Context: an optimization exercise on an open-source flow, tuned for small area. The choices shown serve that exercise and are no tape-out recipe.
The RTL was checked by simulation tests, not by an equivalence proof against the original design.
Not every run is shown, and edits may drop behaviour that the tests do not exercise.

==> flow/design.v, too long to show whole: its modules and the start of the top module <==
// module div20: 13 lines
// module fl20: 5 lines
// module hexd: 9 lines
// module walker: 34 lines
// module goomba: 62 lines
// module mush: 46 lines
// module fball: 48 lines
// module qblock: 19 lines
// module coin: 35 lines
// module mario_core: 279 lines
// module rom_mario_small: 1860 lines
// module rom_mario_big: 3014 lines
// module rom_goomba: 509 lines
// module rom_mush: 317 lines
// module rom_fball: 359 lines
// module rom_coin: 412 lines
// module rom_qblock: 1201 lines
// module rom_tile: 808 lines
// module rom_logo: 8106 lines
// module wall_tile: 63 lines
// module wallp: 47 lines
// module palette: 51 lines
module mario_core (
    input               clk,
    input               reset,
    input        [31:0] keycode,
    input               frame_clk,
    input        [9:0]  DrawX,
    input        [9:0]  DrawY,
    output logic [6:0]  HEX0, HEX1, HEX2, HEX3, HEX5, HEX6, HEX7,
    output logic [7:0]  VGA_R, VGA_G, VGA_B
);
  // ...
==> flow/run.sh <==
#!/bin/bash
# synth_recipe.tcl (not shown) runs the flow's synth.tcl, then flattens the netlist and writes it again
# the make line also repeats each setting of config.mk as NAME=value (left out here)
make -C /OpenROAD-flow-scripts/flow DESIGN_CONFIG=/design/flow/config.mk WORK_HOME=/design/flow/orfs CLKGATE_MAP_FILE= SYNTH_SCRIPT=/design/flow/synth_recipe.tcl finish
==> flow/config.mk <==
export PLATFORM = sky130hd
export DESIGN_NAME = mario_core
export DESIGN_NICKNAME = mario_core
export VERILOG_FILES = /design/flow/design.v
export SDC_FILE = /design/flow/constraint.sdc
export NUM_CORES = 8
export LEC_CHECK = 0
export CAP_MARGIN = 20
export CORE_MARGIN = 2
export CORE_UTILIZATION = 30
export PLACE_DENSITY = 0.4
export SLEW_MARGIN = 20
export SYNTH_MEMORY_MAX_BITS = 262144
==> flow/constraint.sdc <==
create_clock -name core_clock -period 40.0 [get_ports {clk}]
set_input_delay 8.0000 -clock core_clock [delete_from_list [all_inputs] [get_ports {clk}]]
set_output_delay 8.0000 -clock core_clock [all_outputs]
set_load 0.01 [all_outputs]
Run 1, met1 routing:
Drawn at 1 px/micron. Supply wires on this layer in grey. Cells faint in the background.
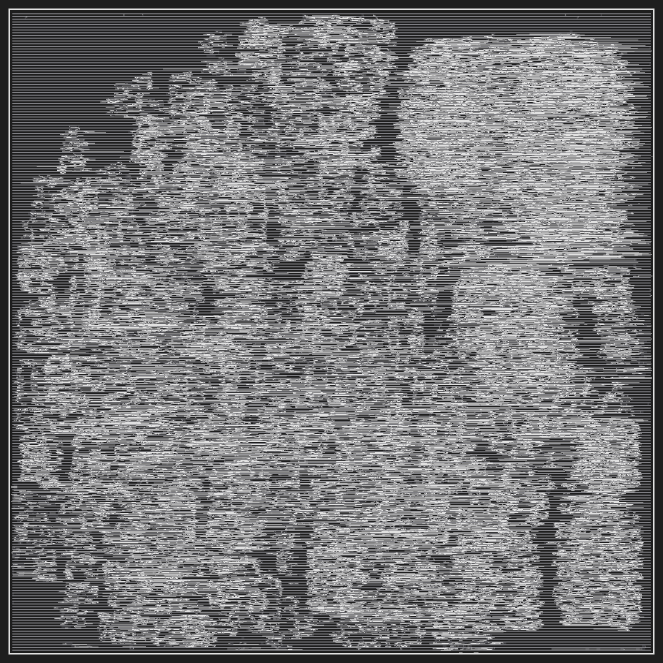
share of all routed wire: 42%
nets with wire on the layer: 18547
wire length on this layer: 302 mm
main direction: horizontal

Run 1, M2 wires:
Drawn at 1 px/micron.
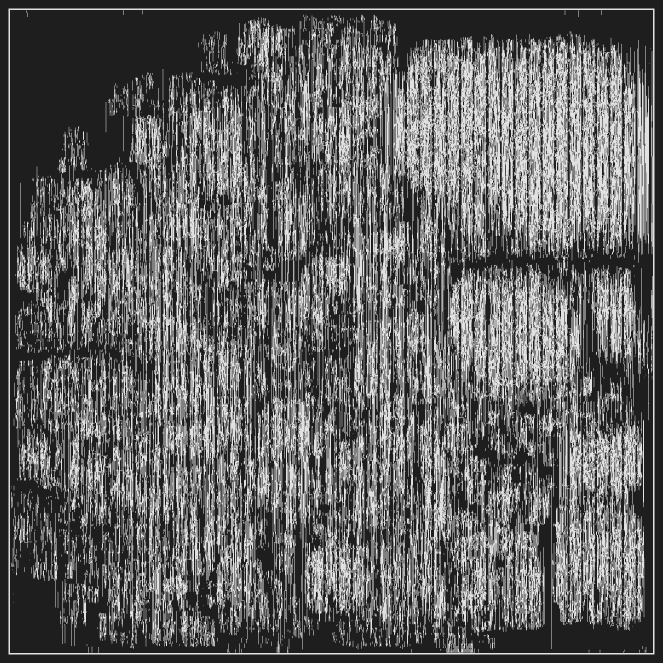
main direction: vertical
nets with wire on the layer: 15372
wire length on this layer: 309 mm
share of all routed wire: 43%
longest straight run: 188 microns
total length of routed wires: 714700 microns
met2 track utilization from global routing: 0.5123
total vias in the final route: 150100

Run 1, metal 3:
Drawn at 1 px/micron. Cells faint in the background.
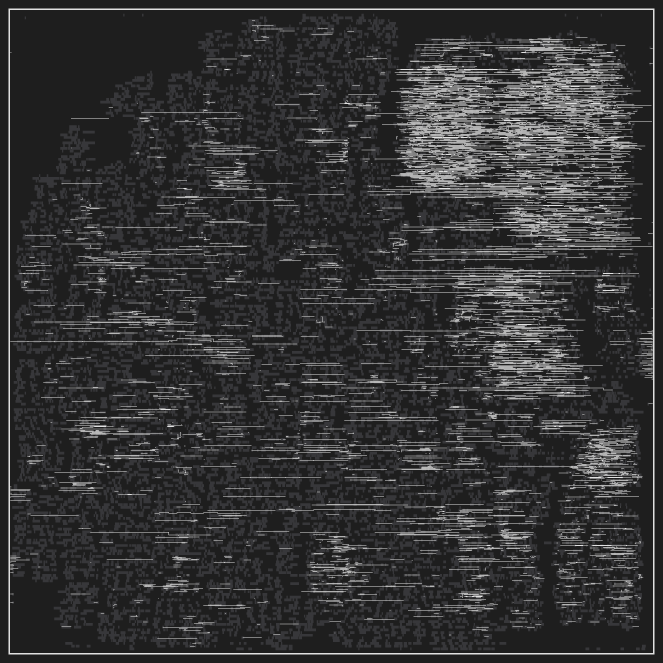
share of all routed wire: 8.3%
main direction: horizontal

==> flow_summary.yaml, run 1 <==
timing:
  fin_crit_sh: 0.7891
  fin_crit_period_ns: 31.56
  setup_viol: 0
  setup_slack_ns: 8.437
  setup_repair_after_global_routing_missed_its_margin: "false"
  finalHoldWorstSlack_ns: 0.3711
  maxSlewHeadroom: 0.09098
  fmax_mhz: 31.68
logic_synthesis:
  yosysTopAreaCell: "sky130_fd_sc_hd__ha_1"
  synth.ff_latch_count: 348
  post_synth_edffs: 1
  synthMuxAreaShare: 0.02715
  synth_cell_type_count: 152
  syn_area_sq_um: 122500
  synth_area_in_adders: 0.1689
  synth-main-ff-cell: "sky130_fd_sc_hd__dfxtp_1"
  asyncSetResetFlopFracSynth: 0
  yosys_warnings: 26
  synth_sequential_area_ratio: 0.05696
  synth_largest_type_area_fraction: 0.1622
run_status:
  outcome: "timing/DRC/antenna clean"
job:
  max_cap_viol_count: 0
placed_design:
  placement.io_buffers: 110
  post-dp-hpwl_microns: 528700
  place_ws_ns: 8.956
  gp_routability_congestion: 1.067
final_layout:
  register_area_sq_um: 6984
  area_growth_pct: 9.308
  final_common_cell: "sky130_fd_sc_hd__nor2_1"
  fill_cell_instance_count_of_the_final_layout: 44990
critical_path:
  worst-r2r-cell-count: 64
  cpMostUsedCell: "sky130_fd_sc_hd__ha_1"
  crit_path_max_incr_delay_ns: 0.77
  critical_path_required_ns: 32.00
  worst-path-max-fanout: 34
  regToRegSetupSlack_ns: 23.75
floorplan:
  core.rowCount: 234
  initial_core_util: 0.3014
worst_hold_path:
  hold-path-cell-count: 1
clock_network:
  clk_pin_slew_worst_paths_ns: 0.06
  cts_inserted_buffers: 52
  holdBufCountCts: 0
  clk-insertion-delay-late_ns: 0.75
drt:
  postRouteAntennaNets: 0
  drt_first_pass_iters: 13
grt:
  grt_max_degree: 111
  grt.total_usage: 0.3284
  grt_antenna_before_repair: 48
run 1: cells by family (layout without fill, tap and decap cells):
kind of cell / Yosys count / count (layout)
xor gates and xnor gates: 1093 / 1093
other: 2 / 46
AOI/OAI and AO/OA: 6180 / 6180
and+or+nand+nor: 6806 / 6806
adders and majority gates: 1632 / 1632
buffers and inverters: 1872 / 1664
DFF: 348 / 348
muxes: 316 / 316
run 1: cell type report:
type	count	area share
diodes	29	0.0005421
flip-flops and latches	348	0.05217
clock buffers	70	0.01136
inverters	796	0.02241
repair buffers	771	0.04553
clock inverters	27	0.002738
well taps	5428	0.05073
multi-input cells	16040	0.8145
run 1: stage by stage:
step | cell area (sq um) | utilization | cells
finish | 133900 | 0.3294 | 23510
global route | 133800 | 0.3293 | 23490
CTS | 133600 | 0.3288 | 23480
detailed placement | 131700 | 0.3241 | 23380
global placement | 131700 | 0.3240 | 23380
floorplan | 122500 | - | 18260
run 1: per-layer routing:
layer | vias to the layer above | routed length, microns | track usage
met5 | - | 107 | 0.0009251
met4 | 10 | 43590 | 0.1666
met3 | 2001 | 59380 | 0.07010
met2 | 7577 | 309400 | 0.5123
met1 | 72320 | 302200 | 0.4242
li1 | 68190 | - | -
run 1: critical path: cells and delay by family:
kind	cells	cell delay, ns
buffers and inverters	12	3.60
AOI/OAI and AO/OA	12	3.12
xor gates and xnor gates	5	1.06
and+or+nand+nor	16	4.46
adders and majority gates	9	3.21
run 1: cell usage after synthesis, types with 60 or more instances:
cell and n:
sky130_fd_sc_hd__or2_2 65, sky130_fd_sc_hd__nor3b_1 78, sky130_fd_sc_hd__a21boi_0 73, sky130_fd_sc_hd__mux2i_1 227, sky130_fd_sc_hd__clkbuf_1 748, sky130_fd_sc_hd__o31ai_1 122, sky130_fd_sc_hd__buf_1 141, sky130_fd_sc_hd__a211oi_1 283
sky130_fd_sc_hd__or4_1 61, sky130_fd_sc_hd__xor2_1 237, sky130_fd_sc_hd__a31oi_1 302, sky130_fd_sc_hd__a21o_1 216, sky130_fd_sc_hd__a22oi_1 112, sky130_fd_sc_hd__a2111oi_0 84, sky130_fd_sc_hd__a211o_1 62, sky130_fd_sc_hd__o21bai_1 93
sky130_fd_sc_hd__nand4_1 335, sky130_fd_sc_hd__o311ai_0 60, sky130_fd_sc_hd__nand2_1 1618, sky130_fd_sc_hd__nor2_1 1738, sky130_fd_sc_hd__o21ai_0 1314, sky130_fd_sc_hd__nor3_1 666, sky130_fd_sc_hd__nand2b_1 288, sky130_fd_sc_hd__and3_1 136
sky130_fd_sc_hd__inv_1 725, sky130_fd_sc_hd__o2111ai_1 109, sky130_fd_sc_hd__or3_1 125, sky130_fd_sc_hd__and2_1 129, sky130_fd_sc_hd__nor2b_1 307, sky130_fd_sc_hd__o211ai_1 241, sky130_fd_sc_hd__ha_1 1588, sky130_fd_sc_hd__nor4_1 240
sky130_fd_sc_hd__o221ai_1 95, sky130_fd_sc_hd__o22ai_1 280, sky130_fd_sc_hd__mux2_2 82, sky130_fd_sc_hd__nand3_1 682, sky130_fd_sc_hd__buf_2 119, sky130_fd_sc_hd__dfxtp_1 347, sky130_fd_sc_hd__a221oi_1 139, sky130_fd_sc_hd__xnor2_1 826
sky130_fd_sc_hd__o21a_1 102, sky130_fd_sc_hd__a21oi_1 1667, sky130_fd_sc_hd__o32ai_1 77, sky130_fd_sc_hd__a32oi_1 68
--- run 2: outline of the changes from run 1 ---
flow/design.v: 17297 -> 21761 lines; modules unchanged: 0
  mario_core: edited, 279 -> 12216 lines
  render: new, 2535 lines
  rom_mario_small: edited, 1860 -> 1443 lines
  rom_mario_big: edited, 3014 -> 1793 lines
  rom_logo: edited, 8106 -> 1627 lines
  rom_coin: edited, 412 -> 161 lines
  rom_qblock: edited, 1201 -> 363 lines
  rom_tile: edited, 808 -> 515 lines
  rom_goomba: edited, 509 -> 212 lines
  rom_mush: edited, 317 -> 214 lines
  rom_fball: edited, 359 -> 136 lines
  palette: edited, 51 -> 546 lines
  removed: div20, fl20, hexd, walker, goomba, mush, fball, qblock, coin, wall_tile, wallp
==> module rom_coin as of run 2 <==
module rom_coin(sel, u, v, o);
  input [1:0] sel;
  wire [1:0] sel;
  input [4:0] u;
  wire [4:0] u;
  input [4:0] v;
  wire [4:0] v;
  output [2:0] o;
  wire [2:0] o;
  wire rom_coin_w0;
  wire rom_coin_w1;
  wire rom_coin_w10;
  wire rom_coin_w11;
  wire rom_coin_w12;
  wire rom_coin_w13;
  wire rom_coin_w14;
  wire rom_coin_w15;
  wire rom_coin_w16;
  wire rom_coin_w17;
  wire rom_coin_w18;
  wire rom_coin_w19;
  wire rom_coin_w2;
  wire rom_coin_w20;
  wire rom_coin_w21;
  wire rom_coin_w22;
  wire rom_coin_w23;
  wire rom_coin_w24;
  wire rom_coin_w25;
  wire rom_coin_w26;
  wire rom_coin_w27;
  wire rom_coin_w28;
  wire rom_coin_w29;
  wire rom_coin_w3;
  wire rom_coin_w30;
  wire rom_coin_w31;
  wire rom_coin_w32;
  wire rom_coin_w33;
  wire rom_coin_w34;
  wire rom_coin_w35;
  wire rom_coin_w36;
  wire rom_coin_w37;
  wire rom_coin_w38;
  wire rom_coin_w39;
  wire rom_coin_w4;
  wire rom_coin_w40;
  wire rom_coin_w41;
  wire rom_coin_w42;
  wire rom_coin_w43;
  wire rom_coin_w44;
  wire rom_coin_w45;
  wire rom_coin_w46;
  wire rom_coin_w47;
  wire rom_coin_w48;
  wire rom_coin_w49;
  wire rom_coin_w5;
  wire rom_coin_w50;
  wire rom_coin_w51;
  wire rom_coin_w52;
  wire rom_coin_w53;
  wire rom_coin_w54;
  wire rom_coin_w55;
  wire rom_coin_w56;
  wire rom_coin_w57;
  wire rom_coin_w58;
  wire rom_coin_w59;
  wire rom_coin_w6;
  wire rom_coin_w60;
  wire rom_coin_w61;
  wire rom_coin_w62;
  wire rom_coin_w63;
  wire rom_coin_w64;
  wire rom_coin_w65;
  wire rom_coin_w66;
  wire rom_coin_w67;
  wire rom_coin_w68;
  wire rom_coin_w69;
  wire rom_coin_w7;
  wire rom_coin_w70;
  wire rom_coin_w71;
  wire rom_coin_w72;
  wire rom_coin_w73;
  wire rom_coin_w8;
  wire rom_coin_w9;
  assign rom_coin_w58 = ~(sel[1] | sel[0]);
  assign rom_coin_w57 = ~(u[1] ^ u[0]);
  assign rom_coin_w56 = ~(rom_coin_w57 | u[2]);
  assign rom_coin_w55 = ~(u[2] | u[3]);
  assign rom_coin_w54 = rom_coin_w55 | u[4];
  assign rom_coin_w53 = rom_coin_w56 & ~(rom_coin_w54);
  assign rom_coin_w52 = rom_coin_w53 & ~(rom_coin_w58);
  assign rom_coin_w51 = v[4] | v[2];
  assign rom_coin_w50 = v[3] & ~(rom_coin_w51);
  assign rom_coin_w49 = v[0] & v[1];
  assign rom_coin_w48 = ~(rom_coin_w49 | rom_coin_w51);
  assign rom_coin_w47 = ~(v[0] | v[1]);
  assign rom_coin_w46 = v[4] & ~(rom_coin_w47);
  assign rom_coin_w45 = ~(rom_coin_w46 | rom_coin_w48);
  assign rom_coin_w44 = ~(rom_coin_w45 | rom_coin_w50);
  assign rom_coin_w43 = sel[0] & ~(rom_coin_w44);
  assign rom_coin_w42 = ~(rom_coin_w47 | rom_coin_w49);
  assign rom_coin_w41 = v[2] & ~(v[4]);
  assign rom_coin_w40 = ~(v[1] ^ v[3]);
  assign rom_coin_w39 = rom_coin_w41 & ~(rom_coin_w40);
  assign rom_coin_w38 = ~(rom_coin_w39 | rom_coin_w50);
  assign rom_coin_w37 = ~(rom_coin_w38 | rom_coin_w42);
  assign rom_coin_w36 = rom_coin_w37 | rom_coin_w43;
  assign rom_coin_w35 = ~sel[1];
  assign rom_coin_w34 = u[1] & u[0];
  assign rom_coin_w33 = ~rom_coin_w34;
  assign rom_coin_w32 = u[2] ? u[0] : rom_coin_w33;
  assign rom_coin_w31 = u[1] & ~(u[3]);
  assign rom_coin_w30 = u[0] & ~(rom_coin_w31);
  assign rom_coin_w29 = rom_coin_w50 | ~(rom_coin_w42);
  assign rom_coin_w28 = rom_coin_w29 | rom_coin_w30;
  assign rom_coin_w27 = rom_coin_w32 & ~(rom_coin_w28);
  assign rom_coin_w26 = rom_coin_w27 | rom_coin_w38;
  assign rom_coin_w25 = rom_coin_w35 & ~(rom_coin_w26);
  assign rom_coin_w24 = rom_coin_w25 | rom_coin_w36;
  assign rom_coin_w23 = rom_coin_w34 & ~(u[2]);
  assign rom_coin_w22 = u[1] ^ u[3];
  assign rom_coin_w21 = ~(rom_coin_w22 | rom_coin_w23);
  assign rom_coin_w20 = rom_coin_w54 | ~(rom_coin_w57);
  assign rom_coin_w19 = rom_coin_w20 | rom_coin_w21;
  assign rom_coin_w18 = rom_coin_w24 & ~(rom_coin_w19);
  assign rom_coin_w17 = rom_coin_w18 | rom_coin_w52;
  assign rom_coin_w16 = ~(rom_coin_w36 | u[1]);
  assign rom_coin_w15 = ~sel[0];
  assign rom_coin_w14 = rom_coin_w32 & ~(rom_coin_w56);
  assign rom_coin_w13 = rom_coin_w14 | rom_coin_w15;
  assign rom_coin_w12 = ~(rom_coin_w13 | rom_coin_w16);
  assign rom_coin_w11 = rom_coin_w42 & rom_coin_w50;
  assign rom_coin_w10 = sel[1] & ~(rom_coin_w11);
  assign rom_coin_w9 = rom_coin_w10 & ~(rom_coin_w12);
  assign rom_coin_w8 = rom_coin_w17 & ~(rom_coin_w9);
  assign rom_coin_w7 = rom_coin_w40 & ~(rom_coin_w56);
  assign rom_coin_w6 = rom_coin_w58 & ~(rom_coin_w54);
  assign rom_coin_w5 = ~(rom_coin_w6 & rom_coin_w41);
  assign rom_coin_w4 = ~(rom_coin_w5 | rom_coin_w7);
  assign rom_coin_w3 = u[0] | ~(rom_coin_w40);
  assign rom_coin_w2 = rom_coin_w4 & ~(rom_coin_w3);
  assign rom_coin_w1 = ~(rom_coin_w2 | rom_coin_w8);
  assign o[1] = ~rom_coin_w1;
  assign rom_coin_w0 = rom_coin_w15 & ~(rom_coin_w42);
  assign rom_coin_w73 = rom_coin_w17 & ~(rom_coin_w0);
  assign rom_coin_w72 = rom_coin_w53 & ~(rom_coin_w39);
  assign rom_coin_w71 = rom_coin_w42 & rom_coin_w57;
  assign rom_coin_w70 = rom_coin_w71 | rom_coin_w45;
  assign rom_coin_w69 = rom_coin_w70 & ~(rom_coin_w21);
  assign rom_coin_w68 = rom_coin_w26 & ~(rom_coin_w69);
  assign rom_coin_w67 = rom_coin_w6 & ~(rom_coin_w68);
  assign rom_coin_w66 = rom_coin_w67 | rom_coin_w72;
  assign o[0] = rom_coin_w66 | rom_coin_w73;
  assign rom_coin_w65 = ~(rom_coin_w1 | rom_coin_w32);
  assign rom_coin_w64 = rom_coin_w4 & rom_coin_w26;
  assign rom_coin_w63 = rom_coin_w12 | rom_coin_w36;
  assign rom_coin_w62 = ~(rom_coin_w36 & rom_coin_w35);
  assign rom_coin_w61 = ~(rom_coin_w62 & rom_coin_w53);
  assign rom_coin_w60 = rom_coin_w63 & ~(rom_coin_w61);
  assign rom_coin_w59 = rom_coin_w60 | rom_coin_w64;
  assign o[2] = rom_coin_w59 | rom_coin_w65;
endmodule
==> module rom_fball as of run 2 <==
module rom_fball(u, v, o);
  input [4:0] u;
  wire [4:0] u;
  input [4:0] v;
  wire [4:0] v;
  output [1:0] o;
  wire [1:0] o;
  wire rom_fball_w0;
  wire rom_fball_w1;
  wire rom_fball_w10;
  wire rom_fball_w11;
  wire rom_fball_w12;
  wire rom_fball_w13;
  wire rom_fball_w14;
  wire rom_fball_w15;
  wire rom_fball_w16;
  wire rom_fball_w17;
  wire rom_fball_w18;
  wire rom_fball_w19;
  wire rom_fball_w2;
  wire rom_fball_w20;
  wire rom_fball_w21;
  wire rom_fball_w22;
  wire rom_fball_w23;
  wire rom_fball_w24;
  wire rom_fball_w25;
  wire rom_fball_w26;
  wire rom_fball_w27;
  wire rom_fball_w28;
  wire rom_fball_w29;
  wire rom_fball_w3;
  wire rom_fball_w30;
  wire rom_fball_w31;
  wire rom_fball_w32;
  wire rom_fball_w33;
  wire rom_fball_w34;
  wire rom_fball_w35;
  wire rom_fball_w36;
  wire rom_fball_w37;
  wire rom_fball_w38;
  wire rom_fball_w39;
  wire rom_fball_w4;
  wire rom_fball_w40;
  wire rom_fball_w41;
  wire rom_fball_w42;
  wire rom_fball_w43;
  wire rom_fball_w44;
  wire rom_fball_w45;
  wire rom_fball_w46;
  wire rom_fball_w47;
  wire rom_fball_w48;
  wire rom_fball_w49;
  wire rom_fball_w5;
  wire rom_fball_w50;
  wire rom_fball_w51;
  wire rom_fball_w52;
  wire rom_fball_w53;
  wire rom_fball_w54;
  wire rom_fball_w55;
  wire rom_fball_w56;
  wire rom_fball_w57;
  wire rom_fball_w58;
  wire rom_fball_w59;
  wire rom_fball_w6;
  wire rom_fball_w60;
  wire rom_fball_w61;
  wire rom_fball_w62;
  wire rom_fball_w7;
  wire rom_fball_w8;
  wire rom_fball_w9;
  assign rom_fball_w50 = u[2] | ~(u[4]);
  assign rom_fball_w49 = ~(u[1] | u[0]);
  assign rom_fball_w48 = rom_fball_w49 & ~(rom_fball_w50);
  assign rom_fball_w47 = u[2] & ~(u[4]);
  assign rom_fball_w46 = u[3] & ~(u[1]);
  assign rom_fball_w45 = rom_fball_w47 & ~(rom_fball_w46);
  assign rom_fball_w44 = u[1] & ~(u[3]);
  assign rom_fball_w43 = rom_fball_w44 | ~(u[0]);
  assign rom_fball_w42 = rom_fball_w45 & ~(rom_fball_w43);
  assign rom_fball_w41 = rom_fball_w42 | rom_fball_w48;
  assign rom_fball_w40 = ~(rom_fball_w47 & u[1]);
  assign rom_fball_w39 = u[3] & ~(u[4]);
  assign rom_fball_w38 = rom_fball_w40 & ~(rom_fball_w39);
  assign rom_fball_w37 = rom_fball_w38 | rom_fball_w41;
  assign rom_fball_w36 = ~v[3];
  assign rom_fball_w35 = v[1] & v[0];
  assign rom_fball_w34 = ~u[2];
  assign rom_fball_w33 = u[4] ? rom_fball_w34 : rom_fball_w44;
  assign rom_fball_w32 = u[4] | ~(u[0]);
  assign rom_fball_w31 = rom_fball_w34 & ~(rom_fball_w32);
  assign rom_fball_w30 = u[1] & ~(rom_fball_w31);
  assign rom_fball_w29 = rom_fball_w33 & ~(rom_fball_w30);
  assign rom_fball_w28 = ~(rom_fball_w29 | rom_fball_w45);
  assign rom_fball_w27 = rom_fball_w35 & ~(rom_fball_w28);
  assign rom_fball_w26 = rom_fball_w36 & ~(rom_fball_w27);
  assign rom_fball_w25 = rom_fball_w37 & ~(rom_fball_w26);
  assign rom_fball_w24 = rom_fball_w39 & rom_fball_w49;
  assign rom_fball_w23 = rom_fball_w24 | rom_fball_w47;
  assign rom_fball_w22 = ~(rom_fball_w23 | rom_fball_w33);
  assign rom_fball_w21 = v[1] | v[0];
  assign rom_fball_w20 = ~(rom_fball_w21 & v[2]);
  assign rom_fball_w19 = ~(rom_fball_w20 | rom_fball_w35);
  assign rom_fball_w18 = rom_fball_w19 & ~(rom_fball_w22);
  assign rom_fball_w17 = rom_fball_w18 | rom_fball_w25;
  assign rom_fball_w16 = rom_fball_w36 & ~(rom_fball_w37);
  assign rom_fball_w15 = ~(rom_fball_w35 | v[4]);
  assign rom_fball_w14 = v[2] & ~(rom_fball_w15);
  assign rom_fball_w13 = rom_fball_w16 ? rom_fball_w20 : rom_fball_w14;
  assign rom_fball_w12 = rom_fball_w39 & ~(rom_fball_w23);
  assign rom_fball_w11 = ~(rom_fball_w12 | rom_fball_w41);
  assign rom_fball_w10 = v[2] | ~(rom_fball_w11);
  assign rom_fball_w9 = ~(v[2] | v[1]);
  assign rom_fball_w8 = rom_fball_w9 | rom_fball_w28;
  assign rom_fball_w7 = rom_fball_w10 & ~(rom_fball_w8);
  assign rom_fball_w6 = rom_fball_w7 | v[4];
  assign rom_fball_w5 = rom_fball_w6 | rom_fball_w13;
  assign rom_fball_w4 = rom_fball_w5 | rom_fball_w17;
  assign rom_fball_w3 = rom_fball_w30 & v[1];
  assign rom_fball_w2 = rom_fball_w22 | v[2];
  assign rom_fball_w1 = rom_fball_w2 | rom_fball_w3;
  assign rom_fball_w0 = ~(rom_fball_w11 & v[4]);
  assign rom_fball_w62 = rom_fball_w1 & ~(rom_fball_w0);
  assign o[0] = rom_fball_w4 & ~(rom_fball_w62);
  assign rom_fball_w61 = rom_fball_w11 | ~(rom_fball_w17);
  assign rom_fball_w60 = rom_fball_w61 & ~(rom_fball_w16);
  assign rom_fball_w59 = v[2] & ~(rom_fball_w60);
  assign rom_fball_w58 = v[3] & ~(rom_fball_w14);
  assign rom_fball_w57 = rom_fball_w28 & ~(rom_fball_w15);
  assign rom_fball_w56 = rom_fball_w57 | rom_fball_w58;
  assign rom_fball_w55 = rom_fball_w56 | rom_fball_w59;
  assign rom_fball_w54 = rom_fball_w28 & ~(rom_fball_w39);
  assign rom_fball_w53 = rom_fball_w9 & rom_fball_w22;
  assign rom_fball_w52 = v[4] & ~(rom_fball_w53);
  assign rom_fball_w51 = rom_fball_w52 | rom_fball_w54;
  assign o[1] = rom_fball_w55 & ~(rom_fball_w51);
endmodule
--- a/flow/config.mk
+++ b/flow/config.mk
@@ -6,8 +6,10 @@
 export NUM_CORES = 8
 export LEC_CHECK = 0
+export ABC_AREA = 1
 export CAP_MARGIN = 20
 export CORE_MARGIN = 2
-export CORE_UTILIZATION = 30
-export PLACE_DENSITY = 0.4
+export CORE_UTILIZATION = 50
+export CTS_BUF_LIST = sky130_fd_sc_hd__clkbuf_4
+export PLACE_DENSITY = 0.6
 export SLEW_MARGIN = 20
 export SYNTH_MEMORY_MAX_BITS = 262144
==> run 2 against run 1 <==
Sequential share of layout area rose by 3.5 points. Critical path depth rose by 4. Cell area fell by 60%. Final cell count fell by 57%. Clock-buffer cell count rose by 13.
==> flow_summary.yaml, run 2 <==
run_status:
  outcome: "timing/DRC/antenna clean"
timing:
  setup_repair_after_global_routing_missed_its_margin: "false"
  finalHoldWorstSlack_ns: 0.3949
  fmax_mhz: 35.46
  fin_crit_period_ns: 28.20
  setup_viol: 0
  setup_slack_ns: 11.80
  maxSlewHeadroom: 0.1570
  fin_crit_sh: 0.7050
placed_design:
  post-dp-hpwl_microns: 208100
  place_ws_ns: 12.15
  placement.io_buffers: 110
  gp_routability_congestion: 1.143
clock_network:
  cts_inserted_buffers: 57
  clk-insertion-delay-late_ns: 0.91
  holdBufCountCts: 0
  clk_pin_slew_worst_paths_ns: 0.08
logic_synthesis:
  synth_cell_type_count: 100
  synth_largest_type_area_fraction: 0.1351
  synth_area_in_adders: 0.1496
  yosysTopAreaCell: "sky130_fd_sc_hd__nand2_1"
  asyncSetResetFlopFracSynth: 0
  synth-main-ff-cell: "sky130_fd_sc_hd__dfxtp_1"
  yosysMostFrequentCell: "sky130_fd_sc_hd__nand2_1"
  synth.ff_latch_count: 205
  yosys_warnings: 1
  syn_area_sq_um: 50370
  syn_inst: 8674
  synth_compound_area_frac: 0.2473
  synth_sequential_area_ratio: 0.09281
  netlist_top_cells_count: "1813 x sky130_fd_sc_hd__nand2_1, 1397 x sky130_fd_sc_hd__inv_1, 1021 x sky130_fd_sc_hd__nor2_1, 630 x sky130_fd_sc_hd__o21ai_0, 523 x sky130_fd_sc_hd__nand3_1"
  post_synth_edffs: 57
  syn-mean-instance-area_sq_um: 5.807
  synthMuxAreaShare: 0.0009937
critical_path:
  worst-r2r-cell-count: 57
  worst-path-max-fanout: 22
  cpMostUsedCell: "sky130_fd_sc_hd__nand2_1"
  cp_num_cells: 58
  critPathTopFamily: "simple AND/OR/NAND/NOR gates"
  crit_path_max_incr_delay_ns: 0.79
  regToRegSetupSlack_ns: 27.45
  critical_path_buf_inv_count: 12
  critical_path_required_ns: 32.00
drt:
  postRouteAntennaNets: 0
  initialDrtViolationCount: 12440
  route.detailed.drc: 0
  drt_first_pass_iters: 17
grt:
  grt_max_degree: 39
  grt_antenna_before_repair: 17
floorplan:
  core.rowCount: 116
  initial_core_util: 0.5037
final_layout:
  register_area_sq_um: 4676
  fill_cell_instance_count_of_the_final_layout: 10200
  final_util: 0.5390
  final_common_cell: "sky130_fd_sc_hd__nand2_1"
  area_growth_pct: 7.025
  final_net_count: 9362
job:
  max_cap_viol_count: 0
worst_hold_path:
  hold-path-cell-count: 1
==> run 2: cell types whose count changed after synthesis, moves of 211 or more <==
| cell | previous run | this run |
|---|---|---|
| sky130_fd_sc_hd__nor2_1 | 1738 | 1021 |
| sky130_fd_sc_hd__nor2b_1 | 307 | 0 |
| sky130_fd_sc_hd__a211oi_1 | 283 | 47 |
| sky130_fd_sc_hd__mux2i_1 | 227 | 5 |
| sky130_fd_sc_hd__a21o_1 | 216 | 5 |
| sky130_fd_sc_hd__ha_1 | 1588 | 448 |
| sky130_fd_sc_hd__clkbuf_1 | 748 | 143 |
| sky130_fd_sc_hd__nor3_1 | 666 | 186 |
| sky130_fd_sc_hd__inv_1 | 725 | 1397 |
| sky130_fd_sc_hd__a21oi_1 | 1667 | 510 |
| sky130_fd_sc_hd__xnor2_1 | 826 | 38 |
| sky130_fd_sc_hd__nand2b_1 | 288 | 2 |
| sky130_fd_sc_hd__o21ai_0 | 1314 | 630 |
==> run 2: routing by layer <==
layer / share of wire / track usage
met1: 0.36 / 0.6176
met4: 0.086 / 0.3281
met2: 0.38 / 0.6952
met5: 0.0014 / 0.01655
met3: 0.17 / 0.2003
==> run 2: cell type report <==
| class | instances | share of cell area |
|---|---|---|
| inverters | 1507 | 0.1053 |
| repair buffers | 240 | 0.03853 |
| flip-flops and latches | 205 | 0.08674 |
| well taps | 1298 | 0.03013 |
| diodes | 12 | 0.0005571 |
| multi-input cells | 6752 | 0.7247 |
| clock inverters | 23 | 0.002553 |
| clock buffers | 83 | 0.01156 |
==> run 2: cells by family after synthesis <==
kind of cell / after synthesis
compound gates: 2027
buf+inv: 1732
mux: 5
simple gates: 4033
other cells: 2
flops: 205
fa+ha+maj: 545
xor+xnor: 125
==> run 2: metrics by stage <==
stage / area [sq um] / cells
2_1_floorplan: 50420 / 8689
3_3_place_gp: 53090 / 10000
3_5_place_dp: 53100 / 10000
4_1_cts: 53860 / 10110
5_1_grt: 53890 / 10120
6_report: 53900 / 10120
==> run 2: worst reg2reg max path, delay by kind of cell, from the launching register on <==
kind            cells  cell delay (ns)
simple gates       22             2.95
flops               1             0.63
xor+xnor            3             1.42
fa+ha+maj           6             1.86
compound gates     15             3.64
buf+inv            11             1.93
Run 2, routing congestion:
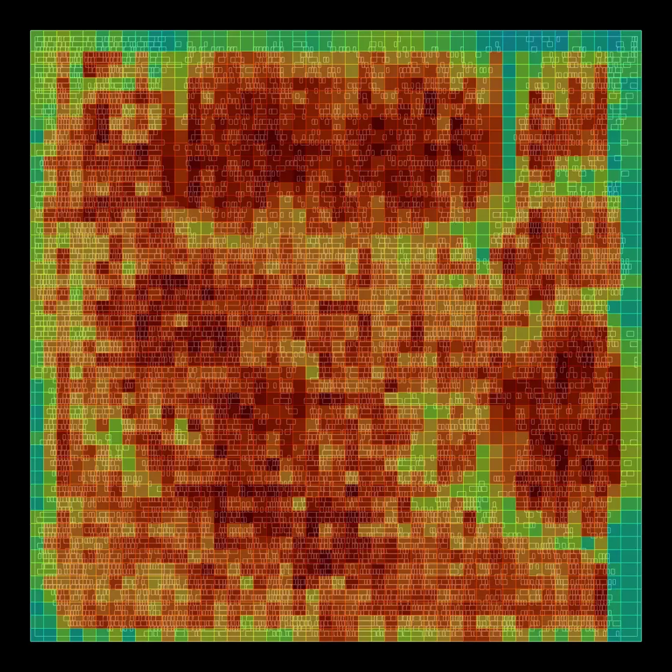
Global Route Usage Sum: 0.4956
WL/cell: 26.49 microns
met3 usage: 0.2003
most heavily used metal layer in global routing: met2

Run 2, metal 3:
Drawn at 1.5 px/micron. Cells faint in the background.
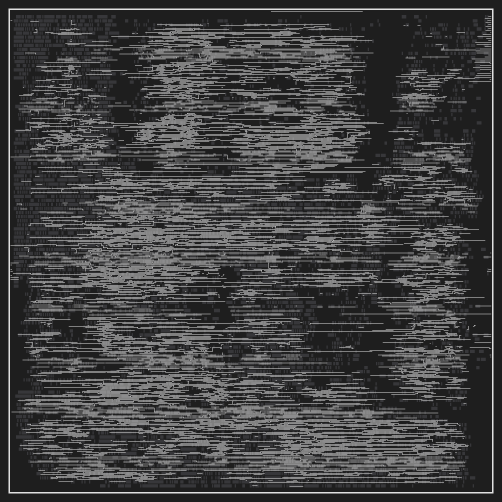
total length of routed wires: 268000 microns
total vias in the final route: 68390

Run 2, met1 routing:
Drawn at 2 px/micron. Supply wires on this layer in grey. Cells faint in the background.
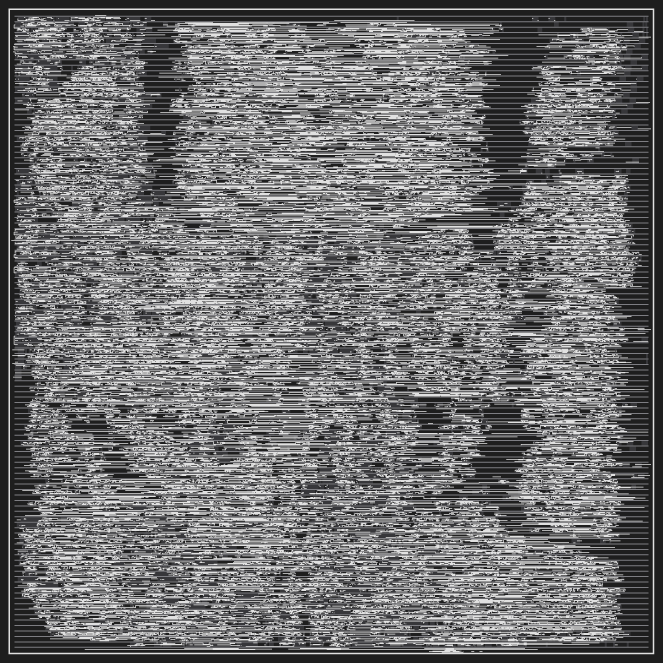
GR Layer Usage met1: 0.6176

--- run 3 (diff from run 2) ---
--- a/flow/config.mk
+++ b/flow/config.mk
@@ -9,7 +9,6 @@
 export CAP_MARGIN = 20
 export CORE_MARGIN = 2
 export CORE_UTILIZATION = 50
-export CTS_BUF_LIST = sky130_fd_sc_hd__clkbuf_4
 export PLACE_DENSITY = 0.6
 export SLEW_MARGIN = 20
 export SYNTH_MEMORY_MAX_BITS = 262144
==> run 3 against run 2 <==
Fmax down 0.70%. Worst hold slack lost 0.0045 ns. Via count shrank 0.36%. Clock skew is 0.027 ns lower. Clock-buffer cell count is 46 lower. Die area did not move. Synthesized cell count unchanged. Register-to-register slack worse by 0.06 ns. Global-route usage grew 0.16 points. Flip-flop and latch count stayed put. Critical endpoint unchanged.
==> flow_summary.yaml, run 3 <==
logic_synthesis:
  synth_cell_type_count: 100
  synthMuxAreaShare: 0.0009937
  yosysMostFrequentCell: "sky130_fd_sc_hd__nand2_1"
  yosysTopAreaCell: "sky130_fd_sc_hd__nand2_1"
  netlist_top_cells_count: "1813 x sky130_fd_sc_hd__nand2_1, 1397 x sky130_fd_sc_hd__inv_1, 1021 x sky130_fd_sc_hd__nor2_1, 630 x sky130_fd_sc_hd__o21ai_0, 523 x sky130_fd_sc_hd__nand3_1"
  synth.ff_latch_count: 205
  synth_compound_area_frac: 0.2473
  syn_inst: 8674
  synth-main-ff-cell: "sky130_fd_sc_hd__dfxtp_1"
  post_synth_edffs: 57
  syn-mean-instance-area_sq_um: 5.807
  synth_largest_type_area_fraction: 0.1351
  asyncSetResetFlopFracSynth: 0
  syn_area_sq_um: 50370
  synth_sequential_area_ratio: 0.09281
placed_design:
  dpl.cell_count: 10000
  placement.io_buffers: 110
  post-dp-hpwl_microns: 208100
  gp_routability_congestion: 1.143
floorplan:
  initial_core_util: 0.5037
critical_path:
  regToRegSetupSlack_ns: 27.39
  cpMostUsedCell: "sky130_fd_sc_hd__nand2_1"
  worst-path-max-fanout: 22
  worst-r2r-cell-count: 61
  critical_path_required_ns: 32.00
final_layout:
  final_cells: 10060
  area_growth_pct: 7.291
  final_net_count: 9330
drt:
  postRouteAntennaNets: 0
  route.detailed.wl_per_inst_microns: 26.73
  drt_first_pass_iters: 17
  initialDrtViolationCount: 12490
clock_network:
  cts_inserted_buffers: 25
  clk_pin_slew_worst_paths_ns: 0.07
timing:
  fmax_mhz: 35.21
  setup_repair_after_global_routing_missed_its_margin: "false"
  maxSlewHeadroom: 0.1616
job:
  max_cap_viol_count: 0
run_status:
  outcome: "timing/DRC/antenna clean"
[run 3: cells by family (layout without fill, tap and decap cells)]
kind of cell,Yosys count,in the layout
adders and majority gates,545,545
xor gates and xnor gates,125,125
and+or+nand+nor,4033,4033
AOI/OAI and AO/OA,2027,2027
buffers and inverters,1732,1792
other,2,29
muxes,5,5
DFF,205,205
[run 3: layer usage]
layer / vias up / part of all wire / global-route usage
li1: 29240 / - / -
met5: - / 0.00090 / 0.005201
met1: 30780 / 0.36 / 0.6214
met3: 1679 / 0.17 / 0.2063
met2: 6423 / 0.38 / 0.6944
met4: 22 / 0.085 / 0.3248
[run 3: final cells by class]
cell class,instances,area [sq um]
diodes,12,30.03
clock buffers,37,764.5
clock inverters,8,123.9
fillers,10170,45960
inverters,1507,5674
multi-input cells,6752,39070
flip-flops and latches,205,4676
well taps,1298,1624
repair buffers,240,2077
[run 3: critical path: cells and delay by family]
family | cells | cell delay (ns)
AND/OR/NAND/NOR | 32 | 5.61
buffers and inverters | 12 | 2.78
AO/OA/AOI/OAI | 9 | 2.55
adder cells (fa/ha/maj) | 5 | 1.39
[run 3: metrics by stage]
step | cell area (sq um) | hold slack [ns]
final | 54040 | 0.3904
after global routing | 54020 | 0.4206
after CTS | 53990 | 0.3961
after detailed placement | 53100 | 0.3866
after global placement | 53090 | 0.3706
after floorplan | 50420 | 0.3661
Run 3, routing congestion:
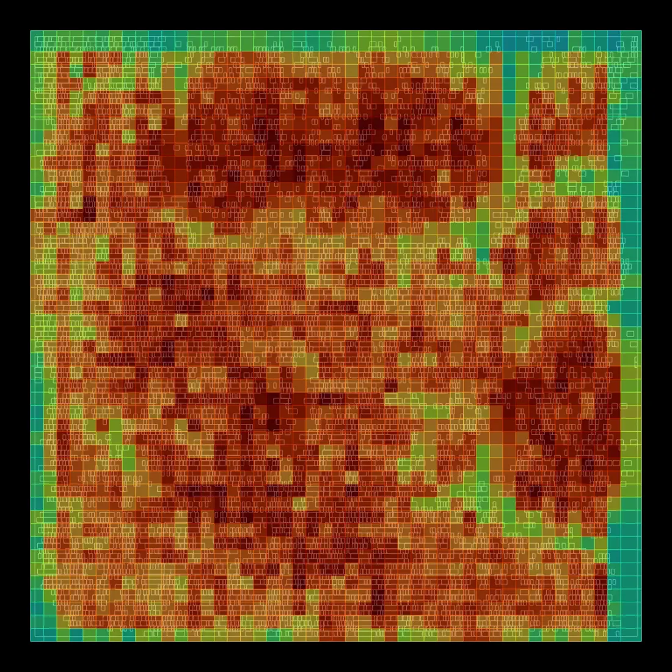
GR Layer Usage met1: 0.6214
Global Route Usage Sum: 0.4972

Run 3, M2 wires:
Drawn at 1 px/micron.
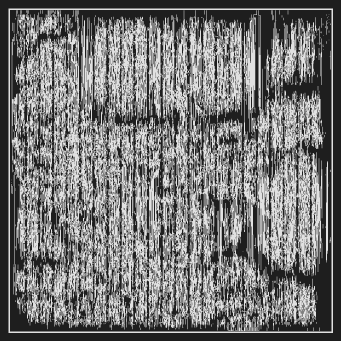
wire length on this layer: 103 mm
nets with wire on the layer: 7774
share of all routed wire: 38%
main direction: vertical
longest straight run: 101 microns
met2 track utilization from global routing: 0.6944
total length of routed wires: 268900 microns
total vias in the final route: 68150

Run 3, signal wires on met4:
Drawn at 1 px/micron. Supply wires on this layer in grey. Cells faint in the background.
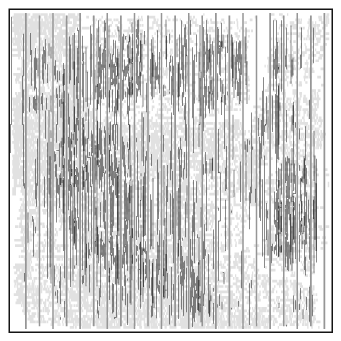
nets with wire on the layer: 530
main direction: vertical

--- run 4 (diff from run 3) ---
==> flow/flow/run.sh (new file) <==
#!/bin/bash
set -e
export BUFFER_PORTS_ARGS="-buffer_cell sky130_fd_sc_hd__buf_1"
bash standard.sh > standard.log 2>&1
==> flow/standard.sh (new file) <==
#!/bin/bash
# synth_recipe.tcl (not shown) runs the flow's synth.tcl, then flattens the netlist and writes it again
# the make line also repeats each setting of config.mk as NAME=value (left out here)
make -C /OpenROAD-flow-scripts/flow DESIGN_CONFIG=/design/flow/config.mk WORK_HOME=/design/flow/orfs CLKGATE_MAP_FILE= SYNTH_SCRIPT=/design/flow/synth_recipe.tcl "${@:-finish}"
removed: flow/run.sh
==> run 4 against run 3 <==
Register-to-register slack worse by 0.29 ns. Die area unchanged. Worst hold slack better by 0.0029 ns. Synthesized cell count unchanged. Largest cell class unchanged. Global-route usage up 0.39 points. Via count up 0.31%.
==> flow_summary.yaml, run 4 <==
job:
  max_cap_viol_count: 0
logic_synthesis:
  synth.ff_latch_count: 205
  synth_cell_type_count: 100
  yosys_warnings: 1
  synth_largest_type_area_fraction: 0.1351
  netlist_top_cells_count: "1813 x sky130_fd_sc_hd__nand2_1, 1397 x sky130_fd_sc_hd__inv_1, 1021 x sky130_fd_sc_hd__nor2_1, 630 x sky130_fd_sc_hd__o21ai_0, 523 x sky130_fd_sc_hd__nand3_1"
  synth-main-ff-cell: "sky130_fd_sc_hd__dfxtp_1"
  yosysTopAreaCell: "sky130_fd_sc_hd__nand2_1"
  syn_area_sq_um: 50370
  synth_sequential_area_ratio: 0.09281
  post_synth_edffs: 57
  yosysMostFrequentCell: "sky130_fd_sc_hd__nand2_1"
  syn-mean-instance-area_sq_um: 5.807
  asyncSetResetFlopFracSynth: 0
  syn_inst: 8674
  leading_post_synthesis_cells_by_cell_area: "sky130_fd_sc_hd__nand2_1 14%, sky130_fd_sc_hd__ha_1 11%, sky130_fd_sc_hd__inv_1 10%"
clock_network:
  clk_pin_slew_worst_paths_ns: 0.06
  cts_inserted_buffers: 25
  htree_num_levels: 1
critical_path:
  critical_path_required_ns: 32.00
  regToRegSetupSlack_ns: 27.10
  cpMostUsedCell: "sky130_fd_sc_hd__nand2_1"
  timing_worst_setup_path_type: "input port to primary output"
  cp_num_cells: 58
  critical_path_buf_inv_count: 13
  worst-r2r-cell-count: 60
  critPathTopFamily: "simple AND/OR/NAND/NOR gates"
  worstSetupEndpointType: "primary output"
  worst-path-max-fanout: 23
drt:
  route.detailed.wl_per_inst_microns: 26.92
  initialDrtViolationCount: 12890
  drt_first_pass_iters: 17
  postRouteAntennaNets: 0
  route.detailed.drc: 0
placed_design:
  placedInstanceArea_sq_um: 52440
  gp_routability_congestion: 1.134
  post-dp-hpwl_microns: 210600
  placement.io_buffers: 110
timing:
  timing.final.max_slew_violations: 0
  fin_crit_sh: 0.6856
  maxSlewHeadroom: 0.1340
  fmax_mhz: 36.46
  setup_repair_after_global_routing_missed_its_margin: "false"
grt:
  grt.total_usage: 0.5010
  busiest_layer: "met2"
  grt.met3_usage: 0.2168
final_layout:
  fill_cell_instance_count_of_the_final_layout: 10080
  final_net_count: 9334
  area_growth_pct: 5.796
  post-route-cell-area_sq_um: 53280
run_status:
  outcome: "timing/DRC/antenna clean"
floorplan:
  initial_core_util: 0.5037
==> run 4: changes by cell type in the layout (fill, tap and decap cells not counted), sizes merged <==
cell	before	now
buf	130	242
bufinv	3	2
clkbuf	37	30
clkdlybuf4s50	110	0
clkinv	31	35
clkinvlp	0	2
diode	12	8
inv	1481	1480
==> run 4: kinds of logic after synthesis <==
group | count (synthesis) | synth area share
AND/OR/NAND/NOR | 4033 | 0.3516
AO/OA/AOI/OAI | 2027 | 0.2473
buffers and inverters | 1732 | 0.1336
adder cells (fa/ha/maj) | 545 | 0.1496
flip-flops | 205 | 0.09281
XOR/XNOR | 125 | 0.02390
multiplexers | 5 | 0.0009937
other | 2 | 0.0001491
==> run 4: metrics by stage <==
step	cells	util	hold WS, ns	setup WS, ns
2_1_floorplan	8689	-	0.3661	15.22
3_3_place_gp	10010	0.5243	0.3707	12.99
3_5_place_dp	10010	0.5243	0.3866	13.10
4_1_cts	10050	0.5323	0.4000	13.07
5_1_grt	10050	0.5327	0.4151	11.94
6_report	10050	0.5328	0.3933	12.58
==> run 4: cell type report <==
class,count,area (sq um),area share
Clock inverter,12,142.6,0.002677
Tap cell,1298,1624,0.03048
Sequential cell,205,4676,0.08775
Timing Repair Buffer,244,1421,0.02667
Antenna cell,8,20.02,0.0003757
Inverter,1507,5674,0.1065
Multi-Input combinational cell,6752,39070,0.7332
Clock buffer,28,656.9,0.01233
==> run 4: routing by layer <==
| metal | part of all wire | wire, microns |
|---|---|---|
| met5 | 0.0018 | 480 |
| met3 | 0.18 | 47640 |
| met4 | 0.086 | 23170 |
| met2 | 0.38 | 102300 |
| met1 | 0.36 | 97070 |
Run 4, M2 wires:
Drawn at 1 px/micron.
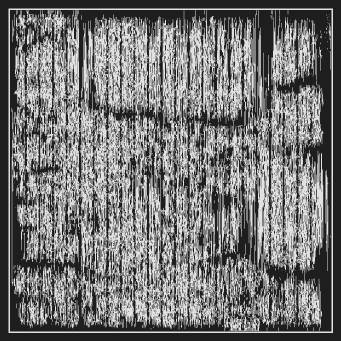
met2 track utilization from global routing: 0.6899
total vias in the final route: 68360

Run 4, signal wires on met4:
Drawn at 1 px/micron. Supply wires on this layer in grey. Cells faint in the background.
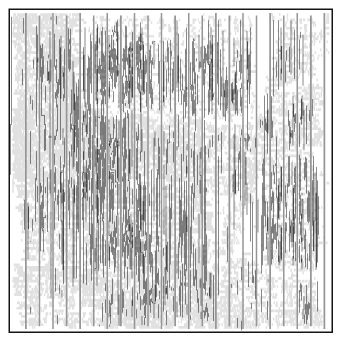
share of all routed wire: 8.6%
wire length on this layer: 23.2 mm
main direction: vertical
total length of routed wires: 270600 microns

Run 4, met1 routing:
Drawn at 2 px/micron. Supply wires on this layer in grey. Cells faint in the background.
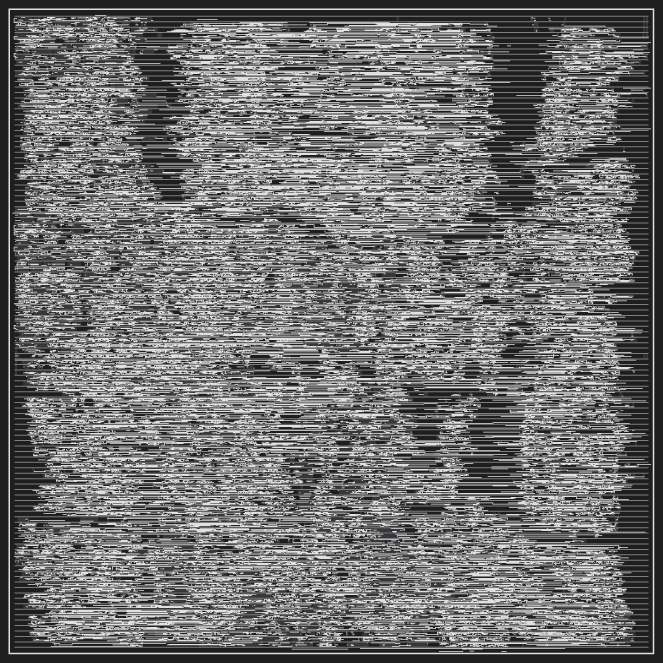
share of all routed wire: 36%
longest straight run: 103 microns
GR Layer Usage met1: 0.6259

==> run 5: too many edits to list; what changed since run 4 <==
flow/design.v: 21761 -> 21185 lines; modules unchanged: 0
  mario_core: edited, 12216 -> 11642 lines
  render: edited, 2535 -> 2499 lines
  rom_mario_small: edited, 1443 -> 1407 lines
  rom_mario_big: edited, 1793 -> 1813 lines
  rom_logo: edited, 1627 -> 1635 lines
  rom_coin: edited, 161 -> 163 lines
  rom_qblock: edited, 363 -> 355 lines
  rom_tile: edited, 515 -> 503 lines
  rom_goomba: edited, 212 -> 232 lines
  rom_mush: edited, 214 -> 208 lines
  rom_fball: edited, 136 -> 136 lines
  palette: edited, 546 -> 592 lines
==> module rom_qblock as of run 5 <==
module rom_qblock(sel, u, v, o);
  input [1:0] sel;
  wire [1:0] sel;
  input [4:0] u;
  wire [4:0] u;
  input [4:0] v;
  wire [4:0] v;
  output [2:0] o;
  wire [2:0] o;
  wire rom_qblock_w0;
  wire rom_qblock_w1;
  wire rom_qblock_w10;
  wire rom_qblock_w100;
  wire rom_qblock_w101;
  wire rom_qblock_w102;
  wire rom_qblock_w103;
  wire rom_qblock_w104;
  wire rom_qblock_w105;
  wire rom_qblock_w106;
  wire rom_qblock_w107;
  wire rom_qblock_w108;
  wire rom_qblock_w109;
  wire rom_qblock_w11;
  wire rom_qblock_w110;
  wire rom_qblock_w111;
  wire rom_qblock_w112;
  wire rom_qblock_w113;
  wire rom_qblock_w114;
  wire rom_qblock_w115;
  wire rom_qblock_w116;
  wire rom_qblock_w117;
  wire rom_qblock_w118;
  wire rom_qblock_w119;
  wire rom_qblock_w12;
  wire rom_qblock_w120;
  wire rom_qblock_w121;
  wire rom_qblock_w122;
  wire rom_qblock_w123;
  wire rom_qblock_w124;
  wire rom_qblock_w125;
  wire rom_qblock_w126;
  wire rom_qblock_w127;
  wire rom_qblock_w128;
  wire rom_qblock_w129;
  wire rom_qblock_w13;
  wire rom_qblock_w130;
  wire rom_qblock_w131;
  wire rom_qblock_w132;
  wire rom_qblock_w133;
  wire rom_qblock_w134;
  wire rom_qblock_w135;
  wire rom_qblock_w136;
  wire rom_qblock_w137;
  wire rom_qblock_w138;
  wire rom_qblock_w139;
  wire rom_qblock_w14;
  wire rom_qblock_w140;
  wire rom_qblock_w141;
  wire rom_qblock_w142;
  wire rom_qblock_w143;
  wire rom_qblock_w144;
  wire rom_qblock_w145;
  wire rom_qblock_w146;
  wire rom_qblock_w147;
  wire rom_qblock_w148;
  wire rom_qblock_w149;
  wire rom_qblock_w15;
  wire rom_qblock_w150;
  wire rom_qblock_w151;
  wire rom_qblock_w152;
  wire rom_qblock_w153;
  wire rom_qblock_w154;
  wire rom_qblock_w155;
  wire rom_qblock_w156;
  wire rom_qblock_w157;
  wire rom_qblock_w158;
  wire rom_qblock_w159;
  wire rom_qblock_w16;
  wire rom_qblock_w160;
  wire rom_qblock_w161;
  wire rom_qblock_w162;
  wire rom_qblock_w163;
  wire rom_qblock_w164;
  wire rom_qblock_w165;
  wire rom_qblock_w166;
  wire rom_qblock_w167;
  wire rom_qblock_w168;
  wire rom_qblock_w169;
  wire rom_qblock_w17;
  wire rom_qblock_w170;
  wire rom_qblock_w18;
  wire rom_qblock_w19;
  wire rom_qblock_w2;
  wire rom_qblock_w20;
  wire rom_qblock_w21;
  wire rom_qblock_w22;
  wire rom_qblock_w23;
  wire rom_qblock_w24;
  wire rom_qblock_w25;
  wire rom_qblock_w26;
  wire rom_qblock_w27;
  wire rom_qblock_w28;
  wire rom_qblock_w29;
  wire rom_qblock_w3;
  wire rom_qblock_w30;
  wire rom_qblock_w31;
  wire rom_qblock_w32;
  wire rom_qblock_w33;
  wire rom_qblock_w34;
  wire rom_qblock_w35;
  wire rom_qblock_w36;
  wire rom_qblock_w37;
  wire rom_qblock_w38;
  wire rom_qblock_w39;
  wire rom_qblock_w4;
  wire rom_qblock_w40;
  wire rom_qblock_w41;
  wire rom_qblock_w42;
  wire rom_qblock_w43;
  wire rom_qblock_w44;
  wire rom_qblock_w45;
  wire rom_qblock_w46;
  wire rom_qblock_w47;
  wire rom_qblock_w48;
  wire rom_qblock_w49;
  wire rom_qblock_w5;
  wire rom_qblock_w50;
  wire rom_qblock_w51;
  wire rom_qblock_w52;
  wire rom_qblock_w53;
  wire rom_qblock_w54;
  wire rom_qblock_w55;
  wire rom_qblock_w56;
  wire rom_qblock_w57;
  wire rom_qblock_w58;
  wire rom_qblock_w59;
  wire rom_qblock_w6;
  wire rom_qblock_w60;
  wire rom_qblock_w61;
  wire rom_qblock_w62;
  wire rom_qblock_w63;
  wire rom_qblock_w64;
  wire rom_qblock_w65;
  wire rom_qblock_w66;
  wire rom_qblock_w67;
  wire rom_qblock_w68;
  wire rom_qblock_w69;
  wire rom_qblock_w7;
  wire rom_qblock_w70;
  wire rom_qblock_w71;
  wire rom_qblock_w72;
  wire rom_qblock_w73;
  wire rom_qblock_w74;
  wire rom_qblock_w75;
  wire rom_qblock_w76;
  wire rom_qblock_w77;
  wire rom_qblock_w78;
  wire rom_qblock_w79;
  wire rom_qblock_w8;
  wire rom_qblock_w80;
  wire rom_qblock_w81;
  wire rom_qblock_w82;
  wire rom_qblock_w83;
  wire rom_qblock_w84;
  wire rom_qblock_w85;
  wire rom_qblock_w86;
  wire rom_qblock_w87;
  wire rom_qblock_w88;
  wire rom_qblock_w89;
  wire rom_qblock_w9;
  wire rom_qblock_w90;
  wire rom_qblock_w91;
  wire rom_qblock_w92;
  wire rom_qblock_w93;
  wire rom_qblock_w94;
  wire rom_qblock_w95;
  wire rom_qblock_w96;
  wire rom_qblock_w97;
  wire rom_qblock_w98;
  wire rom_qblock_w99;
  assign rom_qblock_w155 = ~(sel[1] | sel[0]);
  assign rom_qblock_w154 = ~(u[0] | u[1]);
  assign rom_qblock_w153 = ~rom_qblock_w154;
  assign rom_qblock_w152 = ~u[3];
  assign rom_qblock_w151 = u[2] | u[4];
  assign rom_qblock_w150 = rom_qblock_w152 & ~(rom_qblock_w151);
  assign rom_qblock_w149 = rom_qblock_w150 & ~(rom_qblock_w153);
  assign rom_qblock_w148 = ~u[0];
  assign rom_qblock_w147 = u[3] & ~(u[4]);
  assign rom_qblock_w146 = rom_qblock_w147 & u[2];
  assign rom_qblock_w145 = ~(u[1] | v[1]);
  assign rom_qblock_w144 = ~rom_qblock_w145;
  assign rom_qblock_w143 = rom_qblock_w146 & ~(rom_qblock_w144);
  assign rom_qblock_w142 = rom_qblock_w143 & ~(rom_qblock_w148);
  assign rom_qblock_w141 = v[3] & ~(v[4]);
  assign rom_qblock_w140 = ~rom_qblock_w149;
  assign rom_qblock_w139 = rom_qblock_w147 & ~(u[2]);
  assign rom_qblock_w138 = ~(v[1] | v[0]);
  assign rom_qblock_w137 = v[1] & v[0];
  assign rom_qblock_w136 = ~(rom_qblock_w137 | rom_qblock_w138);
  assign rom_qblock_w135 = rom_qblock_w153 & ~(rom_qblock_w136);
  assign rom_qblock_w134 = rom_qblock_w135 & rom_qblock_w139;
  assign rom_qblock_w133 = rom_qblock_w140 & ~(rom_qblock_w134);
  assign rom_qblock_w132 = rom_qblock_w137 | v[2];
  assign rom_qblock_w131 = rom_qblock_w152 & ~(rom_qblock_w135);
  assign rom_qblock_w130 = ~(rom_qblock_w131 | rom_qblock_w132);
  assign rom_qblock_w129 = rom_qblock_w130 | ~(rom_qblock_w133);
  assign rom_qblock_w128 = ~(u[0] & u[1]);
  assign rom_qblock_w127 = rom_qblock_w128 | rom_qblock_w151;
  assign rom_qblock_w126 = rom_qblock_w146 & ~(rom_qblock_w153);
  assign rom_qblock_w125 = rom_qblock_w127 & ~(rom_qblock_w126);
  assign rom_qblock_w124 = rom_qblock_w128 & ~(rom_qblock_w154);
  assign rom_qblock_w123 = ~(rom_qblock_w124 & u[4]);
  assign rom_qblock_w122 = rom_qblock_w123 | rom_qblock_w148;
  assign rom_qblock_w121 = rom_qblock_w124 | ~(rom_qblock_w150);
  assign rom_qblock_w120 = ~(rom_qblock_w121 & rom_qblock_w136);
  assign rom_qblock_w119 = rom_qblock_w122 & ~(rom_qblock_w120);
  assign rom_qblock_w118 = rom_qblock_w144 & ~(rom_qblock_w119);
  assign rom_qblock_w117 = ~(rom_qblock_w118 | rom_qblock_w125);
  assign rom_qblock_w116 = u[2] & ~(u[4]);
  assign rom_qblock_w115 = u[3] & ~(rom_qblock_w128);
  assign rom_qblock_w114 = rom_qblock_w116 & ~(rom_qblock_w115);
  assign rom_qblock_w113 = rom_qblock_w130 & ~(rom_qblock_w114);
  assign rom_qblock_w112 = rom_qblock_w113 & ~(rom_qblock_w117);
  assign rom_qblock_w111 = rom_qblock_w112 | ~(rom_qblock_w129);
  assign rom_qblock_w110 = ~(rom_qblock_w111 & rom_qblock_w141);
  assign rom_qblock_w109 = ~u[4];
  assign rom_qblock_w108 = rom_qblock_w109 & ~(rom_qblock_w132);
  assign rom_qblock_w107 = rom_qblock_w108 | rom_qblock_w117;
  assign rom_qblock_w106 = u[0] | ~(u[1]);
  assign rom_qblock_w105 = u[2] & ~(rom_qblock_w106);
  assign rom_qblock_w104 = ~(u[0] | v[1]);
  assign rom_qblock_w103 = u[3] & ~(u[1]);
  assign rom_qblock_w102 = rom_qblock_w103 & ~(rom_qblock_w104);
  assign rom_qblock_w101 = rom_qblock_w102 | rom_qblock_w105;
  assign rom_qblock_w100 = ~u[1];
  assign rom_qblock_w99 = rom_qblock_w139 & ~(rom_qblock_w100);
  assign rom_qblock_w98 = rom_qblock_w107 ? rom_qblock_w101 : rom_qblock_w99;
  assign rom_qblock_w97 = rom_qblock_w98 | rom_qblock_w110;
  assign rom_qblock_w96 = rom_qblock_w123 & rom_qblock_w125;
  assign rom_qblock_w95 = v[1] & ~(rom_qblock_w96);
  assign rom_qblock_w94 = rom_qblock_w133 & ~(rom_qblock_w95);
  assign rom_qblock_w93 = u[0] | ~(v[1]);
  assign rom_qblock_w92 = rom_qblock_w150 & ~(rom_qblock_w93);
  assign rom_qblock_w91 = rom_qblock_w94 & ~(rom_qblock_w92);
  assign rom_qblock_w90 = ~v[4];
  assign rom_qblock_w89 = rom_qblock_w148 ? rom_qblock_w100 : rom_qblock_w123;
  assign rom_qblock_w88 = v[0] & ~(rom_qblock_w89);
  assign rom_qblock_w87 = rom_qblock_w88 | rom_qblock_w90;
  assign rom_qblock_w86 = rom_qblock_w91 & ~(rom_qblock_w87);
  assign rom_qblock_w85 = rom_qblock_w97 & ~(rom_qblock_w86);
  assign rom_qblock_w84 = rom_qblock_w85 | rom_qblock_w142;
  assign rom_qblock_w83 = v[1] & ~(v[2]);
  assign rom_qblock_w82 = rom_qblock_w90 & ~(rom_qblock_w83);
  assign rom_qblock_w81 = ~(rom_qblock_w137 & v[4]);
  assign rom_qblock_w80 = rom_qblock_w116 & ~(rom_qblock_w100);
  assign rom_qblock_w79 = rom_qblock_w81 & ~(rom_qblock_w80);
  assign rom_qblock_w78 = rom_qblock_w79 | rom_qblock_w82;
  assign rom_qblock_w77 = rom_qblock_w110 & ~(rom_qblock_w78);
  assign rom_qblock_w76 = rom_qblock_w148 ? v[1] : rom_qblock_w94;
  assign rom_qblock_w75 = rom_qblock_w76 & ~(u[2]);
  assign rom_qblock_w74 = u[0] & v[0];
  assign rom_qblock_w73 = rom_qblock_w74 | rom_qblock_w104;
  assign rom_qblock_w72 = rom_qblock_w147 | v[2];
  assign rom_qblock_w71 = rom_qblock_w72 | rom_qblock_w96;
  assign rom_qblock_w70 = ~(v[2] & u[1]);
  assign rom_qblock_w69 = rom_qblock_w147 & ~(rom_qblock_w70);
  assign rom_qblock_w68 = rom_qblock_w71 & ~(rom_qblock_w69);
  assign rom_qblock_w67 = rom_qblock_w73 & ~(rom_qblock_w68);
  assign rom_qblock_w66 = rom_qblock_w116 & ~(rom_qblock_w145);
  assign rom_qblock_w65 = ~(rom_qblock_w66 | rom_qblock_w147);
  assign rom_qblock_w64 = rom_qblock_w154 & ~(u[3]);
  assign rom_qblock_w63 = ~v[2];
  assign rom_qblock_w62 = rom_qblock_w138 | rom_qblock_w63;
  assign rom_qblock_w61 = rom_qblock_w62 | rom_qblock_w64;
  assign rom_qblock_w60 = rom_qblock_w61 | rom_qblock_w65;
  assign rom_qblock_w59 = rom_qblock_w60 | rom_qblock_w67;
  assign rom_qblock_w58 = rom_qblock_w59 | rom_qblock_w75;
  assign rom_qblock_w57 = v[3] | v[4];
  assign rom_qblock_w56 = rom_qblock_w128 | ~(rom_qblock_w114);
  assign rom_qblock_w55 = rom_qblock_w139 | rom_qblock_w63;
  assign rom_qblock_w54 = rom_qblock_w55 | rom_qblock_w126;
  assign rom_qblock_w53 = rom_qblock_w56 & ~(rom_qblock_w54);
  assign rom_qblock_w52 = rom_qblock_w138 & ~(rom_qblock_w53);
  assign rom_qblock_w51 = rom_qblock_w52 | rom_qblock_w57;
  assign rom_qblock_w50 = u[0] | v[0];
  assign rom_qblock_w49 = rom_qblock_w109 & ~(rom_qblock_w50);
  assign rom_qblock_w48 = rom_qblock_w72 | rom_qblock_w74;
  assign rom_qblock_w47 = ~(rom_qblock_w48 | rom_qblock_w49);
  assign rom_qblock_w46 = rom_qblock_w47 & ~(rom_qblock_w91);
  assign rom_qblock_w45 = rom_qblock_w46 | rom_qblock_w51;
  assign rom_qblock_w44 = rom_qblock_w58 & ~(rom_qblock_w45);
  assign rom_qblock_w43 = rom_qblock_w44 | rom_qblock_w77;
  assign rom_qblock_w42 = rom_qblock_w84 & ~(rom_qblock_w43);
  assign rom_qblock_w41 = rom_qblock_w42 | rom_qblock_w149;
  assign rom_qblock_w40 = rom_qblock_w155 & ~(rom_qblock_w41);
  assign rom_qblock_w39 = rom_qblock_w62 | ~(rom_qblock_w139);
  assign rom_qblock_w38 = rom_qblock_w137 & ~(rom_qblock_w68);
  assign rom_qblock_w37 = rom_qblock_w39 & ~(rom_qblock_w38);
  assign rom_qblock_w36 = rom_qblock_w133 & ~(rom_qblock_w37);
  assign rom_qblock_w35 = ~(rom_qblock_w36 | rom_qblock_w57);
  assign rom_qblock_w34 = u[4] | ~(sel[1]);
  assign rom_qblock_w33 = rom_qblock_w34 | ~(rom_qblock_w41);
  assign rom_qblock_w32 = ~(rom_qblock_w33 & rom_qblock_w35);
  assign rom_qblock_w31 = rom_qblock_w114 & ~(rom_qblock_w61);
  assign rom_qblock_w30 = rom_qblock_w31 | rom_qblock_w51;
  assign rom_qblock_w29 = ~v[1];
  assign rom_qblock_w28 = rom_qblock_w29 & ~(rom_qblock_w133);
  assign rom_qblock_w27 = v[4] & ~(rom_qblock_w28);
  assign rom_qblock_w26 = rom_qblock_w27 | sel[1];
  assign rom_qblock_w25 = rom_qblock_w30 & ~(rom_qblock_w26);
  assign rom_qblock_w24 = rom_qblock_w140 & ~(rom_qblock_w25);
  assign rom_qblock_w23 = rom_qblock_w110 & ~(rom_qblock_w24);
  assign rom_qblock_w22 = rom_qblock_w57 | v[2];
  assign rom_qblock_w21 = rom_qblock_w22 | rom_qblock_w119;
  assign rom_qblock_w20 = rom_qblock_w29 & ~(rom_qblock_w21);
  assign rom_qblock_w19 = rom_qblock_w150 & ~(u[1]);
  assign rom_qblock_w18 = rom_qblock_w19 | rom_qblock_w20;
  assign rom_qblock_w17 = ~(v[4] & v[0]);
  assign rom_qblock_w16 = rom_qblock_w119 ? rom_qblock_w17 : rom_qblock_w22;
  assign rom_qblock_w15 = rom_qblock_w16 | ~(sel[1]);
  assign rom_qblock_w14 = rom_qblock_w18 & ~(rom_qblock_w15);
  assign rom_qblock_w13 = rom_qblock_w14 | rom_qblock_w155;
  assign rom_qblock_w12 = ~(rom_qblock_w13 | rom_qblock_w23);
  assign rom_qblock_w11 = rom_qblock_w139 & ~(rom_qblock_w153);
  assign rom_qblock_w10 = rom_qblock_w56 & ~(rom_qblock_w11);
  assign rom_qblock_w9 = rom_qblock_w108 & ~(rom_qblock_w10);
  assign rom_qblock_w8 = rom_qblock_w141 & ~(rom_qblock_w9);
  assign rom_qblock_w7 = ~(rom_qblock_w146 & rom_qblock_w63);
  assign rom_qblock_w6 = ~(rom_qblock_w7 & rom_qblock_w8);
  assign rom_qblock_w5 = rom_qblock_w136 & ~(rom_qblock_w96);
  assign rom_qblock_w4 = v[4] & ~(rom_qblock_w5);
  assign rom_qblock_w3 = rom_qblock_w6 & ~(rom_qblock_w4);
  assign rom_qblock_w2 = ~(rom_qblock_w3 | rom_qblock_w117);
  assign rom_qblock_w1 = ~(rom_qblock_w34 | rom_qblock_w150);
  assign rom_qblock_w0 = ~(rom_qblock_w1 | rom_qblock_w2);
  assign rom_qblock_w170 = ~(rom_qblock_w0 & rom_qblock_w12);
  assign rom_qblock_w169 = rom_qblock_w32 & ~(rom_qblock_w170);
  assign o[1] = rom_qblock_w169 | rom_qblock_w40;
  assign rom_qblock_w168 = v[4] ^ v[0];
  assign rom_qblock_w167 = rom_qblock_w168 | ~(rom_qblock_w143);
  assign rom_qblock_w166 = ~(rom_qblock_w167 & rom_qblock_w2);
  assign rom_qblock_w165 = rom_qblock_w66 | v[2];
  assign rom_qblock_w164 = rom_qblock_w8 & ~(rom_qblock_w165);
  assign rom_qblock_w163 = rom_qblock_w138 & ~(u[3]);
  assign rom_qblock_w162 = rom_qblock_w163 | sel[0];
  assign rom_qblock_w161 = rom_qblock_w162 | rom_qblock_w164;
  assign rom_qblock_w160 = rom_qblock_w161 | rom_qblock_w35;
  assign rom_qblock_w159 = rom_qblock_w166 & ~(rom_qblock_w160);
  assign o[0] = rom_qblock_w159 | rom_qblock_w12;
  assign rom_qblock_w158 = sel[1] | ~(sel[0]);
  assign rom_qblock_w157 = rom_qblock_w158 | ~(rom_qblock_w50);
  assign rom_qblock_w156 = ~(rom_qblock_w157 & rom_qblock_w19);
  assign o[2] = rom_qblock_w20 & ~(rom_qblock_w156);
endmodule
==> flow/run.sh (new file) <==
#!/bin/bash
# synth_recipe.tcl (not shown) runs the flow's synth.tcl, then flattens the netlist and writes it again
# the make line also repeats each setting of config.mk as NAME=value (left out here)
make -C /OpenROAD-flow-scripts/flow DESIGN_CONFIG=/design/flow/config.mk WORK_HOME=/design/flow/orfs CLKGATE_MAP_FILE= SYNTH_SCRIPT=/design/flow/synth_recipe.tcl finish
removed: flow/flow/run.sh
removed: flow/standard.sh
==> run 5 against run 4 <==
Still clean. Via count fell by 5.2%. Fmax fell by 7.7%. First-iteration DRC count decreased by 12%. Wire length down 6.1%. Critical path depth shrank 3. Area after synthesis down 5.2%. Worst hold slack gained 0.012 ns. Critical path type unchanged.
==> flow_summary.yaml, run 5 <==
logic_synthesis:
  syn-mean-instance-area_sq_um: 5.740
  post_synth_edffs: 57
  synth_largest_type_area_fraction: 0.1357
  synth.ff_latch_count: 205
  synth_cell_type_count: 89
  synth-main-ff-cell: "sky130_fd_sc_hd__dfxtp_1"
placed_design:
  post-dp-hpwl_microns: 195800
  placement.io_buffers: 110
  gp_routability_congestion: 1.163
  dpl.cell_count: 9603
timing:
  fin_crit_sh: 0.7430
  fmax_mhz: 33.65
  setup_slack_ns: 10.28
  setup_repair_after_global_routing_missed_its_margin: "false"
  maxSlewHeadroom: 0.2231
  timing.final.max_slew_violations: 0
clock_network:
  clk_pin_slew_worst_paths_ns: 0.06
  cts_inserted_buffers: 24
drt:
  route.detailed.drc: 0
final_layout:
  final_cells: 9664
  final_net_count: 8924
  fill_cell_instance_count_of_the_final_layout: 9444
  area_growth_pct: 7.422
  multi_input_area_sq_um: 36640
  post-route-cell-area_sq_um: 51300
job:
  max_cap_viol_count: 0
critical_path:
  cp_num_cells: 55
  critical_path_required_ns: 32.00
  timing_worst_setup_path_type: "input port to primary output"
  cpMostUsedCell: "sky130_fd_sc_hd__nand2_1"
run_status:
  outcome: "timing/DRC/antenna clean"
==> run 5: worst reg2reg max path, delay by kind of cell, from the launching register on <==
kind	cells	cell delay, ns
flip-flops	1	0.42
adder cells (fa/ha/maj)	12	3.34
XOR/XNOR	1	0.15
AO/OA/AOI/OAI	13	2.06
AND/OR/NAND/NOR	34	6.27
buffers and inverters	13	2.11
==> run 5: routing by layer <==
layer | routed length (microns) | global-route usage | up-vias
li1 | - | - | 27920
met4 | 25230 | 0.3763 | 14
met1 | 85960 | 0.5771 | 29050
met2 | 101600 | 0.7288 | 6009
met5 | 155 | 0 | -
met3 | 41180 | 0.1902 | 1797
==> run 5: logic make-up after synthesis <==
family | share of synthesized area
multiplexers | 0.0008645
XOR/XNOR | 0.02911
adder cells (fa/ha/maj) | 0.1490
AO/OA/AOI/OAI | 0.2401
buffers and inverters | 0.1370
flip-flops | 0.09788
other | 0.0001572
AND/OR/NAND/NOR | 0.3460
==> run 5: final cells by class <==
class                      count  share of cell area
multi-input combinational   6442              0.7142
clock inverter                14            0.003536
clock buffer                  30             0.01356
inverter                    1465              0.1074
timing repair buffer         226             0.03844
sequential                   205             0.09114
antenna                       17           0.0008292
tap                         1265             0.03085
==> run 5: per-stage QoR <==
step | util | hold WS [ns]
final | 0.5408 | 0.4054
after global routing | 0.5404 | 0.4205
after CTS | 0.5402 | 0.4065
after detailed placement | 0.5310 | 0.3884
after global placement | 0.5309 | 0.3692
after floorplan | - | 0.3661
Run 5, signal wires on met4:
Drawn at 1 px/micron. Supply wires on this layer in grey. Cells faint in the background.
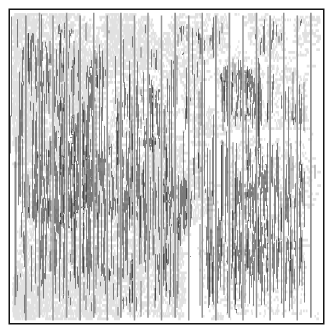
total length of routed wires: 254100 microns
total vias in the final route: 64800

Run 5, routing congestion:
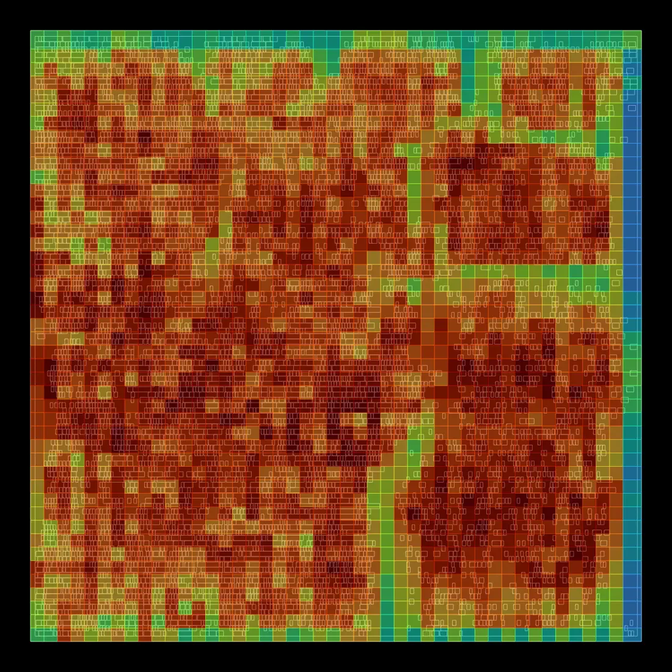
Global Route Usage Sum: 0.4941
GR Layer Usage met1: 0.5771
Final Util: 0.5408
met3 usage: 0.1902
met2 track utilization from global routing: 0.7288

Run 5, metal 3:
Drawn at 1.5 px/micron. Cells faint in the background.
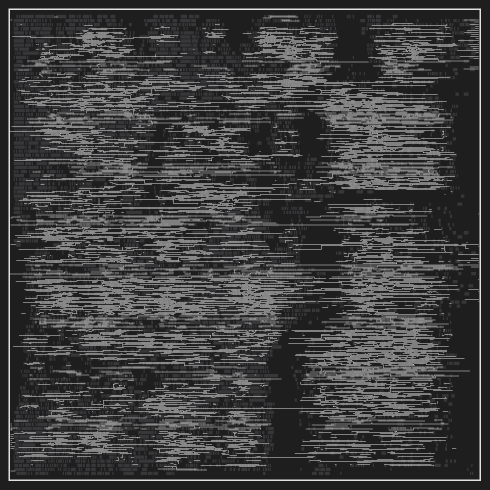

--- run 6: outline of the changes from run 5 ---
flow/design.v: 21185 -> 20979 lines; modules unchanged: 2
  mario_core: edited, 11642 -> 6089 lines
  goomba_a: new, 2151 lines
  goomba_b: new, 1798 lines
  mush: new, 1462 lines
  render: edited, 2499 -> 2515 lines
  rom_mario_small: edited, 1407 -> 1417 lines
  rom_mario_big: edited, 1813 -> 1731 lines
  rom_logo: edited, 1635 -> 1681 lines
  rom_qblock: edited, 355 -> 345 lines
  rom_tile: edited, 503 -> 493 lines
  rom_goomba: edited, 232 -> 214 lines
  rom_mush: edited, 208 -> 206 lines
  palette: edited, 592 -> 578 lines
==> module rom_goomba as of run 6 <==
module rom_goomba(sq, u, v, o);
  input sq;
  wire sq;
  input [4:0] u;
  wire [4:0] u;
  input [4:0] v;
  wire [4:0] v;
  output [1:0] o;
  wire [1:0] o;
  wire rom_goomba_w0;
  wire rom_goomba_w1;
  wire rom_goomba_w10;
  wire rom_goomba_w100;
  wire rom_goomba_w11;
  wire rom_goomba_w12;
  wire rom_goomba_w13;
  wire rom_goomba_w14;
  wire rom_goomba_w15;
  wire rom_goomba_w16;
  wire rom_goomba_w17;
  wire rom_goomba_w18;
  wire rom_goomba_w19;
  wire rom_goomba_w2;
  wire rom_goomba_w20;
  wire rom_goomba_w21;
  wire rom_goomba_w22;
  wire rom_goomba_w23;
  wire rom_goomba_w24;
  wire rom_goomba_w25;
  wire rom_goomba_w26;
  wire rom_goomba_w27;
  wire rom_goomba_w28;
  wire rom_goomba_w29;
  wire rom_goomba_w3;
  wire rom_goomba_w30;
  wire rom_goomba_w31;
  wire rom_goomba_w32;
  wire rom_goomba_w33;
  wire rom_goomba_w34;
  wire rom_goomba_w35;
  wire rom_goomba_w36;
  wire rom_goomba_w37;
  wire rom_goomba_w38;
  wire rom_goomba_w39;
  wire rom_goomba_w4;
  wire rom_goomba_w40;
  wire rom_goomba_w41;
  wire rom_goomba_w42;
  wire rom_goomba_w43;
  wire rom_goomba_w44;
  wire rom_goomba_w45;
  wire rom_goomba_w46;
  wire rom_goomba_w47;
  wire rom_goomba_w48;
  wire rom_goomba_w49;
  wire rom_goomba_w5;
  wire rom_goomba_w50;
  wire rom_goomba_w51;
  wire rom_goomba_w52;
  wire rom_goomba_w53;
  wire rom_goomba_w54;
  wire rom_goomba_w55;
  wire rom_goomba_w56;
  wire rom_goomba_w57;
  wire rom_goomba_w58;
  wire rom_goomba_w59;
  wire rom_goomba_w6;
  wire rom_goomba_w60;
  wire rom_goomba_w61;
  wire rom_goomba_w62;
  wire rom_goomba_w63;
  wire rom_goomba_w64;
  wire rom_goomba_w65;
  wire rom_goomba_w66;
  wire rom_goomba_w67;
  wire rom_goomba_w68;
  wire rom_goomba_w69;
  wire rom_goomba_w7;
  wire rom_goomba_w70;
  wire rom_goomba_w71;
  wire rom_goomba_w72;
  wire rom_goomba_w73;
  wire rom_goomba_w74;
  wire rom_goomba_w75;
  wire rom_goomba_w76;
  wire rom_goomba_w77;
  wire rom_goomba_w78;
  wire rom_goomba_w79;
  wire rom_goomba_w8;
  wire rom_goomba_w80;
  wire rom_goomba_w81;
  wire rom_goomba_w82;
  wire rom_goomba_w83;
  wire rom_goomba_w84;
  wire rom_goomba_w85;
  wire rom_goomba_w86;
  wire rom_goomba_w87;
  wire rom_goomba_w88;
  wire rom_goomba_w89;
  wire rom_goomba_w9;
  wire rom_goomba_w90;
  wire rom_goomba_w91;
  wire rom_goomba_w92;
  wire rom_goomba_w93;
  wire rom_goomba_w94;
  wire rom_goomba_w95;
  wire rom_goomba_w96;
  wire rom_goomba_w97;
  wire rom_goomba_w98;
  wire rom_goomba_w99;
  assign rom_goomba_w87 = ~sq;
  assign rom_goomba_w86 = u[2] & ~(u[4]);
  assign rom_goomba_w85 = ~(u[1] | u[0]);
  assign rom_goomba_w84 = rom_goomba_w86 & ~(rom_goomba_w85);
  assign rom_goomba_w83 = u[3] & ~(u[4]);
  assign rom_goomba_w82 = ~rom_goomba_w83;
  assign rom_goomba_w81 = rom_goomba_w82 & ~(rom_goomba_w84);
  assign rom_goomba_w80 = ~rom_goomba_w81;
  assign rom_goomba_w79 = ~(rom_goomba_w85 | u[2]);
  assign rom_goomba_w78 = ~(u[4] ^ u[2]);
  assign rom_goomba_w77 = rom_goomba_w78 | rom_goomba_w79;
  assign rom_goomba_w76 = ~(rom_goomba_w77 | v[1]);
  assign rom_goomba_w75 = ~(rom_goomba_w76 | rom_goomba_w80);
  assign rom_goomba_w74 = v[4] & ~(v[2]);
  assign rom_goomba_w73 = rom_goomba_w74 & ~(rom_goomba_w75);
  assign rom_goomba_w72 = rom_goomba_w73 | rom_goomba_w87;
  assign rom_goomba_w71 = ~(u[4] | u[3]);
  assign rom_goomba_w70 = u[1] & u[0];
  assign rom_goomba_w69 = rom_goomba_w71 & ~(rom_goomba_w70);
  assign rom_goomba_w68 = rom_goomba_w83 & ~(rom_goomba_w84);
  assign rom_goomba_w67 = u[1] & ~(rom_goomba_w71);
  assign rom_goomba_w66 = rom_goomba_w67 & ~(rom_goomba_w68);
  assign rom_goomba_w65 = rom_goomba_w66 | rom_goomba_w69;
  assign rom_goomba_w64 = rom_goomba_w65 & ~(u[2]);
  assign rom_goomba_w63 = v[1] & v[0];
  assign rom_goomba_w62 = ~v[2];
  assign rom_goomba_w61 = rom_goomba_w62 & ~(rom_goomba_w68);
  assign rom_goomba_w60 = rom_goomba_w61 & ~(rom_goomba_w79);
  assign rom_goomba_w59 = rom_goomba_w63 & ~(rom_goomba_w60);
  assign rom_goomba_w58 = v[3] & ~(rom_goomba_w59);
  assign rom_goomba_w57 = rom_goomba_w58 & ~(rom_goomba_w64);
  assign rom_goomba_w56 = rom_goomba_w57 | v[4];
  assign rom_goomba_w55 = rom_goomba_w68 & v[4];
  assign rom_goomba_w54 = rom_goomba_w79 | ~(rom_goomba_w78);
  assign rom_goomba_w53 = rom_goomba_w82 & ~(rom_goomba_w54);
  assign rom_goomba_w52 = rom_goomba_w62 & ~(rom_goomba_w63);
  assign rom_goomba_w51 = rom_goomba_w52 | rom_goomba_w53;
  assign rom_goomba_w50 = rom_goomba_w51 | rom_goomba_w55;
  assign rom_goomba_w49 = rom_goomba_w56 & ~(rom_goomba_w50);
  assign rom_goomba_w48 = rom_goomba_w49 | rom_goomba_w72;
  assign rom_goomba_w47 = ~(v[1] | v[0]);
  assign rom_goomba_w46 = rom_goomba_w47 | ~(rom_goomba_w84);
  assign rom_goomba_w45 = u[3] & u[2];
  assign rom_goomba_w44 = rom_goomba_w85 & ~(rom_goomba_w45);
  assign rom_goomba_w43 = rom_goomba_w46 & ~(rom_goomba_w44);
  assign rom_goomba_w42 = rom_goomba_w80 & ~(rom_goomba_w65);
  assign rom_goomba_w41 = rom_goomba_w54 & ~(rom_goomba_w42);
  assign rom_goomba_w40 = ~(u[1] | v[1]);
  assign rom_goomba_w39 = rom_goomba_w40 & ~(rom_goomba_w41);
  assign rom_goomba_w38 = rom_goomba_w39 | rom_goomba_w43;
  assign rom_goomba_w37 = ~(rom_goomba_w41 | rom_goomba_w63);
  assign rom_goomba_w36 = ~(rom_goomba_w47 | rom_goomba_w63);
  assign rom_goomba_w35 = rom_goomba_w85 & ~(rom_goomba_w36);
  assign rom_goomba_w34 = rom_goomba_w35 | rom_goomba_w62;
  assign rom_goomba_w33 = rom_goomba_w34 | rom_goomba_w37;
  assign rom_goomba_w32 = rom_goomba_w33 | rom_goomba_w38;
  assign rom_goomba_w31 = rom_goomba_w32 | rom_goomba_w49;
  assign rom_goomba_w30 = rom_goomba_w62 & ~(rom_goomba_w47);
  assign rom_goomba_w29 = rom_goomba_w77 | ~(rom_goomba_w30);
  assign rom_goomba_w28 = rom_goomba_w30 & rom_goomba_w79;
  assign rom_goomba_w27 = rom_goomba_w28 | ~(rom_goomba_w64);
  assign rom_goomba_w26 = rom_goomba_w27 & ~(u[4]);
  assign rom_goomba_w25 = rom_goomba_w29 & ~(rom_goomba_w26);
  assign rom_goomba_w24 = v[4] & ~(rom_goomba_w25);
  assign rom_goomba_w23 = rom_goomba_w24 | sq;
  assign rom_goomba_w22 = rom_goomba_w31 & ~(rom_goomba_w23);
  assign rom_goomba_w21 = rom_goomba_w48 & ~(rom_goomba_w22);
  assign rom_goomba_w20 = v[0] & ~(rom_goomba_w41);
  assign rom_goomba_w19 = v[1] | ~(v[2]);
  assign rom_goomba_w18 = rom_goomba_w19 | rom_goomba_w20;
  assign rom_goomba_w17 = sq | ~(v[3]);
  assign rom_goomba_w16 = rom_goomba_w18 & ~(rom_goomba_w17);
  assign rom_goomba_w15 = rom_goomba_w28 | rom_goomba_w81;
  assign rom_goomba_w14 = rom_goomba_w16 & ~(rom_goomba_w15);
  assign o[0] = rom_goomba_w14 | rom_goomba_w21;
  assign rom_goomba_w13 = rom_goomba_w87 & ~(rom_goomba_w38);
  assign rom_goomba_w12 = rom_goomba_w73 & ~(rom_goomba_w13);
  assign rom_goomba_w11 = rom_goomba_w32 | rom_goomba_w65;
  assign rom_goomba_w10 = rom_goomba_w54 & ~(rom_goomba_w47);
  assign rom_goomba_w9 = rom_goomba_w10 | ~(rom_goomba_w75);
  assign rom_goomba_w8 = rom_goomba_w9 & ~(rom_goomba_w61);
  assign rom_goomba_w7 = rom_goomba_w46 & ~(rom_goomba_w8);
  assign rom_goomba_w6 = rom_goomba_w36 & rom_goomba_w65;
  assign rom_goomba_w5 = rom_goomba_w6 | sq;
  assign rom_goomba_w4 = rom_goomba_w5 | rom_goomba_w7;
  assign rom_goomba_w3 = rom_goomba_w11 & ~(rom_goomba_w4);
  assign rom_goomba_w2 = rom_goomba_w3 | v[3];
  assign rom_goomba_w1 = ~(rom_goomba_w81 & v[2]);
  assign rom_goomba_w0 = rom_goomba_w47 | rom_goomba_w84;
  assign rom_goomba_w100 = rom_goomba_w0 & rom_goomba_w52;
  assign rom_goomba_w99 = rom_goomba_w100 & ~(rom_goomba_w41);
  assign rom_goomba_w98 = rom_goomba_w1 & ~(rom_goomba_w99);
  assign rom_goomba_w97 = rom_goomba_w16 & ~(rom_goomba_w98);
  assign rom_goomba_w96 = rom_goomba_w97 | v[4];
  assign rom_goomba_w95 = rom_goomba_w2 & ~(rom_goomba_w96);
  assign rom_goomba_w94 = rom_goomba_w95 | rom_goomba_w12;
  assign rom_goomba_w93 = rom_goomba_w68 & ~(rom_goomba_w30);
  assign rom_goomba_w92 = ~(rom_goomba_w29 | v[0]);
  assign rom_goomba_w91 = rom_goomba_w61 & ~(rom_goomba_w92);
  assign rom_goomba_w90 = rom_goomba_w91 | rom_goomba_w93;
  assign rom_goomba_w89 = rom_goomba_w59 | rom_goomba_w72;
  assign rom_goomba_w88 = rom_goomba_w90 & ~(rom_goomba_w89);
  assign o[1] = rom_goomba_w94 & ~(rom_goomba_w88);
endmodule
==> flow/flow/run.sh (new file) <==
#!/bin/bash
# The standard layout (standard.sh: ORFS synthesis to finish, unchanged), except
# that the buffers ORFS puts on every input and output port are the smallest buffer
# cell (buf_1) instead of the default.  ORFS's own logs stay in orfs/logs; the make
# output goes to standard.log.
set -e
export BUFFER_PORTS_ARGS="-buffer_cell sky130_fd_sc_hd__buf_1"
bash standard.sh > standard.log 2>&1
==> flow/standard.sh (new file) <==
#!/bin/bash
# synth_recipe.tcl (not shown) runs the flow's synth.tcl, then flattens the netlist and writes it again
# the make line also repeats each setting of config.mk as NAME=value (left out here)
make -C /OpenROAD-flow-scripts/flow DESIGN_CONFIG=/design/flow/config.mk WORK_HOME=/design/flow/orfs CLKGATE_MAP_FILE= SYNTH_SCRIPT=/design/flow/synth_recipe.tcl "${@:-finish}"
--- a/flow/config.mk
+++ b/flow/config.mk
@@ -10,4 +10,5 @@
 export CORE_MARGIN = 2
 export CORE_UTILIZATION = 50
+export CTS_BUF_LIST = sky130_fd_sc_hd__clkbuf_4
 export PLACE_DENSITY = 0.6
 export SLEW_MARGIN = 20
removed: flow/run.sh
==> run 6 against run 5 <==
Still clean on timing, DRC and antenna. Flip-flop and latch count unchanged. Area after synthesis about the same. Core utilization decreased by 1.2 points. Die area about the same. Via count decreased by 1.5%. Fmax increased by 6.4%. First-iteration DRC count decreased by 3.2%. Synthesized cell count decreased by 2.0%. Final cell count decreased by 1.4%. Critical path type unchanged. Highest routed layer unchanged.
==> flow_summary.yaml, run 6 <==
critical_path:
  cpMostUsedCell: "sky130_fd_sc_hd__nand2_1"
  critical_path_required_ns: 32.00
  crit_path_max_incr_delay_ns: 0.69
  timing_worst_setup_path_type: "input port to primary output"
placed_design:
  placement.io_buffers: 110
  gp_routability_congestion: 1.142
floorplan:
  die_h_microns: 313.0
  core.rowCount: 113
final_layout:
  area_growth_pct: 5.145
  final_util: 0.5290
clock_network:
  cts_tree: "yes"
  numClockSinks: 205
  cts_inserted_buffers: 52
  cts.root.buffer_cell: "sky130_fd_sc_hd__clkbuf_4"
  clk_pin_slew_worst_paths_ns: 0.07
logic_synthesis:
  yosys.area_share.xor_xnor: 0.02705
  synthMuxAreaShare: 0.001075
  synth_largest_type_area_fraction: 0.1209
  synth_area_in_adders: 0.1420
  leading_post_synthesis_cells_by_cell_area: "sky130_fd_sc_hd__nand2_1 12%, sky130_fd_sc_hd__inv_1 11%, sky130_fd_sc_hd__ha_1 11%"
  synth.ff_latch_count: 205
  synth_compound_area_frac: 0.2585
  syn-mean-instance-area_sq_um: 5.854
  post_synth_edffs: 57
  synth_cell_type_count: 99
  synth_top_family_by_area: "simple AND/OR/NAND/NOR gates"
  synth-main-ff-cell: "sky130_fd_sc_hd__dfxtp_1"
timing:
  fmax_mhz: 35.79
  fin_crit_sh: 0.6984
  maxSlewHeadroom: 0.1863
  timing.final.max_slew_violations: 0
drt:
  route.detailed.wl_per_inst_microns: 25.93
  route.detailed.drc: 0
grt:
  vias_in_the_first_global_route: 60000
  grt.total_usage: 0.4792
run_status:
  outcome: "timing/DRC/antenna clean"
==> run 6: cell count changes in the layout (fill, tap and decap cells not counted), sizes merged, moves of 23 or more <==
| cell | change |
|---|---|
| clkbuf | +42 |
| nand3 | -50 |
| fa | -23 |
| clkdlybuf4s50 | -110 |
| nand2 | -161 |
| buf | +99 |
| nand4 | -26 |
| a21oi | -30 |
| o211ai | +29 |
| inv | +26 |
==> run 6: kinds of logic after synthesis <==
group / after synthesis
AOI/OAI and AO/OA: 1983
xor gates and xnor gates: 138
adders and majority gates: 492
buffers and inverters: 1709
DFF: 205
muxes: 5
other: 2
and+or+nand+nor: 3620
==> run 6: critical path: cells and delay by family <==
kind	cells	cell delay, ns
fa+ha+maj	7	2.13
buf+inv	14	2.76
compound gates	12	2.46
simple gates	39	4.50
==> run 6: per-stage QoR <==
stage	instances	worst slack [ns]	hold WS (ns)	area [sq um]
global placement	9434	12.49	0.3735	49480
global route	9526	11.46	0.4161	50180
detailed placement	9434	12.61	0.3785	49480
floorplan	8169	14.33	0.3661	47790
finish	9531	12.06	0.4059	50190
CTS	9525	12.58	0.4109	50170
==> run 6: cell type report <==
class                      count  area (sq um)
antenna                        6         15.01
clock buffer                  70         525.5
inverter                    1492          5618
clock inverter                21         168.9
sequential                   205          4677
fill                        9747         44680
timing repair buffer         217          1219
tap                         1265          1583
multi-input combinational   6255         36380
==> run 6: layer usage <==
metal,part of all wire,GRT usage,up-vias
met5,0.00068,0.003868,-
met1,0.35,0.5715,28810
met2,0.40,0.7113,5710
met4,0.094,0.3543,14
li1,-,-,27620
met3,0.15,0.1655,1695
Run 6, signal wires on met4:
Drawn at 1 px/micron. Supply wires on this layer in grey. Cells faint in the background.
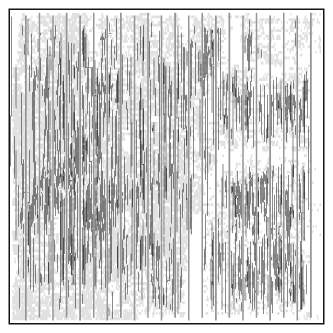
total length of routed wires: 247100 microns
total vias in the final route: 63850

Run 6, M2 wires:
Drawn at 1 px/micron.
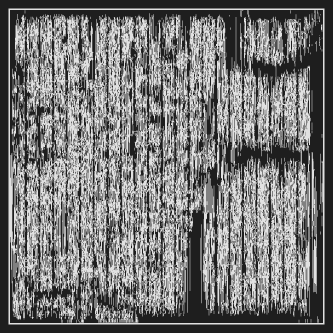
longest straight run: 128 microns
main direction: vertical
met2 track utilization from global routing: 0.7113

Run 6, met1 routing:
Drawn at 2 px/micron. Supply wires on this layer in grey. Cells faint in the background.
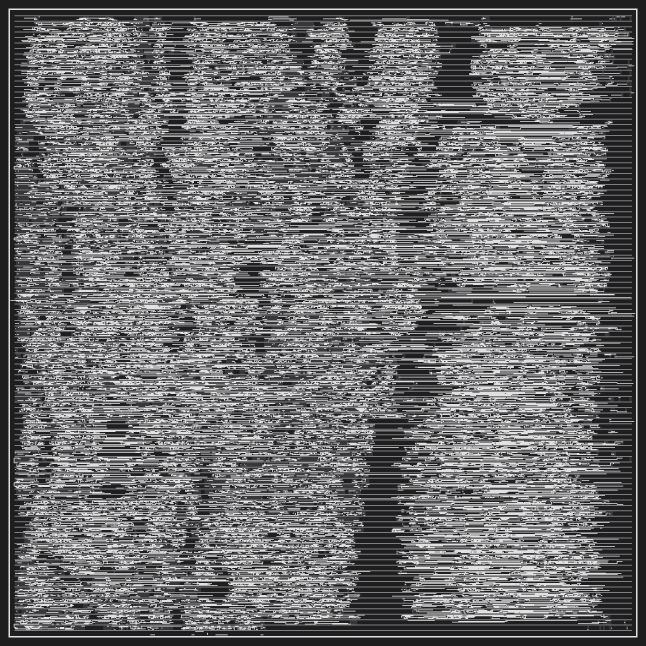
wire length on this layer: 86.8 mm
nets with wire on the layer: 8293
longest straight run: 95.2 microns
GR Layer Usage met1: 0.5715

==> run 7: too many edits to list; what changed since run 6 <==
flow/design.v: 20979 -> 20271 lines; modules unchanged: 0
  mario_core: edited, 6089 -> 5581 lines
  goomba_a: edited, 2151 -> 2109 lines
  goomba_b: edited, 1798 -> 1772 lines
  mush: edited, 1462 -> 1456 lines
  render: edited, 2515 -> 2549 lines
  rom_mario_small: edited, 1417 -> 1381 lines
  rom_mario_big: edited, 1731 -> 1755 lines
  rom_logo: edited, 1681 -> 1649 lines
  rom_coin: edited, 163 -> 151 lines
  rom_qblock: edited, 345 -> 329 lines
  rom_tile: edited, 493 -> 477 lines
  rom_goomba: edited, 214 -> 216 lines
  rom_mush: edited, 206 -> 208 lines
  rom_fball: edited, 136 -> 138 lines
  palette: edited, 578 -> 500 lines
==> module rom_coin as of run 7 <==
module rom_coin(sel, u, v, o);
  input [1:0] sel;
  wire [1:0] sel;
  input [4:0] u;
  wire [4:0] u;
  input [4:0] v;
  wire [4:0] v;
  output [2:0] o;
  wire [2:0] o;
  wire rom_coin_w0;
  wire rom_coin_w1;
  wire rom_coin_w10;
  wire rom_coin_w11;
  wire rom_coin_w12;
  wire rom_coin_w13;
  wire rom_coin_w14;
  wire rom_coin_w15;
  wire rom_coin_w16;
  wire rom_coin_w17;
  wire rom_coin_w18;
  wire rom_coin_w19;
  wire rom_coin_w2;
  wire rom_coin_w20;
  wire rom_coin_w21;
  wire rom_coin_w22;
  wire rom_coin_w23;
  wire rom_coin_w24;
  wire rom_coin_w25;
  wire rom_coin_w26;
  wire rom_coin_w27;
  wire rom_coin_w28;
  wire rom_coin_w29;
  wire rom_coin_w3;
  wire rom_coin_w30;
  wire rom_coin_w31;
  wire rom_coin_w32;
  wire rom_coin_w33;
  wire rom_coin_w34;
  wire rom_coin_w35;
  wire rom_coin_w36;
  wire rom_coin_w37;
  wire rom_coin_w38;
  wire rom_coin_w39;
  wire rom_coin_w4;
  wire rom_coin_w40;
  wire rom_coin_w41;
  wire rom_coin_w42;
  wire rom_coin_w43;
  wire rom_coin_w44;
  wire rom_coin_w45;
  wire rom_coin_w46;
  wire rom_coin_w47;
  wire rom_coin_w48;
  wire rom_coin_w49;
  wire rom_coin_w5;
  wire rom_coin_w50;
  wire rom_coin_w51;
  wire rom_coin_w52;
  wire rom_coin_w53;
  wire rom_coin_w54;
  wire rom_coin_w55;
  wire rom_coin_w56;
  wire rom_coin_w57;
  wire rom_coin_w58;
  wire rom_coin_w59;
  wire rom_coin_w6;
  wire rom_coin_w60;
  wire rom_coin_w61;
  wire rom_coin_w62;
  wire rom_coin_w63;
  wire rom_coin_w64;
  wire rom_coin_w65;
  wire rom_coin_w66;
  wire rom_coin_w67;
  wire rom_coin_w68;
  wire rom_coin_w7;
  wire rom_coin_w8;
  wire rom_coin_w9;
  assign rom_coin_w53 = ~(u[1] ^ u[0]);
  assign rom_coin_w52 = ~sel[0];
  assign rom_coin_w51 = ~v[4];
  assign rom_coin_w50 = v[0] & v[1];
  assign rom_coin_w49 = v[2] | v[3];
  assign rom_coin_w48 = ~(rom_coin_w49 | rom_coin_w50);
  assign rom_coin_w47 = ~(v[0] | v[1]);
  assign rom_coin_w46 = ~rom_coin_w47;
  assign rom_coin_w45 = rom_coin_w51 ? rom_coin_w48 : rom_coin_w46;
  assign rom_coin_w44 = rom_coin_w45 | rom_coin_w52;
  assign rom_coin_w43 = ~v[3];
  assign rom_coin_w42 = v[1] & v[2];
  assign rom_coin_w41 = rom_coin_w42 & ~(rom_coin_w43);
  assign rom_coin_w40 = rom_coin_w43 & ~(rom_coin_w42);
  assign rom_coin_w39 = rom_coin_w40 | v[4];
  assign rom_coin_w38 = ~(rom_coin_w39 | rom_coin_w41);
  assign rom_coin_w37 = ~(v[0] ^ v[3]);
  assign rom_coin_w36 = ~(u[2] ^ u[0]);
  assign rom_coin_w35 = ~(rom_coin_w36 & v[2]);
  assign rom_coin_w34 = rom_coin_w37 & ~(rom_coin_w35);
  assign rom_coin_w33 = rom_coin_w34 | sel[1];
  assign rom_coin_w32 = rom_coin_w38 & ~(rom_coin_w33);
  assign rom_coin_w31 = rom_coin_w44 & ~(rom_coin_w32);
  assign rom_coin_w30 = rom_coin_w53 ? rom_coin_w31 : u[2];
  assign rom_coin_w29 = u[2] & u[1];
  assign rom_coin_w28 = rom_coin_w29 ^ u[3];
  assign rom_coin_w27 = rom_coin_w28 & ~(u[4]);
  assign rom_coin_w26 = rom_coin_w27 & ~(rom_coin_w30);
  assign rom_coin_w25 = ~(rom_coin_w38 | u[0]);
  assign rom_coin_w24 = rom_coin_w25 | sel[0];
  assign rom_coin_w23 = ~rom_coin_w45;
  assign rom_coin_w22 = rom_coin_w36 & ~(rom_coin_w31);
  assign rom_coin_w21 = rom_coin_w23 & ~(rom_coin_w22);
  assign rom_coin_w20 = ~(rom_coin_w21 | u[1]);
  assign rom_coin_w19 = ~(rom_coin_w53 | sel[1]);
  assign rom_coin_w18 = ~(rom_coin_w19 | rom_coin_w29);
  assign rom_coin_w17 = ~(rom_coin_w18 | rom_coin_w31);
  assign rom_coin_w16 = rom_coin_w47 | rom_coin_w50;
  assign rom_coin_w15 = rom_coin_w16 | rom_coin_w53;
  assign rom_coin_w14 = ~(rom_coin_w15 & rom_coin_w38);
  assign rom_coin_w13 = ~u[2];
  assign rom_coin_w12 = rom_coin_w13 & ~(rom_coin_w53);
  assign rom_coin_w11 = v[2] & ~(v[4]);
  assign rom_coin_w10 = sel[1] | ~(rom_coin_w11);
  assign rom_coin_w9 = rom_coin_w12 & ~(rom_coin_w10);
  assign rom_coin_w8 = rom_coin_w9 | sel[0];
  assign rom_coin_w7 = rom_coin_w14 & ~(rom_coin_w8);
  assign rom_coin_w6 = rom_coin_w7 | rom_coin_w17;
  assign rom_coin_w5 = ~(rom_coin_w6 | rom_coin_w20);
  assign rom_coin_w4 = ~(rom_coin_w5 & rom_coin_w24);
  assign rom_coin_w3 = ~(rom_coin_w19 & rom_coin_w52);
  assign rom_coin_w2 = ~(rom_coin_w16 | v[2]);
  assign rom_coin_w1 = rom_coin_w2 & ~(rom_coin_w45);
  assign rom_coin_w0 = sel[1] & ~(rom_coin_w1);
  assign rom_coin_w68 = rom_coin_w3 & ~(rom_coin_w0);
  assign rom_coin_w67 = rom_coin_w4 & ~(rom_coin_w68);
  assign o[1] = rom_coin_w26 & ~(rom_coin_w67);
  assign rom_coin_w66 = sel[0] | u[4];
  assign rom_coin_w65 = rom_coin_w66 | sel[1];
  assign rom_coin_w64 = rom_coin_w28 & ~(rom_coin_w65);
  assign rom_coin_w63 = ~(rom_coin_w64 | rom_coin_w26);
  assign rom_coin_w62 = rom_coin_w23 & ~(rom_coin_w38);
  assign rom_coin_w61 = rom_coin_w12 & ~(rom_coin_w11);
  assign rom_coin_w60 = ~(rom_coin_w16 | rom_coin_w19);
  assign rom_coin_w59 = rom_coin_w60 | rom_coin_w61;
  assign rom_coin_w58 = rom_coin_w59 | rom_coin_w62;
  assign rom_coin_w57 = rom_coin_w58 | ~(rom_coin_w31);
  assign rom_coin_w56 = rom_coin_w57 & ~(rom_coin_w63);
  assign rom_coin_w55 = rom_coin_w65 | rom_coin_w13;
  assign rom_coin_w54 = rom_coin_w38 & ~(rom_coin_w55);
  assign o[0] = rom_coin_w54 | rom_coin_w56;
  assign o[2] = rom_coin_w5 & ~(rom_coin_w63);
endmodule
==> run 7 against run 6 <==
Register-to-register slack got worse by 2.6 ns. Final cell count rose by 0.18%. Critical path depth fell by 1. Clock-buffer cell count rose by 14. Non-clock buffer count rose by 4. Die area fell by 1.5%. First-iteration DRC count fell by 3.5%. Via count fell by 1.5%. Area after synthesis fell by 1.5%. Fmax fell by 0.85%.
==> flow_summary.yaml, run 7 <==
logic_synthesis:
  synth_largest_type_area_fraction: 0.1474
  leading_post_synthesis_cells_by_cell_area: "sky130_fd_sc_hd__nand2_1 15%, sky130_fd_sc_hd__ha_1 11%, sky130_fd_sc_hd__inv_1 10%"
  asyncSetResetFlopFracSynth: 0
  synth_sequential_area_ratio: 0.09899
  synth-main-ff-cell: "sky130_fd_sc_hd__dfxtp_1"
  syn_area_sq_um: 47020
  post_synth_edffs: 57
  synth_cell_type_count: 99
  synth.ff_latch_count: 204
  syn-mean-instance-area_sq_um: 5.780
critical_path:
  crit_path_max_incr_delay_ns: 0.59
  worstSetupEndpointType: "primary output"
  worst-path-max-fanout: 22
  cpMostUsedCell: "sky130_fd_sc_hd__nand2_1"
  timing_worst_setup_path_type: "input port to primary output"
  critical_path_required_ns: 32.00
  regToRegSetupSlack_ns: 24.78
timing:
  timing.final.max_slew_violations: 0
  fin_setup_tns_ns: 0
  maxSlewHeadroom: 0.08139
  fmax_mhz: 35.49
  setup_repair_after_global_routing_missed_its_margin: "false"
  fin_crit_sh: 0.7044
  setup_slack_ns: 11.82
clock_network:
  clk_pin_slew_worst_paths_ns: 0.07
  cts_inserted_buffers: 59
  cts.root.buffer_cell: "sky130_fd_sc_hd__clkbuf_4"
  numClockSinks: 204
  cts_tree: "yes"
final_layout:
  post-route-cell-area_sq_um: 49750
  final_cells: 9548
  final_util: 0.5338
  area_growth_pct: 5.807
  final_common_cell: "sky130_fd_sc_hd__nand2_1"
floorplan:
  core.rowCount: 112
  die_h_microns: 310.7
placed_design:
  dpl.cell_count: 9428
  place_ws_ns: 12.49
  placedInstanceArea_sq_um: 48960
  placement.io_buffers: 110
  gp_routability_congestion: 1.179
drt:
  route.detailed.drc: 0
  postRouteAntennaNets: 0
run_status:
  outcome: "timing/DRC/antenna clean"
grt:
  vias_in_the_first_global_route: 57950
  grt_overflow_total: 0
==> run 7: critical path, delay by kind of cell <==
family,cells,cell delay [ns]
AO/OA/AOI/OAI,7,1.65
buffers and inverters,16,3.24
adder cells (fa/ha/maj),9,2.83
AND/OR/NAND/NOR,39,4.37
==> run 7: layer usage <==
metal | wire, microns | global-route usage | up-vias
li1 | - | - | 27330
met2 | 95580 | 0.6844 | 5618
met3 | 39640 | 0.1854 | 1528
met5 | 167 | 0 | -
met1 | 88240 | 0.5983 | 28380
met4 | 19630 | 0.3065 | 24
==> run 7: cell type report <==
type	count	area, sq um
Fill cell	9556	43440
Clock buffer	84	630.6
Sequential cell	204	4656
Antenna cell	15	37.54
Inverter	1395	5255
Clock inverter	21	96.34
Tap cell	1254	1569
Multi-Input combinational cell	6354	36260
Timing Repair Buffer	221	1246
==> run 7: kinds of logic (layout without fill, tap and decap cells) <==
logic type      count (synthesis)  in the layout  share of synthesized area
buf+inv                      1591           1721                     0.1319
xor+xnor                      142            142                    0.02797
simple gates                 3922           3922                     0.3610
fa+ha+maj                     519            519                     0.1531
compound gates               1746           1746                     0.2251
other cells                     2             32                  0.0001597
mux                             8              8                   0.001783
flops                         204            204                    0.09899
==> run 7: stage by stage <==
step                      hold WS (ns)
after global routing            0.4102
after detailed placement        0.3820
after floorplan                 0.3661
after global placement          0.3690
final                           0.3860
after CTS                       0.3915
Run 7, metal 3:
Drawn at 1.5 px/micron. Cells faint in the background.
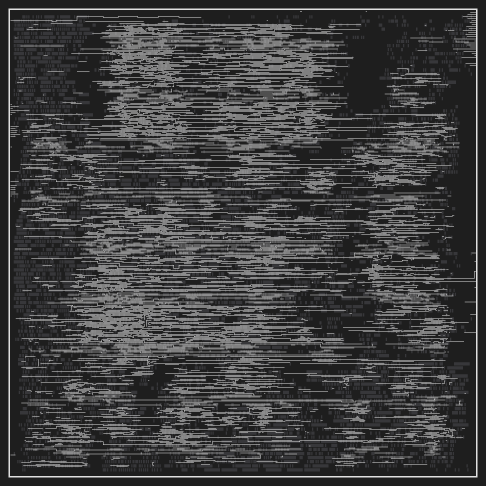
met3 usage: 0.1854
total vias in the final route: 62880
total length of routed wires: 243300 microns

Run 7, routing congestion:
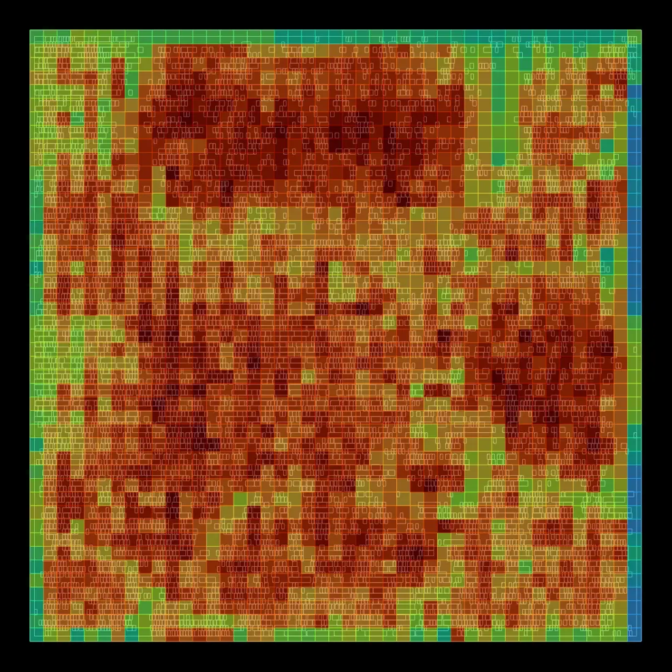
WL/cell: 25.48 microns
Global Route Usage Sum: 0.4790
GR Layer Usage met1: 0.5983

Run 7, M2 wires:
Drawn at 1 px/micron.
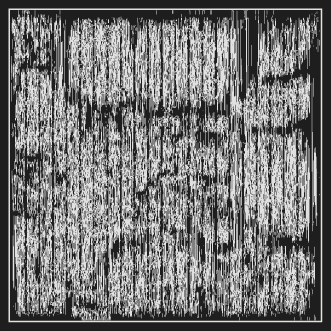
met2 track utilization from global routing: 0.6844

--- run 8: outline of the changes from run 7 ---
flow/design.v: 20271 -> 20231 lines; modules unchanged: 2
  mario_core: edited, 5581 -> 5699 lines
  goomba_a: edited, 2109 -> 2145 lines
  goomba_b: edited, 1772 -> 1666 lines
  render: edited, 2549 -> 2549 lines
  rom_mario_small: edited, 1381 -> 1415 lines
  rom_mario_big: edited, 1755 -> 1675 lines
  rom_logo: edited, 1649 -> 1613 lines
  rom_coin: edited, 151 -> 147 lines
  rom_qblock: edited, 329 -> 329 lines
  rom_tile: edited, 477 -> 455 lines
  rom_goomba: edited, 216 -> 218 lines
  rom_mush: edited, 208 -> 208 lines
  palette: edited, 500 -> 518 lines
==> run 8 against run 7 <==
Synthesized cell count is 1.3% lower. Final cell count down 1.6%. Via count shrank 2.8%. Largest cell class unchanged. Cell area shrank 1.3%. Critical path type unchanged. First-iteration DRC count shrank 6.9%. Area after synthesis is 0.93% lower. Critical path depth rose by 6. Flip-flop and latch count stayed put.
==> flow_summary.yaml, run 8 <==
placed_design:
  gp_routability_congestion: 1.168
  placement.io_buffers: 110
critical_path:
  worstSetupEndpointType: "primary output"
  timing_worst_setup_path_type: "input port to primary output"
  critical_path_buf_inv_count: 10
  crit_path_max_incr_delay_ns: 0.69
  critical_path_required_ns: 32.00
  critPathTopFamily: "simple AND/OR/NAND/NOR gates"
drt:
  route.final.wire_length_microns: 234300
  route.detailed.wl_per_inst_microns: 24.94
  route.detailed.drc: 0
  detailroute.via_count: 61090
  postRouteAntennaNets: 0
timing:
  setup_repair_after_global_routing_missed_its_margin: "false"
  fin_crit_sh: 0.6969
  fin_setup_tns_ns: 0
  maxSlewHeadroom: 0.2150
  fmax_mhz: 35.87
logic_synthesis:
  synth_sequential_area_ratio: 0.09992
  synth_largest_type_area_fraction: 0.1373
  synth-main-ff-cell: "sky130_fd_sc_hd__dfxtp_1"
  asyncSetResetFlopFracSynth: 0
  syn-mean-instance-area_sq_um: 5.804
  post_synth_edffs: 57
  synth.ff_latch_count: 204
  leading_post_synthesis_cells_by_cell_area: "sky130_fd_sc_hd__nand2_1 14%, sky130_fd_sc_hd__ha_1 11%, sky130_fd_sc_hd__inv_1 11%"
clock_network:
  cts.root.buffer_cell: "sky130_fd_sc_hd__clkbuf_4"
  clk-insertion-delay-late_ns: 0.86
  numClockSinks: 204
  cts_tree: "yes"
  clk_pin_slew_worst_paths_ns: 0.07
final_layout:
  register_area_sq_um: 4657
  multi_input_area_sq_um: 35750
  area_growth_pct: 5.388
  final_common_cell: "sky130_fd_sc_hd__nand2_1"
  final_util: 0.5339
grt:
  vias_in_the_first_global_route: 57360
  grt_overflow_total: 0
  grt.total_usage: 0.4721
run_status:
  outcome: "timing/DRC/antenna clean"
floorplan:
  die_h_microns: 309.2
  core.rowCount: 111
run 8: final cells by class:
type	count	area share
Multi-Input combinational cell	6233	0.7283
Inverter	1400	0.1075
Sequential cell	204	0.09487
Tap cell	1243	0.03168
Timing Repair Buffer	215	0.02444
Clock buffer	72	0.01101
Clock inverter	20	0.001886
Antenna cell	7	0.0003568
run 8: routing by layer:
metal | track usage | vias up | part of all wire
met3 | 0.1562 | 1544 | 0.15
met2 | 0.6951 | 5091 | 0.40
li1 | - | 26980 | -
met5 | 0.0005056 | - | 0.00012
met4 | 0.3817 | 4 | 0.10
met1 | 0.5599 | 27470 | 0.35
run 8: cell families after synthesis:
logic type	share of synthesized area
AND/OR/NAND/NOR	0.3532
other	0.0001612
flip-flops	0.09992
buffers and inverters	0.1341
XOR/XNOR	0.03068
AO/OA/AOI/OAI	0.2303
multiplexers	0.001558
adder cells (fa/ha/maj)	0.1501
run 8: stage by stage:
step | instances | hold WS [ns] | instance area [sq um] | worst slack (ns)
finish | 9394 | 0.3788 | 49090 | 12.13
global route | 9390 | 0.3872 | 49080 | 11.07
CTS | 9387 | 0.3816 | 49060 | 12.40
detailed placement | 9295 | 0.3711 | 48430 | 12.43
global placement | 9294 | 0.3621 | 48430 | 12.51
floorplan | 8041 | 0.3661 | 46640 | 14.52
Run 8, M2 wires:
Drawn at 1 px/micron.
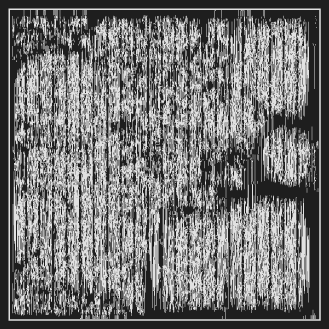
main direction: vertical
nets with wire on the layer: 7121
wire length on this layer: 93.7 mm
longest straight run: 82.6 microns
share of all routed wire: 40%

Run 8, signal wires on met4:
Drawn at 1 px/micron. Supply wires on this layer in grey. Cells faint in the background.
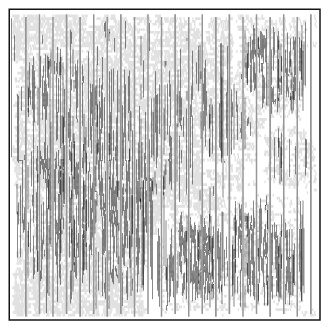
wire length on this layer: 23.6 mm
share of all routed wire: 10%
main direction: vertical
nets with wire on the layer: 503
longest straight run: 171 microns

Run 8, metal 3:
Drawn at 1.5 px/micron. Cells faint in the background.
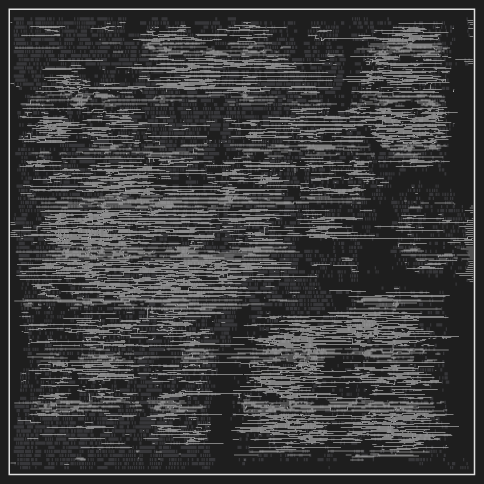
nets with wire on the layer: 1578
main direction: horizontal
share of all routed wire: 15%
wire length on this layer: 34.7 mm
longest straight run: 130 microns

## Run 9: large edit since run 8, in outline
flow/design.v: 20231 -> 20277 lines; modules unchanged: 4
  mario_core: edited, 5699 -> 5695 lines
  goomba_a: edited, 2145 -> 2133 lines
  goomba_b: edited, 1666 -> 1714 lines
  mush: edited, 1456 -> 1486 lines
  render: edited, 2549 -> 2549 lines
  rom_mario_small: edited, 1415 -> 1391 lines
  rom_mario_big: edited, 1675 -> 1695 lines
  rom_logo: edited, 1613 -> 1619 lines
  rom_qblock: edited, 329 -> 317 lines
  rom_tile: edited, 455 -> 483 lines
  palette: edited, 518 -> 484 lines
--- a/flow/config.mk
+++ b/flow/config.mk
@@ -10,5 +10,4 @@
 export CORE_MARGIN = 2
 export CORE_UTILIZATION = 50
-export CTS_BUF_LIST = sky130_fd_sc_hd__clkbuf_4
 export PLACE_DENSITY = 0.6
 export SLEW_MARGIN = 20
==> run 9 against run 8 <==
Still clean on timing, DRC and antenna. Sequential share of layout area fell by 0.40 points. Clock-buffer cell count fell by 53. Critical path type unchanged. Critical endpoint is now VGA_B[6]. Global-route usage rose by 0.94 points. Wire length rose by 1.5%.
==> flow_summary.yaml, run 9 <==
clock_network:
  numClockSinks: 193
  clk_pin_slew_worst_paths_ns: 0.08
  cts.root.buffer_cell: "sky130_fd_sc_hd__clkbuf_16"
  cts_tree: "yes"
timing:
  fin_crit_sh: 0.7379
  maxSlewHeadroom: 0.1210
  finalHoldWorstSlack_ns: 0.3855
final_layout:
  area_growth_pct: 5.622
  post-route-cell-area_sq_um: 48800
  final_util: 0.5324
critical_path:
  critPathTopFamily: "simple AND/OR/NAND/NOR gates"
  timing_worst_setup_path_type: "input port to primary output"
  crit_path_max_incr_delay_ns: 0.70
  worstSetupEndpointType: "primary output"
floorplan:
  core.rowCount: 111
  die_h_microns: 308.0
logic_synthesis:
  leading_post_synthesis_cells_by_cell_area: "sky130_fd_sc_hd__nand2_1 14%, sky130_fd_sc_hd__ha_1 11%, sky130_fd_sc_hd__inv_1 11%"
  synth-main-ff-cell: "sky130_fd_sc_hd__dfxtp_1"
  synth.ff_latch_count: 193
  syn-mean-instance-area_sq_um: 5.736
  asyncSetResetFlopFracSynth: 0
  post_synth_edffs: 57
drt:
  route.detailed.drc: 0
  topRoutingLayerUsed: "met5"
  routedLengthMet1_microns: 89390
  met3_wirelength_microns: 43120
  postRouteAntennaNets: 0
  routed-wl-met2_microns: 88500
  route.detailed.wl_per_inst_microns: 25.46
grt:
  grt_overflow_total: 0
run_status:
  outcome: "timing/DRC/antenna clean"
placed_design:
  placedInstanceArea_sq_um: 48170
  gp_routability_congestion: 1.131
==> run 9: cell count changes after synthesis, moves of 14 or more <==
cell,delta
sky130_fd_sc_hd__nand3b_1,-14
sky130_fd_sc_hd__o21ai_1,-23
sky130_fd_sc_hd__nor3_1,+24
sky130_fd_sc_hd__nand4_1,-16
sky130_fd_sc_hd__nor2_2,+19
sky130_fd_sc_hd__clkbuf_1,-14
sky130_fd_sc_hd__a21oi_1,+36
sky130_fd_sc_hd__o21ai_0,-14
sky130_fd_sc_hd__nand2_1,+47
sky130_fd_sc_hd__nand3_1,-33
sky130_fd_sc_hd__inv_2,+15
sky130_fd_sc_hd__nor2_1,+27
sky130_fd_sc_hd__o22ai_1,+14
==> run 9: logic make-up (layout without fill, tap and decap cells) <==
group                      count (synthesis)  count (layout)  synth area share
AOI/OAI and AO/OA                       1768            1768            0.2308
xor gates and xnor gates                 127             127           0.02545
adders and majority gates                515             515            0.1547
buffers and inverters                   1601            1675            0.1343
DFF                                      193             193           0.09597
muxes                                     13              13          0.002925
other                                      2              27         0.0001625
and+or+nand+nor                         3836            3836            0.3557
==> run 9: final cells by class <==
| cell class | count | area [sq um] | share of cell area |
|---|---|---|---|
| multi-input cells | 6276 | 35630 | 0.7302 |
| inverters | 1418 | 5340 | 0.1094 |
| flip-flops and latches | 193 | 4434 | 0.09086 |
| well taps | 1186 | 1484 | 0.03041 |
| repair buffers | 225 | 1276 | 0.02615 |
| clock buffers | 19 | 464.2 | 0.009512 |
| clock inverters | 13 | 145.1 | 0.002974 |
| diodes | 10 | 25.02 | 0.0005128 |
==> run 9: layer usage <==
| layer | global-route usage | vias to the layer above |
|---|---|---|
| met1 | 0.6346 | 28100 |
| met4 | 0.2582 | 8 |
| li1 | - | 26990 |
| met3 | 0.2118 | 1393 |
| met2 | 0.6496 | 5670 |
| met5 | 0.0005168 | - |
==> run 9: metrics by stage <==
step / cells / setup slack [ns]
floorplan: 8070 / 13.97
global route: 9332 / 9.792
global placement: 9298 / 11.35
CTS: 9330 / 11.32
detailed placement: 9298 / 11.34
finish: 9340 / 10.48
==> run 9: worst register-to-register path, delay by kind of cell, from the launching register on <==
family / cells / cell delay [ns]
xor+xnor: 2 / 1.41
compound gates: 10 / 1.42
fa+ha+maj: 15 / 5.12
simple gates: 19 / 3.27
flops: 1 / 0.38
buf+inv: 15 / 1.99
mux: 2 / 0.56
Run 9, met1 routing:
Drawn at 2 px/micron. Supply wires on this layer in grey. Cells faint in the background.
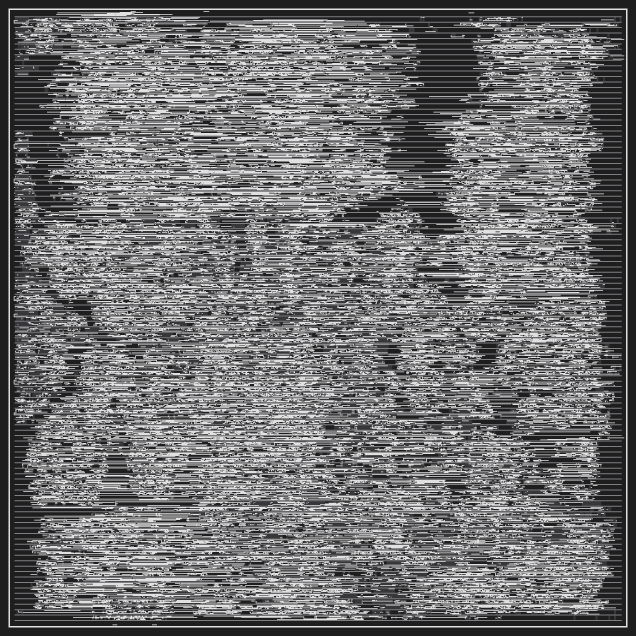
wire length on this layer: 89.4 mm
longest straight run: 81.0 microns
main direction: horizontal
share of all routed wire: 38%

Run 9, metal 3:
Drawn at 1.5 px/micron. Cells faint in the background.
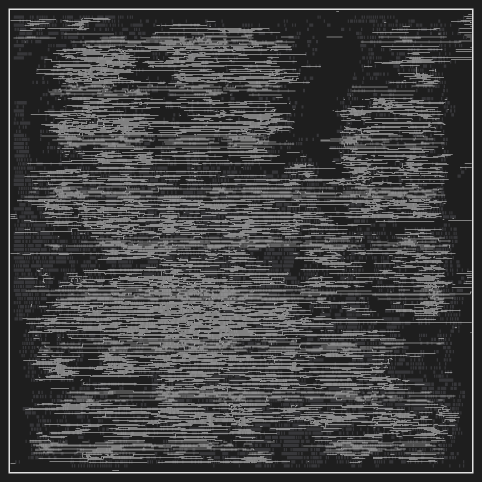
main direction: horizontal
wire length on this layer: 43.1 mm
share of all routed wire: 18%
longest straight run: 120 microns
total vias in the final route: 62160
met3 usage: 0.2118
total length of routed wires: 237800 microns

Run 9, M2 wires:
Drawn at 1 px/micron.
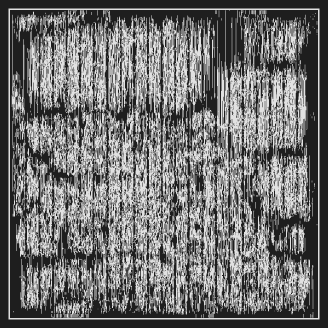
wire length on this layer: 88.5 mm
nets with wire on the layer: 7210
main direction: vertical
longest straight run: 97.1 microns
share of all routed wire: 37%
met2 track utilization from global routing: 0.6496

--- run 10: outline of the changes from run 9 ---
flow/design.v: 20277 -> 19995 lines; modules unchanged: 4
  mario_core: edited, 5695 -> 5609 lines
  goomba_a: edited, 2133 -> 2091 lines
  goomba_b: edited, 1714 -> 1678 lines
  mush: edited, 1486 -> 1470 lines
  rom_mario_small: edited, 1391 -> 1355 lines
  rom_mario_big: edited, 1695 -> 1649 lines
  rom_logo: edited, 1619 -> 1605 lines
  rom_qblock: edited, 317 -> 311 lines
  rom_tile: edited, 483 -> 437 lines
  rom_goomba: edited, 218 -> 212 lines
  palette: edited, 484 -> 536 lines
==> run 10 against run 9 <==
First-iteration DRC count fell by 2.6%. Worst hold slack lost 0.00066 ns. Core utilization down 0.27 points. Highest routed layer unchanged.
==> flow_summary.yaml, run 10 <==
logic_synthesis:
  leading_post_synthesis_cells_by_cell_area: "sky130_fd_sc_hd__nand2_1 14%, sky130_fd_sc_hd__inv_1 11%, sky130_fd_sc_hd__ha_1 11%"
  asyncSetResetFlopFracSynth: 0
  syn-mean-instance-area_sq_um: 5.698
  yosysTopAreaCell: "sky130_fd_sc_hd__nand2_1"
  yosysMostFrequentCell: "sky130_fd_sc_hd__nand2_1"
  synth-main-ff-cell: "sky130_fd_sc_hd__dfxtp_1"
  post_synth_edffs: 57
  synth.ff_latch_count: 193
final_layout:
  final_cells: 9322
  post-route-cell-area_sq_um: 48410
  final_common_cell: "sky130_fd_sc_hd__nand2_1"
  multi_input_area_sq_um: 35340
  register_area_sq_um: 4436
  area_growth_pct: 5.239
grt:
  grt_overflow_total: 0
drt:
  route.detailed.drc: 0
  postRouteAntennaNets: 0
placed_design:
  gp_routability_congestion: 1.152
  dpl.cell_count: 9282
  placedInstanceArea_sq_um: 47740
  post-dp-hpwl_microns: 182400
clock_network:
  holdBufCountCts: 0
  cts.root.buffer_cell: "sky130_fd_sc_hd__clkbuf_16"
  numClockSinks: 193
  clk_pin_slew_worst_paths_ns: 0.09
  post_cts_gate_resize_count: 0
  cts_tree: "yes"
critical_path:
  worstSetupEndpointType: "primary output"
  crit_path_start_kind: "input port"
  critPathTopFamily: "simple AND/OR/NAND/NOR gates"
  crit_path_max_incr_delay_ns: 0.52
  critical_path_required_ns: 32.00
  cp_data_arrival_time_ns: 20.75
run_status:
  outcome: "timing/DRC/antenna clean"
timing:
  final-hold-violation-count: 0
  fin_crit_sh: 0.7188
  fin_crit_period_ns: 28.75
  maxSlewHeadroom: 0.1710
floorplan:
  core.rowCount: 111
  die_h_microns: 307.3
  fp.dieW_microns: 307.3
## run 10: cell count changes after synthesis, sizes merged, moves of 10 or more
cell,delta
a211oi,+12
a21oi,-33
clkbuf,+18
ha,-23
inv,+16
nand3,+42
nor3,-19
o2111ai,-24
o211ai,-23
o21ai,+12
o31ai,+10
or2,+18
xnor2,+12
## run 10: worst reg2reg max path: cells and delay by family, from the launching register on
family,cells,cell delay [ns]
and+or+nand+nor,20,3.29
DFF,1,0.31
AOI/OAI and AO/OA,9,2.43
buffers and inverters,14,2.68
xor gates and xnor gates,1,0.75
adders and majority gates,12,4.16
## run 10: cells by family (layout without fill, tap and decap cells)
group                    after synthesis  count (layout)  share of synthesized area
adder cells (fa/ha/maj)              494             494                     0.1498
flip-flops                           193             193                    0.09640
other                                  2              25                  0.0001633
AND/OR/NAND/NOR                     3891            3891                     0.3617
AO/OA/AOI/OAI                       1728            1728                     0.2256
XOR/XNOR                             136             136                    0.02802
multiplexers                           6               6                   0.001333
buffers and inverters               1623            1663                     0.1370
## run 10: final cells by class
type,instances,area share
multi-input combinational,6272,0.7301
antenna,8,0.0004136
timing repair buffer,201,0.02264
clock inverter,15,0.004575
inverter,1430,0.1112
clock buffer,17,0.008788
tap,1186,0.03066
sequential,193,0.09163
## run 10: through the flow
step	hold WS (ns)	worst slack, ns	util
5_1_grt	0.4047	9.844	0.5295
3_3_place_gp	0.3642	11.72	0.5224
2_1_floorplan	0.3661	14.04	-
3_5_place_dp	0.3719	11.57	0.5224
4_1_cts	0.3848	11.55	0.5295
6_report	0.3849	11.25	0.5297
## run 10: per-layer routing
layer  vias to the layer above  wire (microns)  part of all wire  GRT usage
li1                      26910               -                 -          -
met1                     27630           82730              0.35     0.5795
met4                        16           22960             0.097     0.3644
met3                      1532           35740              0.15     0.1637
met2                      5393           95500              0.40     0.7198
met5                         -             159           0.00067          0
Run 10, routing congestion:
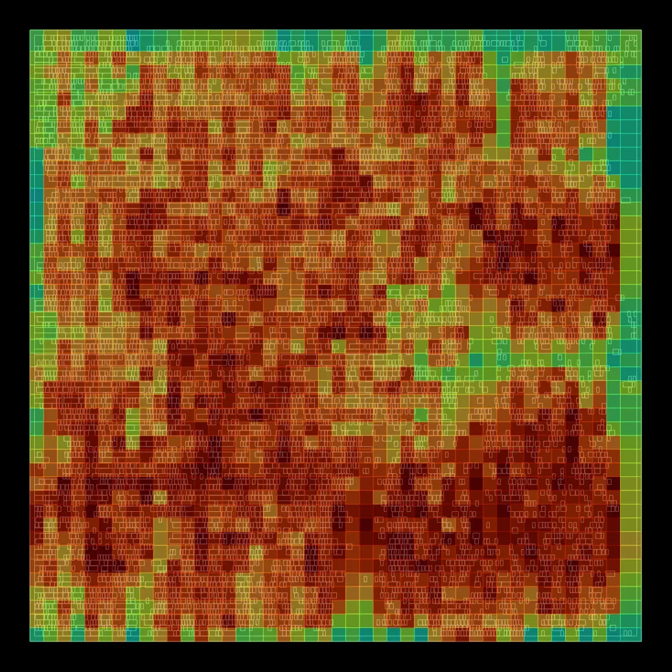
met2 track utilization from global routing: 0.7198
GR Layer Usage met1: 0.5795
WL/cell: 25.43 microns

Run 10, signal wires on met4:
Drawn at 1 px/micron. Supply wires on this layer in grey. Cells faint in the background.
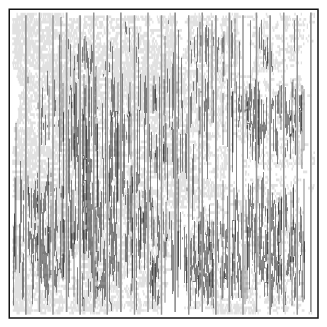
total vias in the final route: 61480
total length of routed wires: 237100 microns

Run 10, met1 routing:
Drawn at 2 px/micron. Supply wires on this layer in grey. Cells faint in the background.
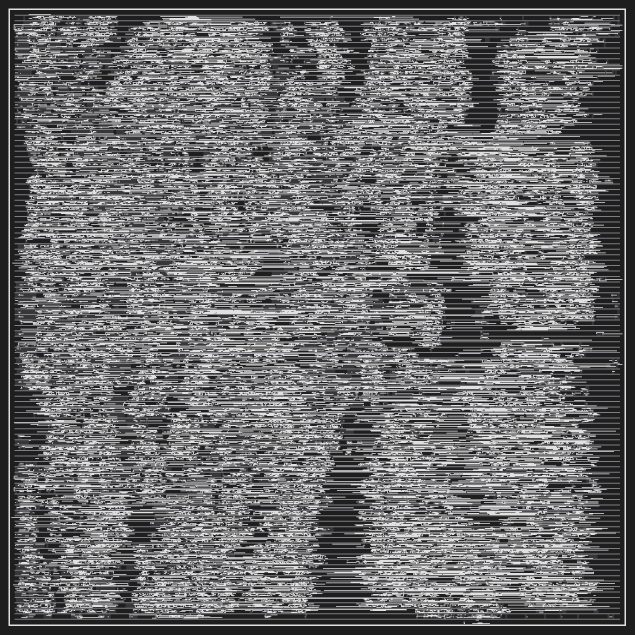
longest straight run: 95.5 microns
main direction: horizontal
nets with wire on the layer: 8228
share of all routed wire: 35%

afterwards: timing with drivers on the ports:
Ports are ideal in the flow. The routed layouts listed here were re-timed in OpenROAD. Step 1 assumes that a clkbuf_16 drives the clock port and a buf_2 every other input. Step 2, shift: input delay + t, output delay - t, t = (earliest + latest rising clock arrival at the registers) / 2. This alone moves slack from input paths to output paths. Three values: no drivers, after step 1, after step 2; two values: the first two.
run | t (ns) | slack for setup (ns) | hold slack, ns | worst register clock-pin slew, ns | cell pins on the clock port's net
run 1 | 0.816 | 8.437 / 8.401 / 8.401 | 0.371 / 0.371 / 0.371 | 0.08 / 0.08 | 1
run 2 | 0.956 | 11.798 / 11.700 / 11.700 | 0.395 / 0.395 / 0.395 | 0.08 / 0.08 | 1
run 3 | 0.668 | 11.600 / 11.508 / 11.508 | 0.390 / 0.390 / 0.390 | 0.08 / 0.08 | 1
run 4 | 0.680 | 12.575 / 12.556 / 12.556 | 0.393 / 0.393 / 0.393 | 0.08 / 0.08 | 1
run 5 | 0.677 | 10.280 / 10.254 / 10.254 | 0.405 / 0.405 / 0.405 | 0.08 / 0.08 | 1
run 6 | 0.849 | 12.063 / 12.021 / 12.021 | 0.406 / 0.406 / 0.406 | 0.09 / 0.09 | 1
run 7 | 0.981 | 11.823 / 11.801 / 11.801 | 0.386 / 0.386 / 0.386 | 0.08 / 0.08 | 1
run 8 | 0.871 | 12.125 / 12.098 / 12.098 | 0.379 / 0.379 / 0.379 | 0.10 / 0.10 | 1
run 9 | 0.587 | 10.484 / 10.461 / 10.461 | 0.386 / 0.386 / 0.386 | 0.10 / 0.10 | 1
run 10 | 0.566 | 11.248 / 11.227 / 11.227 | 0.385 / 0.385 / 0.385 | 0.10 / 0.10 | 1
After both steps setup and hold are still met in every run listed. The setup slack of run 2, which loses most, moves by -0.098 ns with the drivers and by -0.098 ns with both steps.
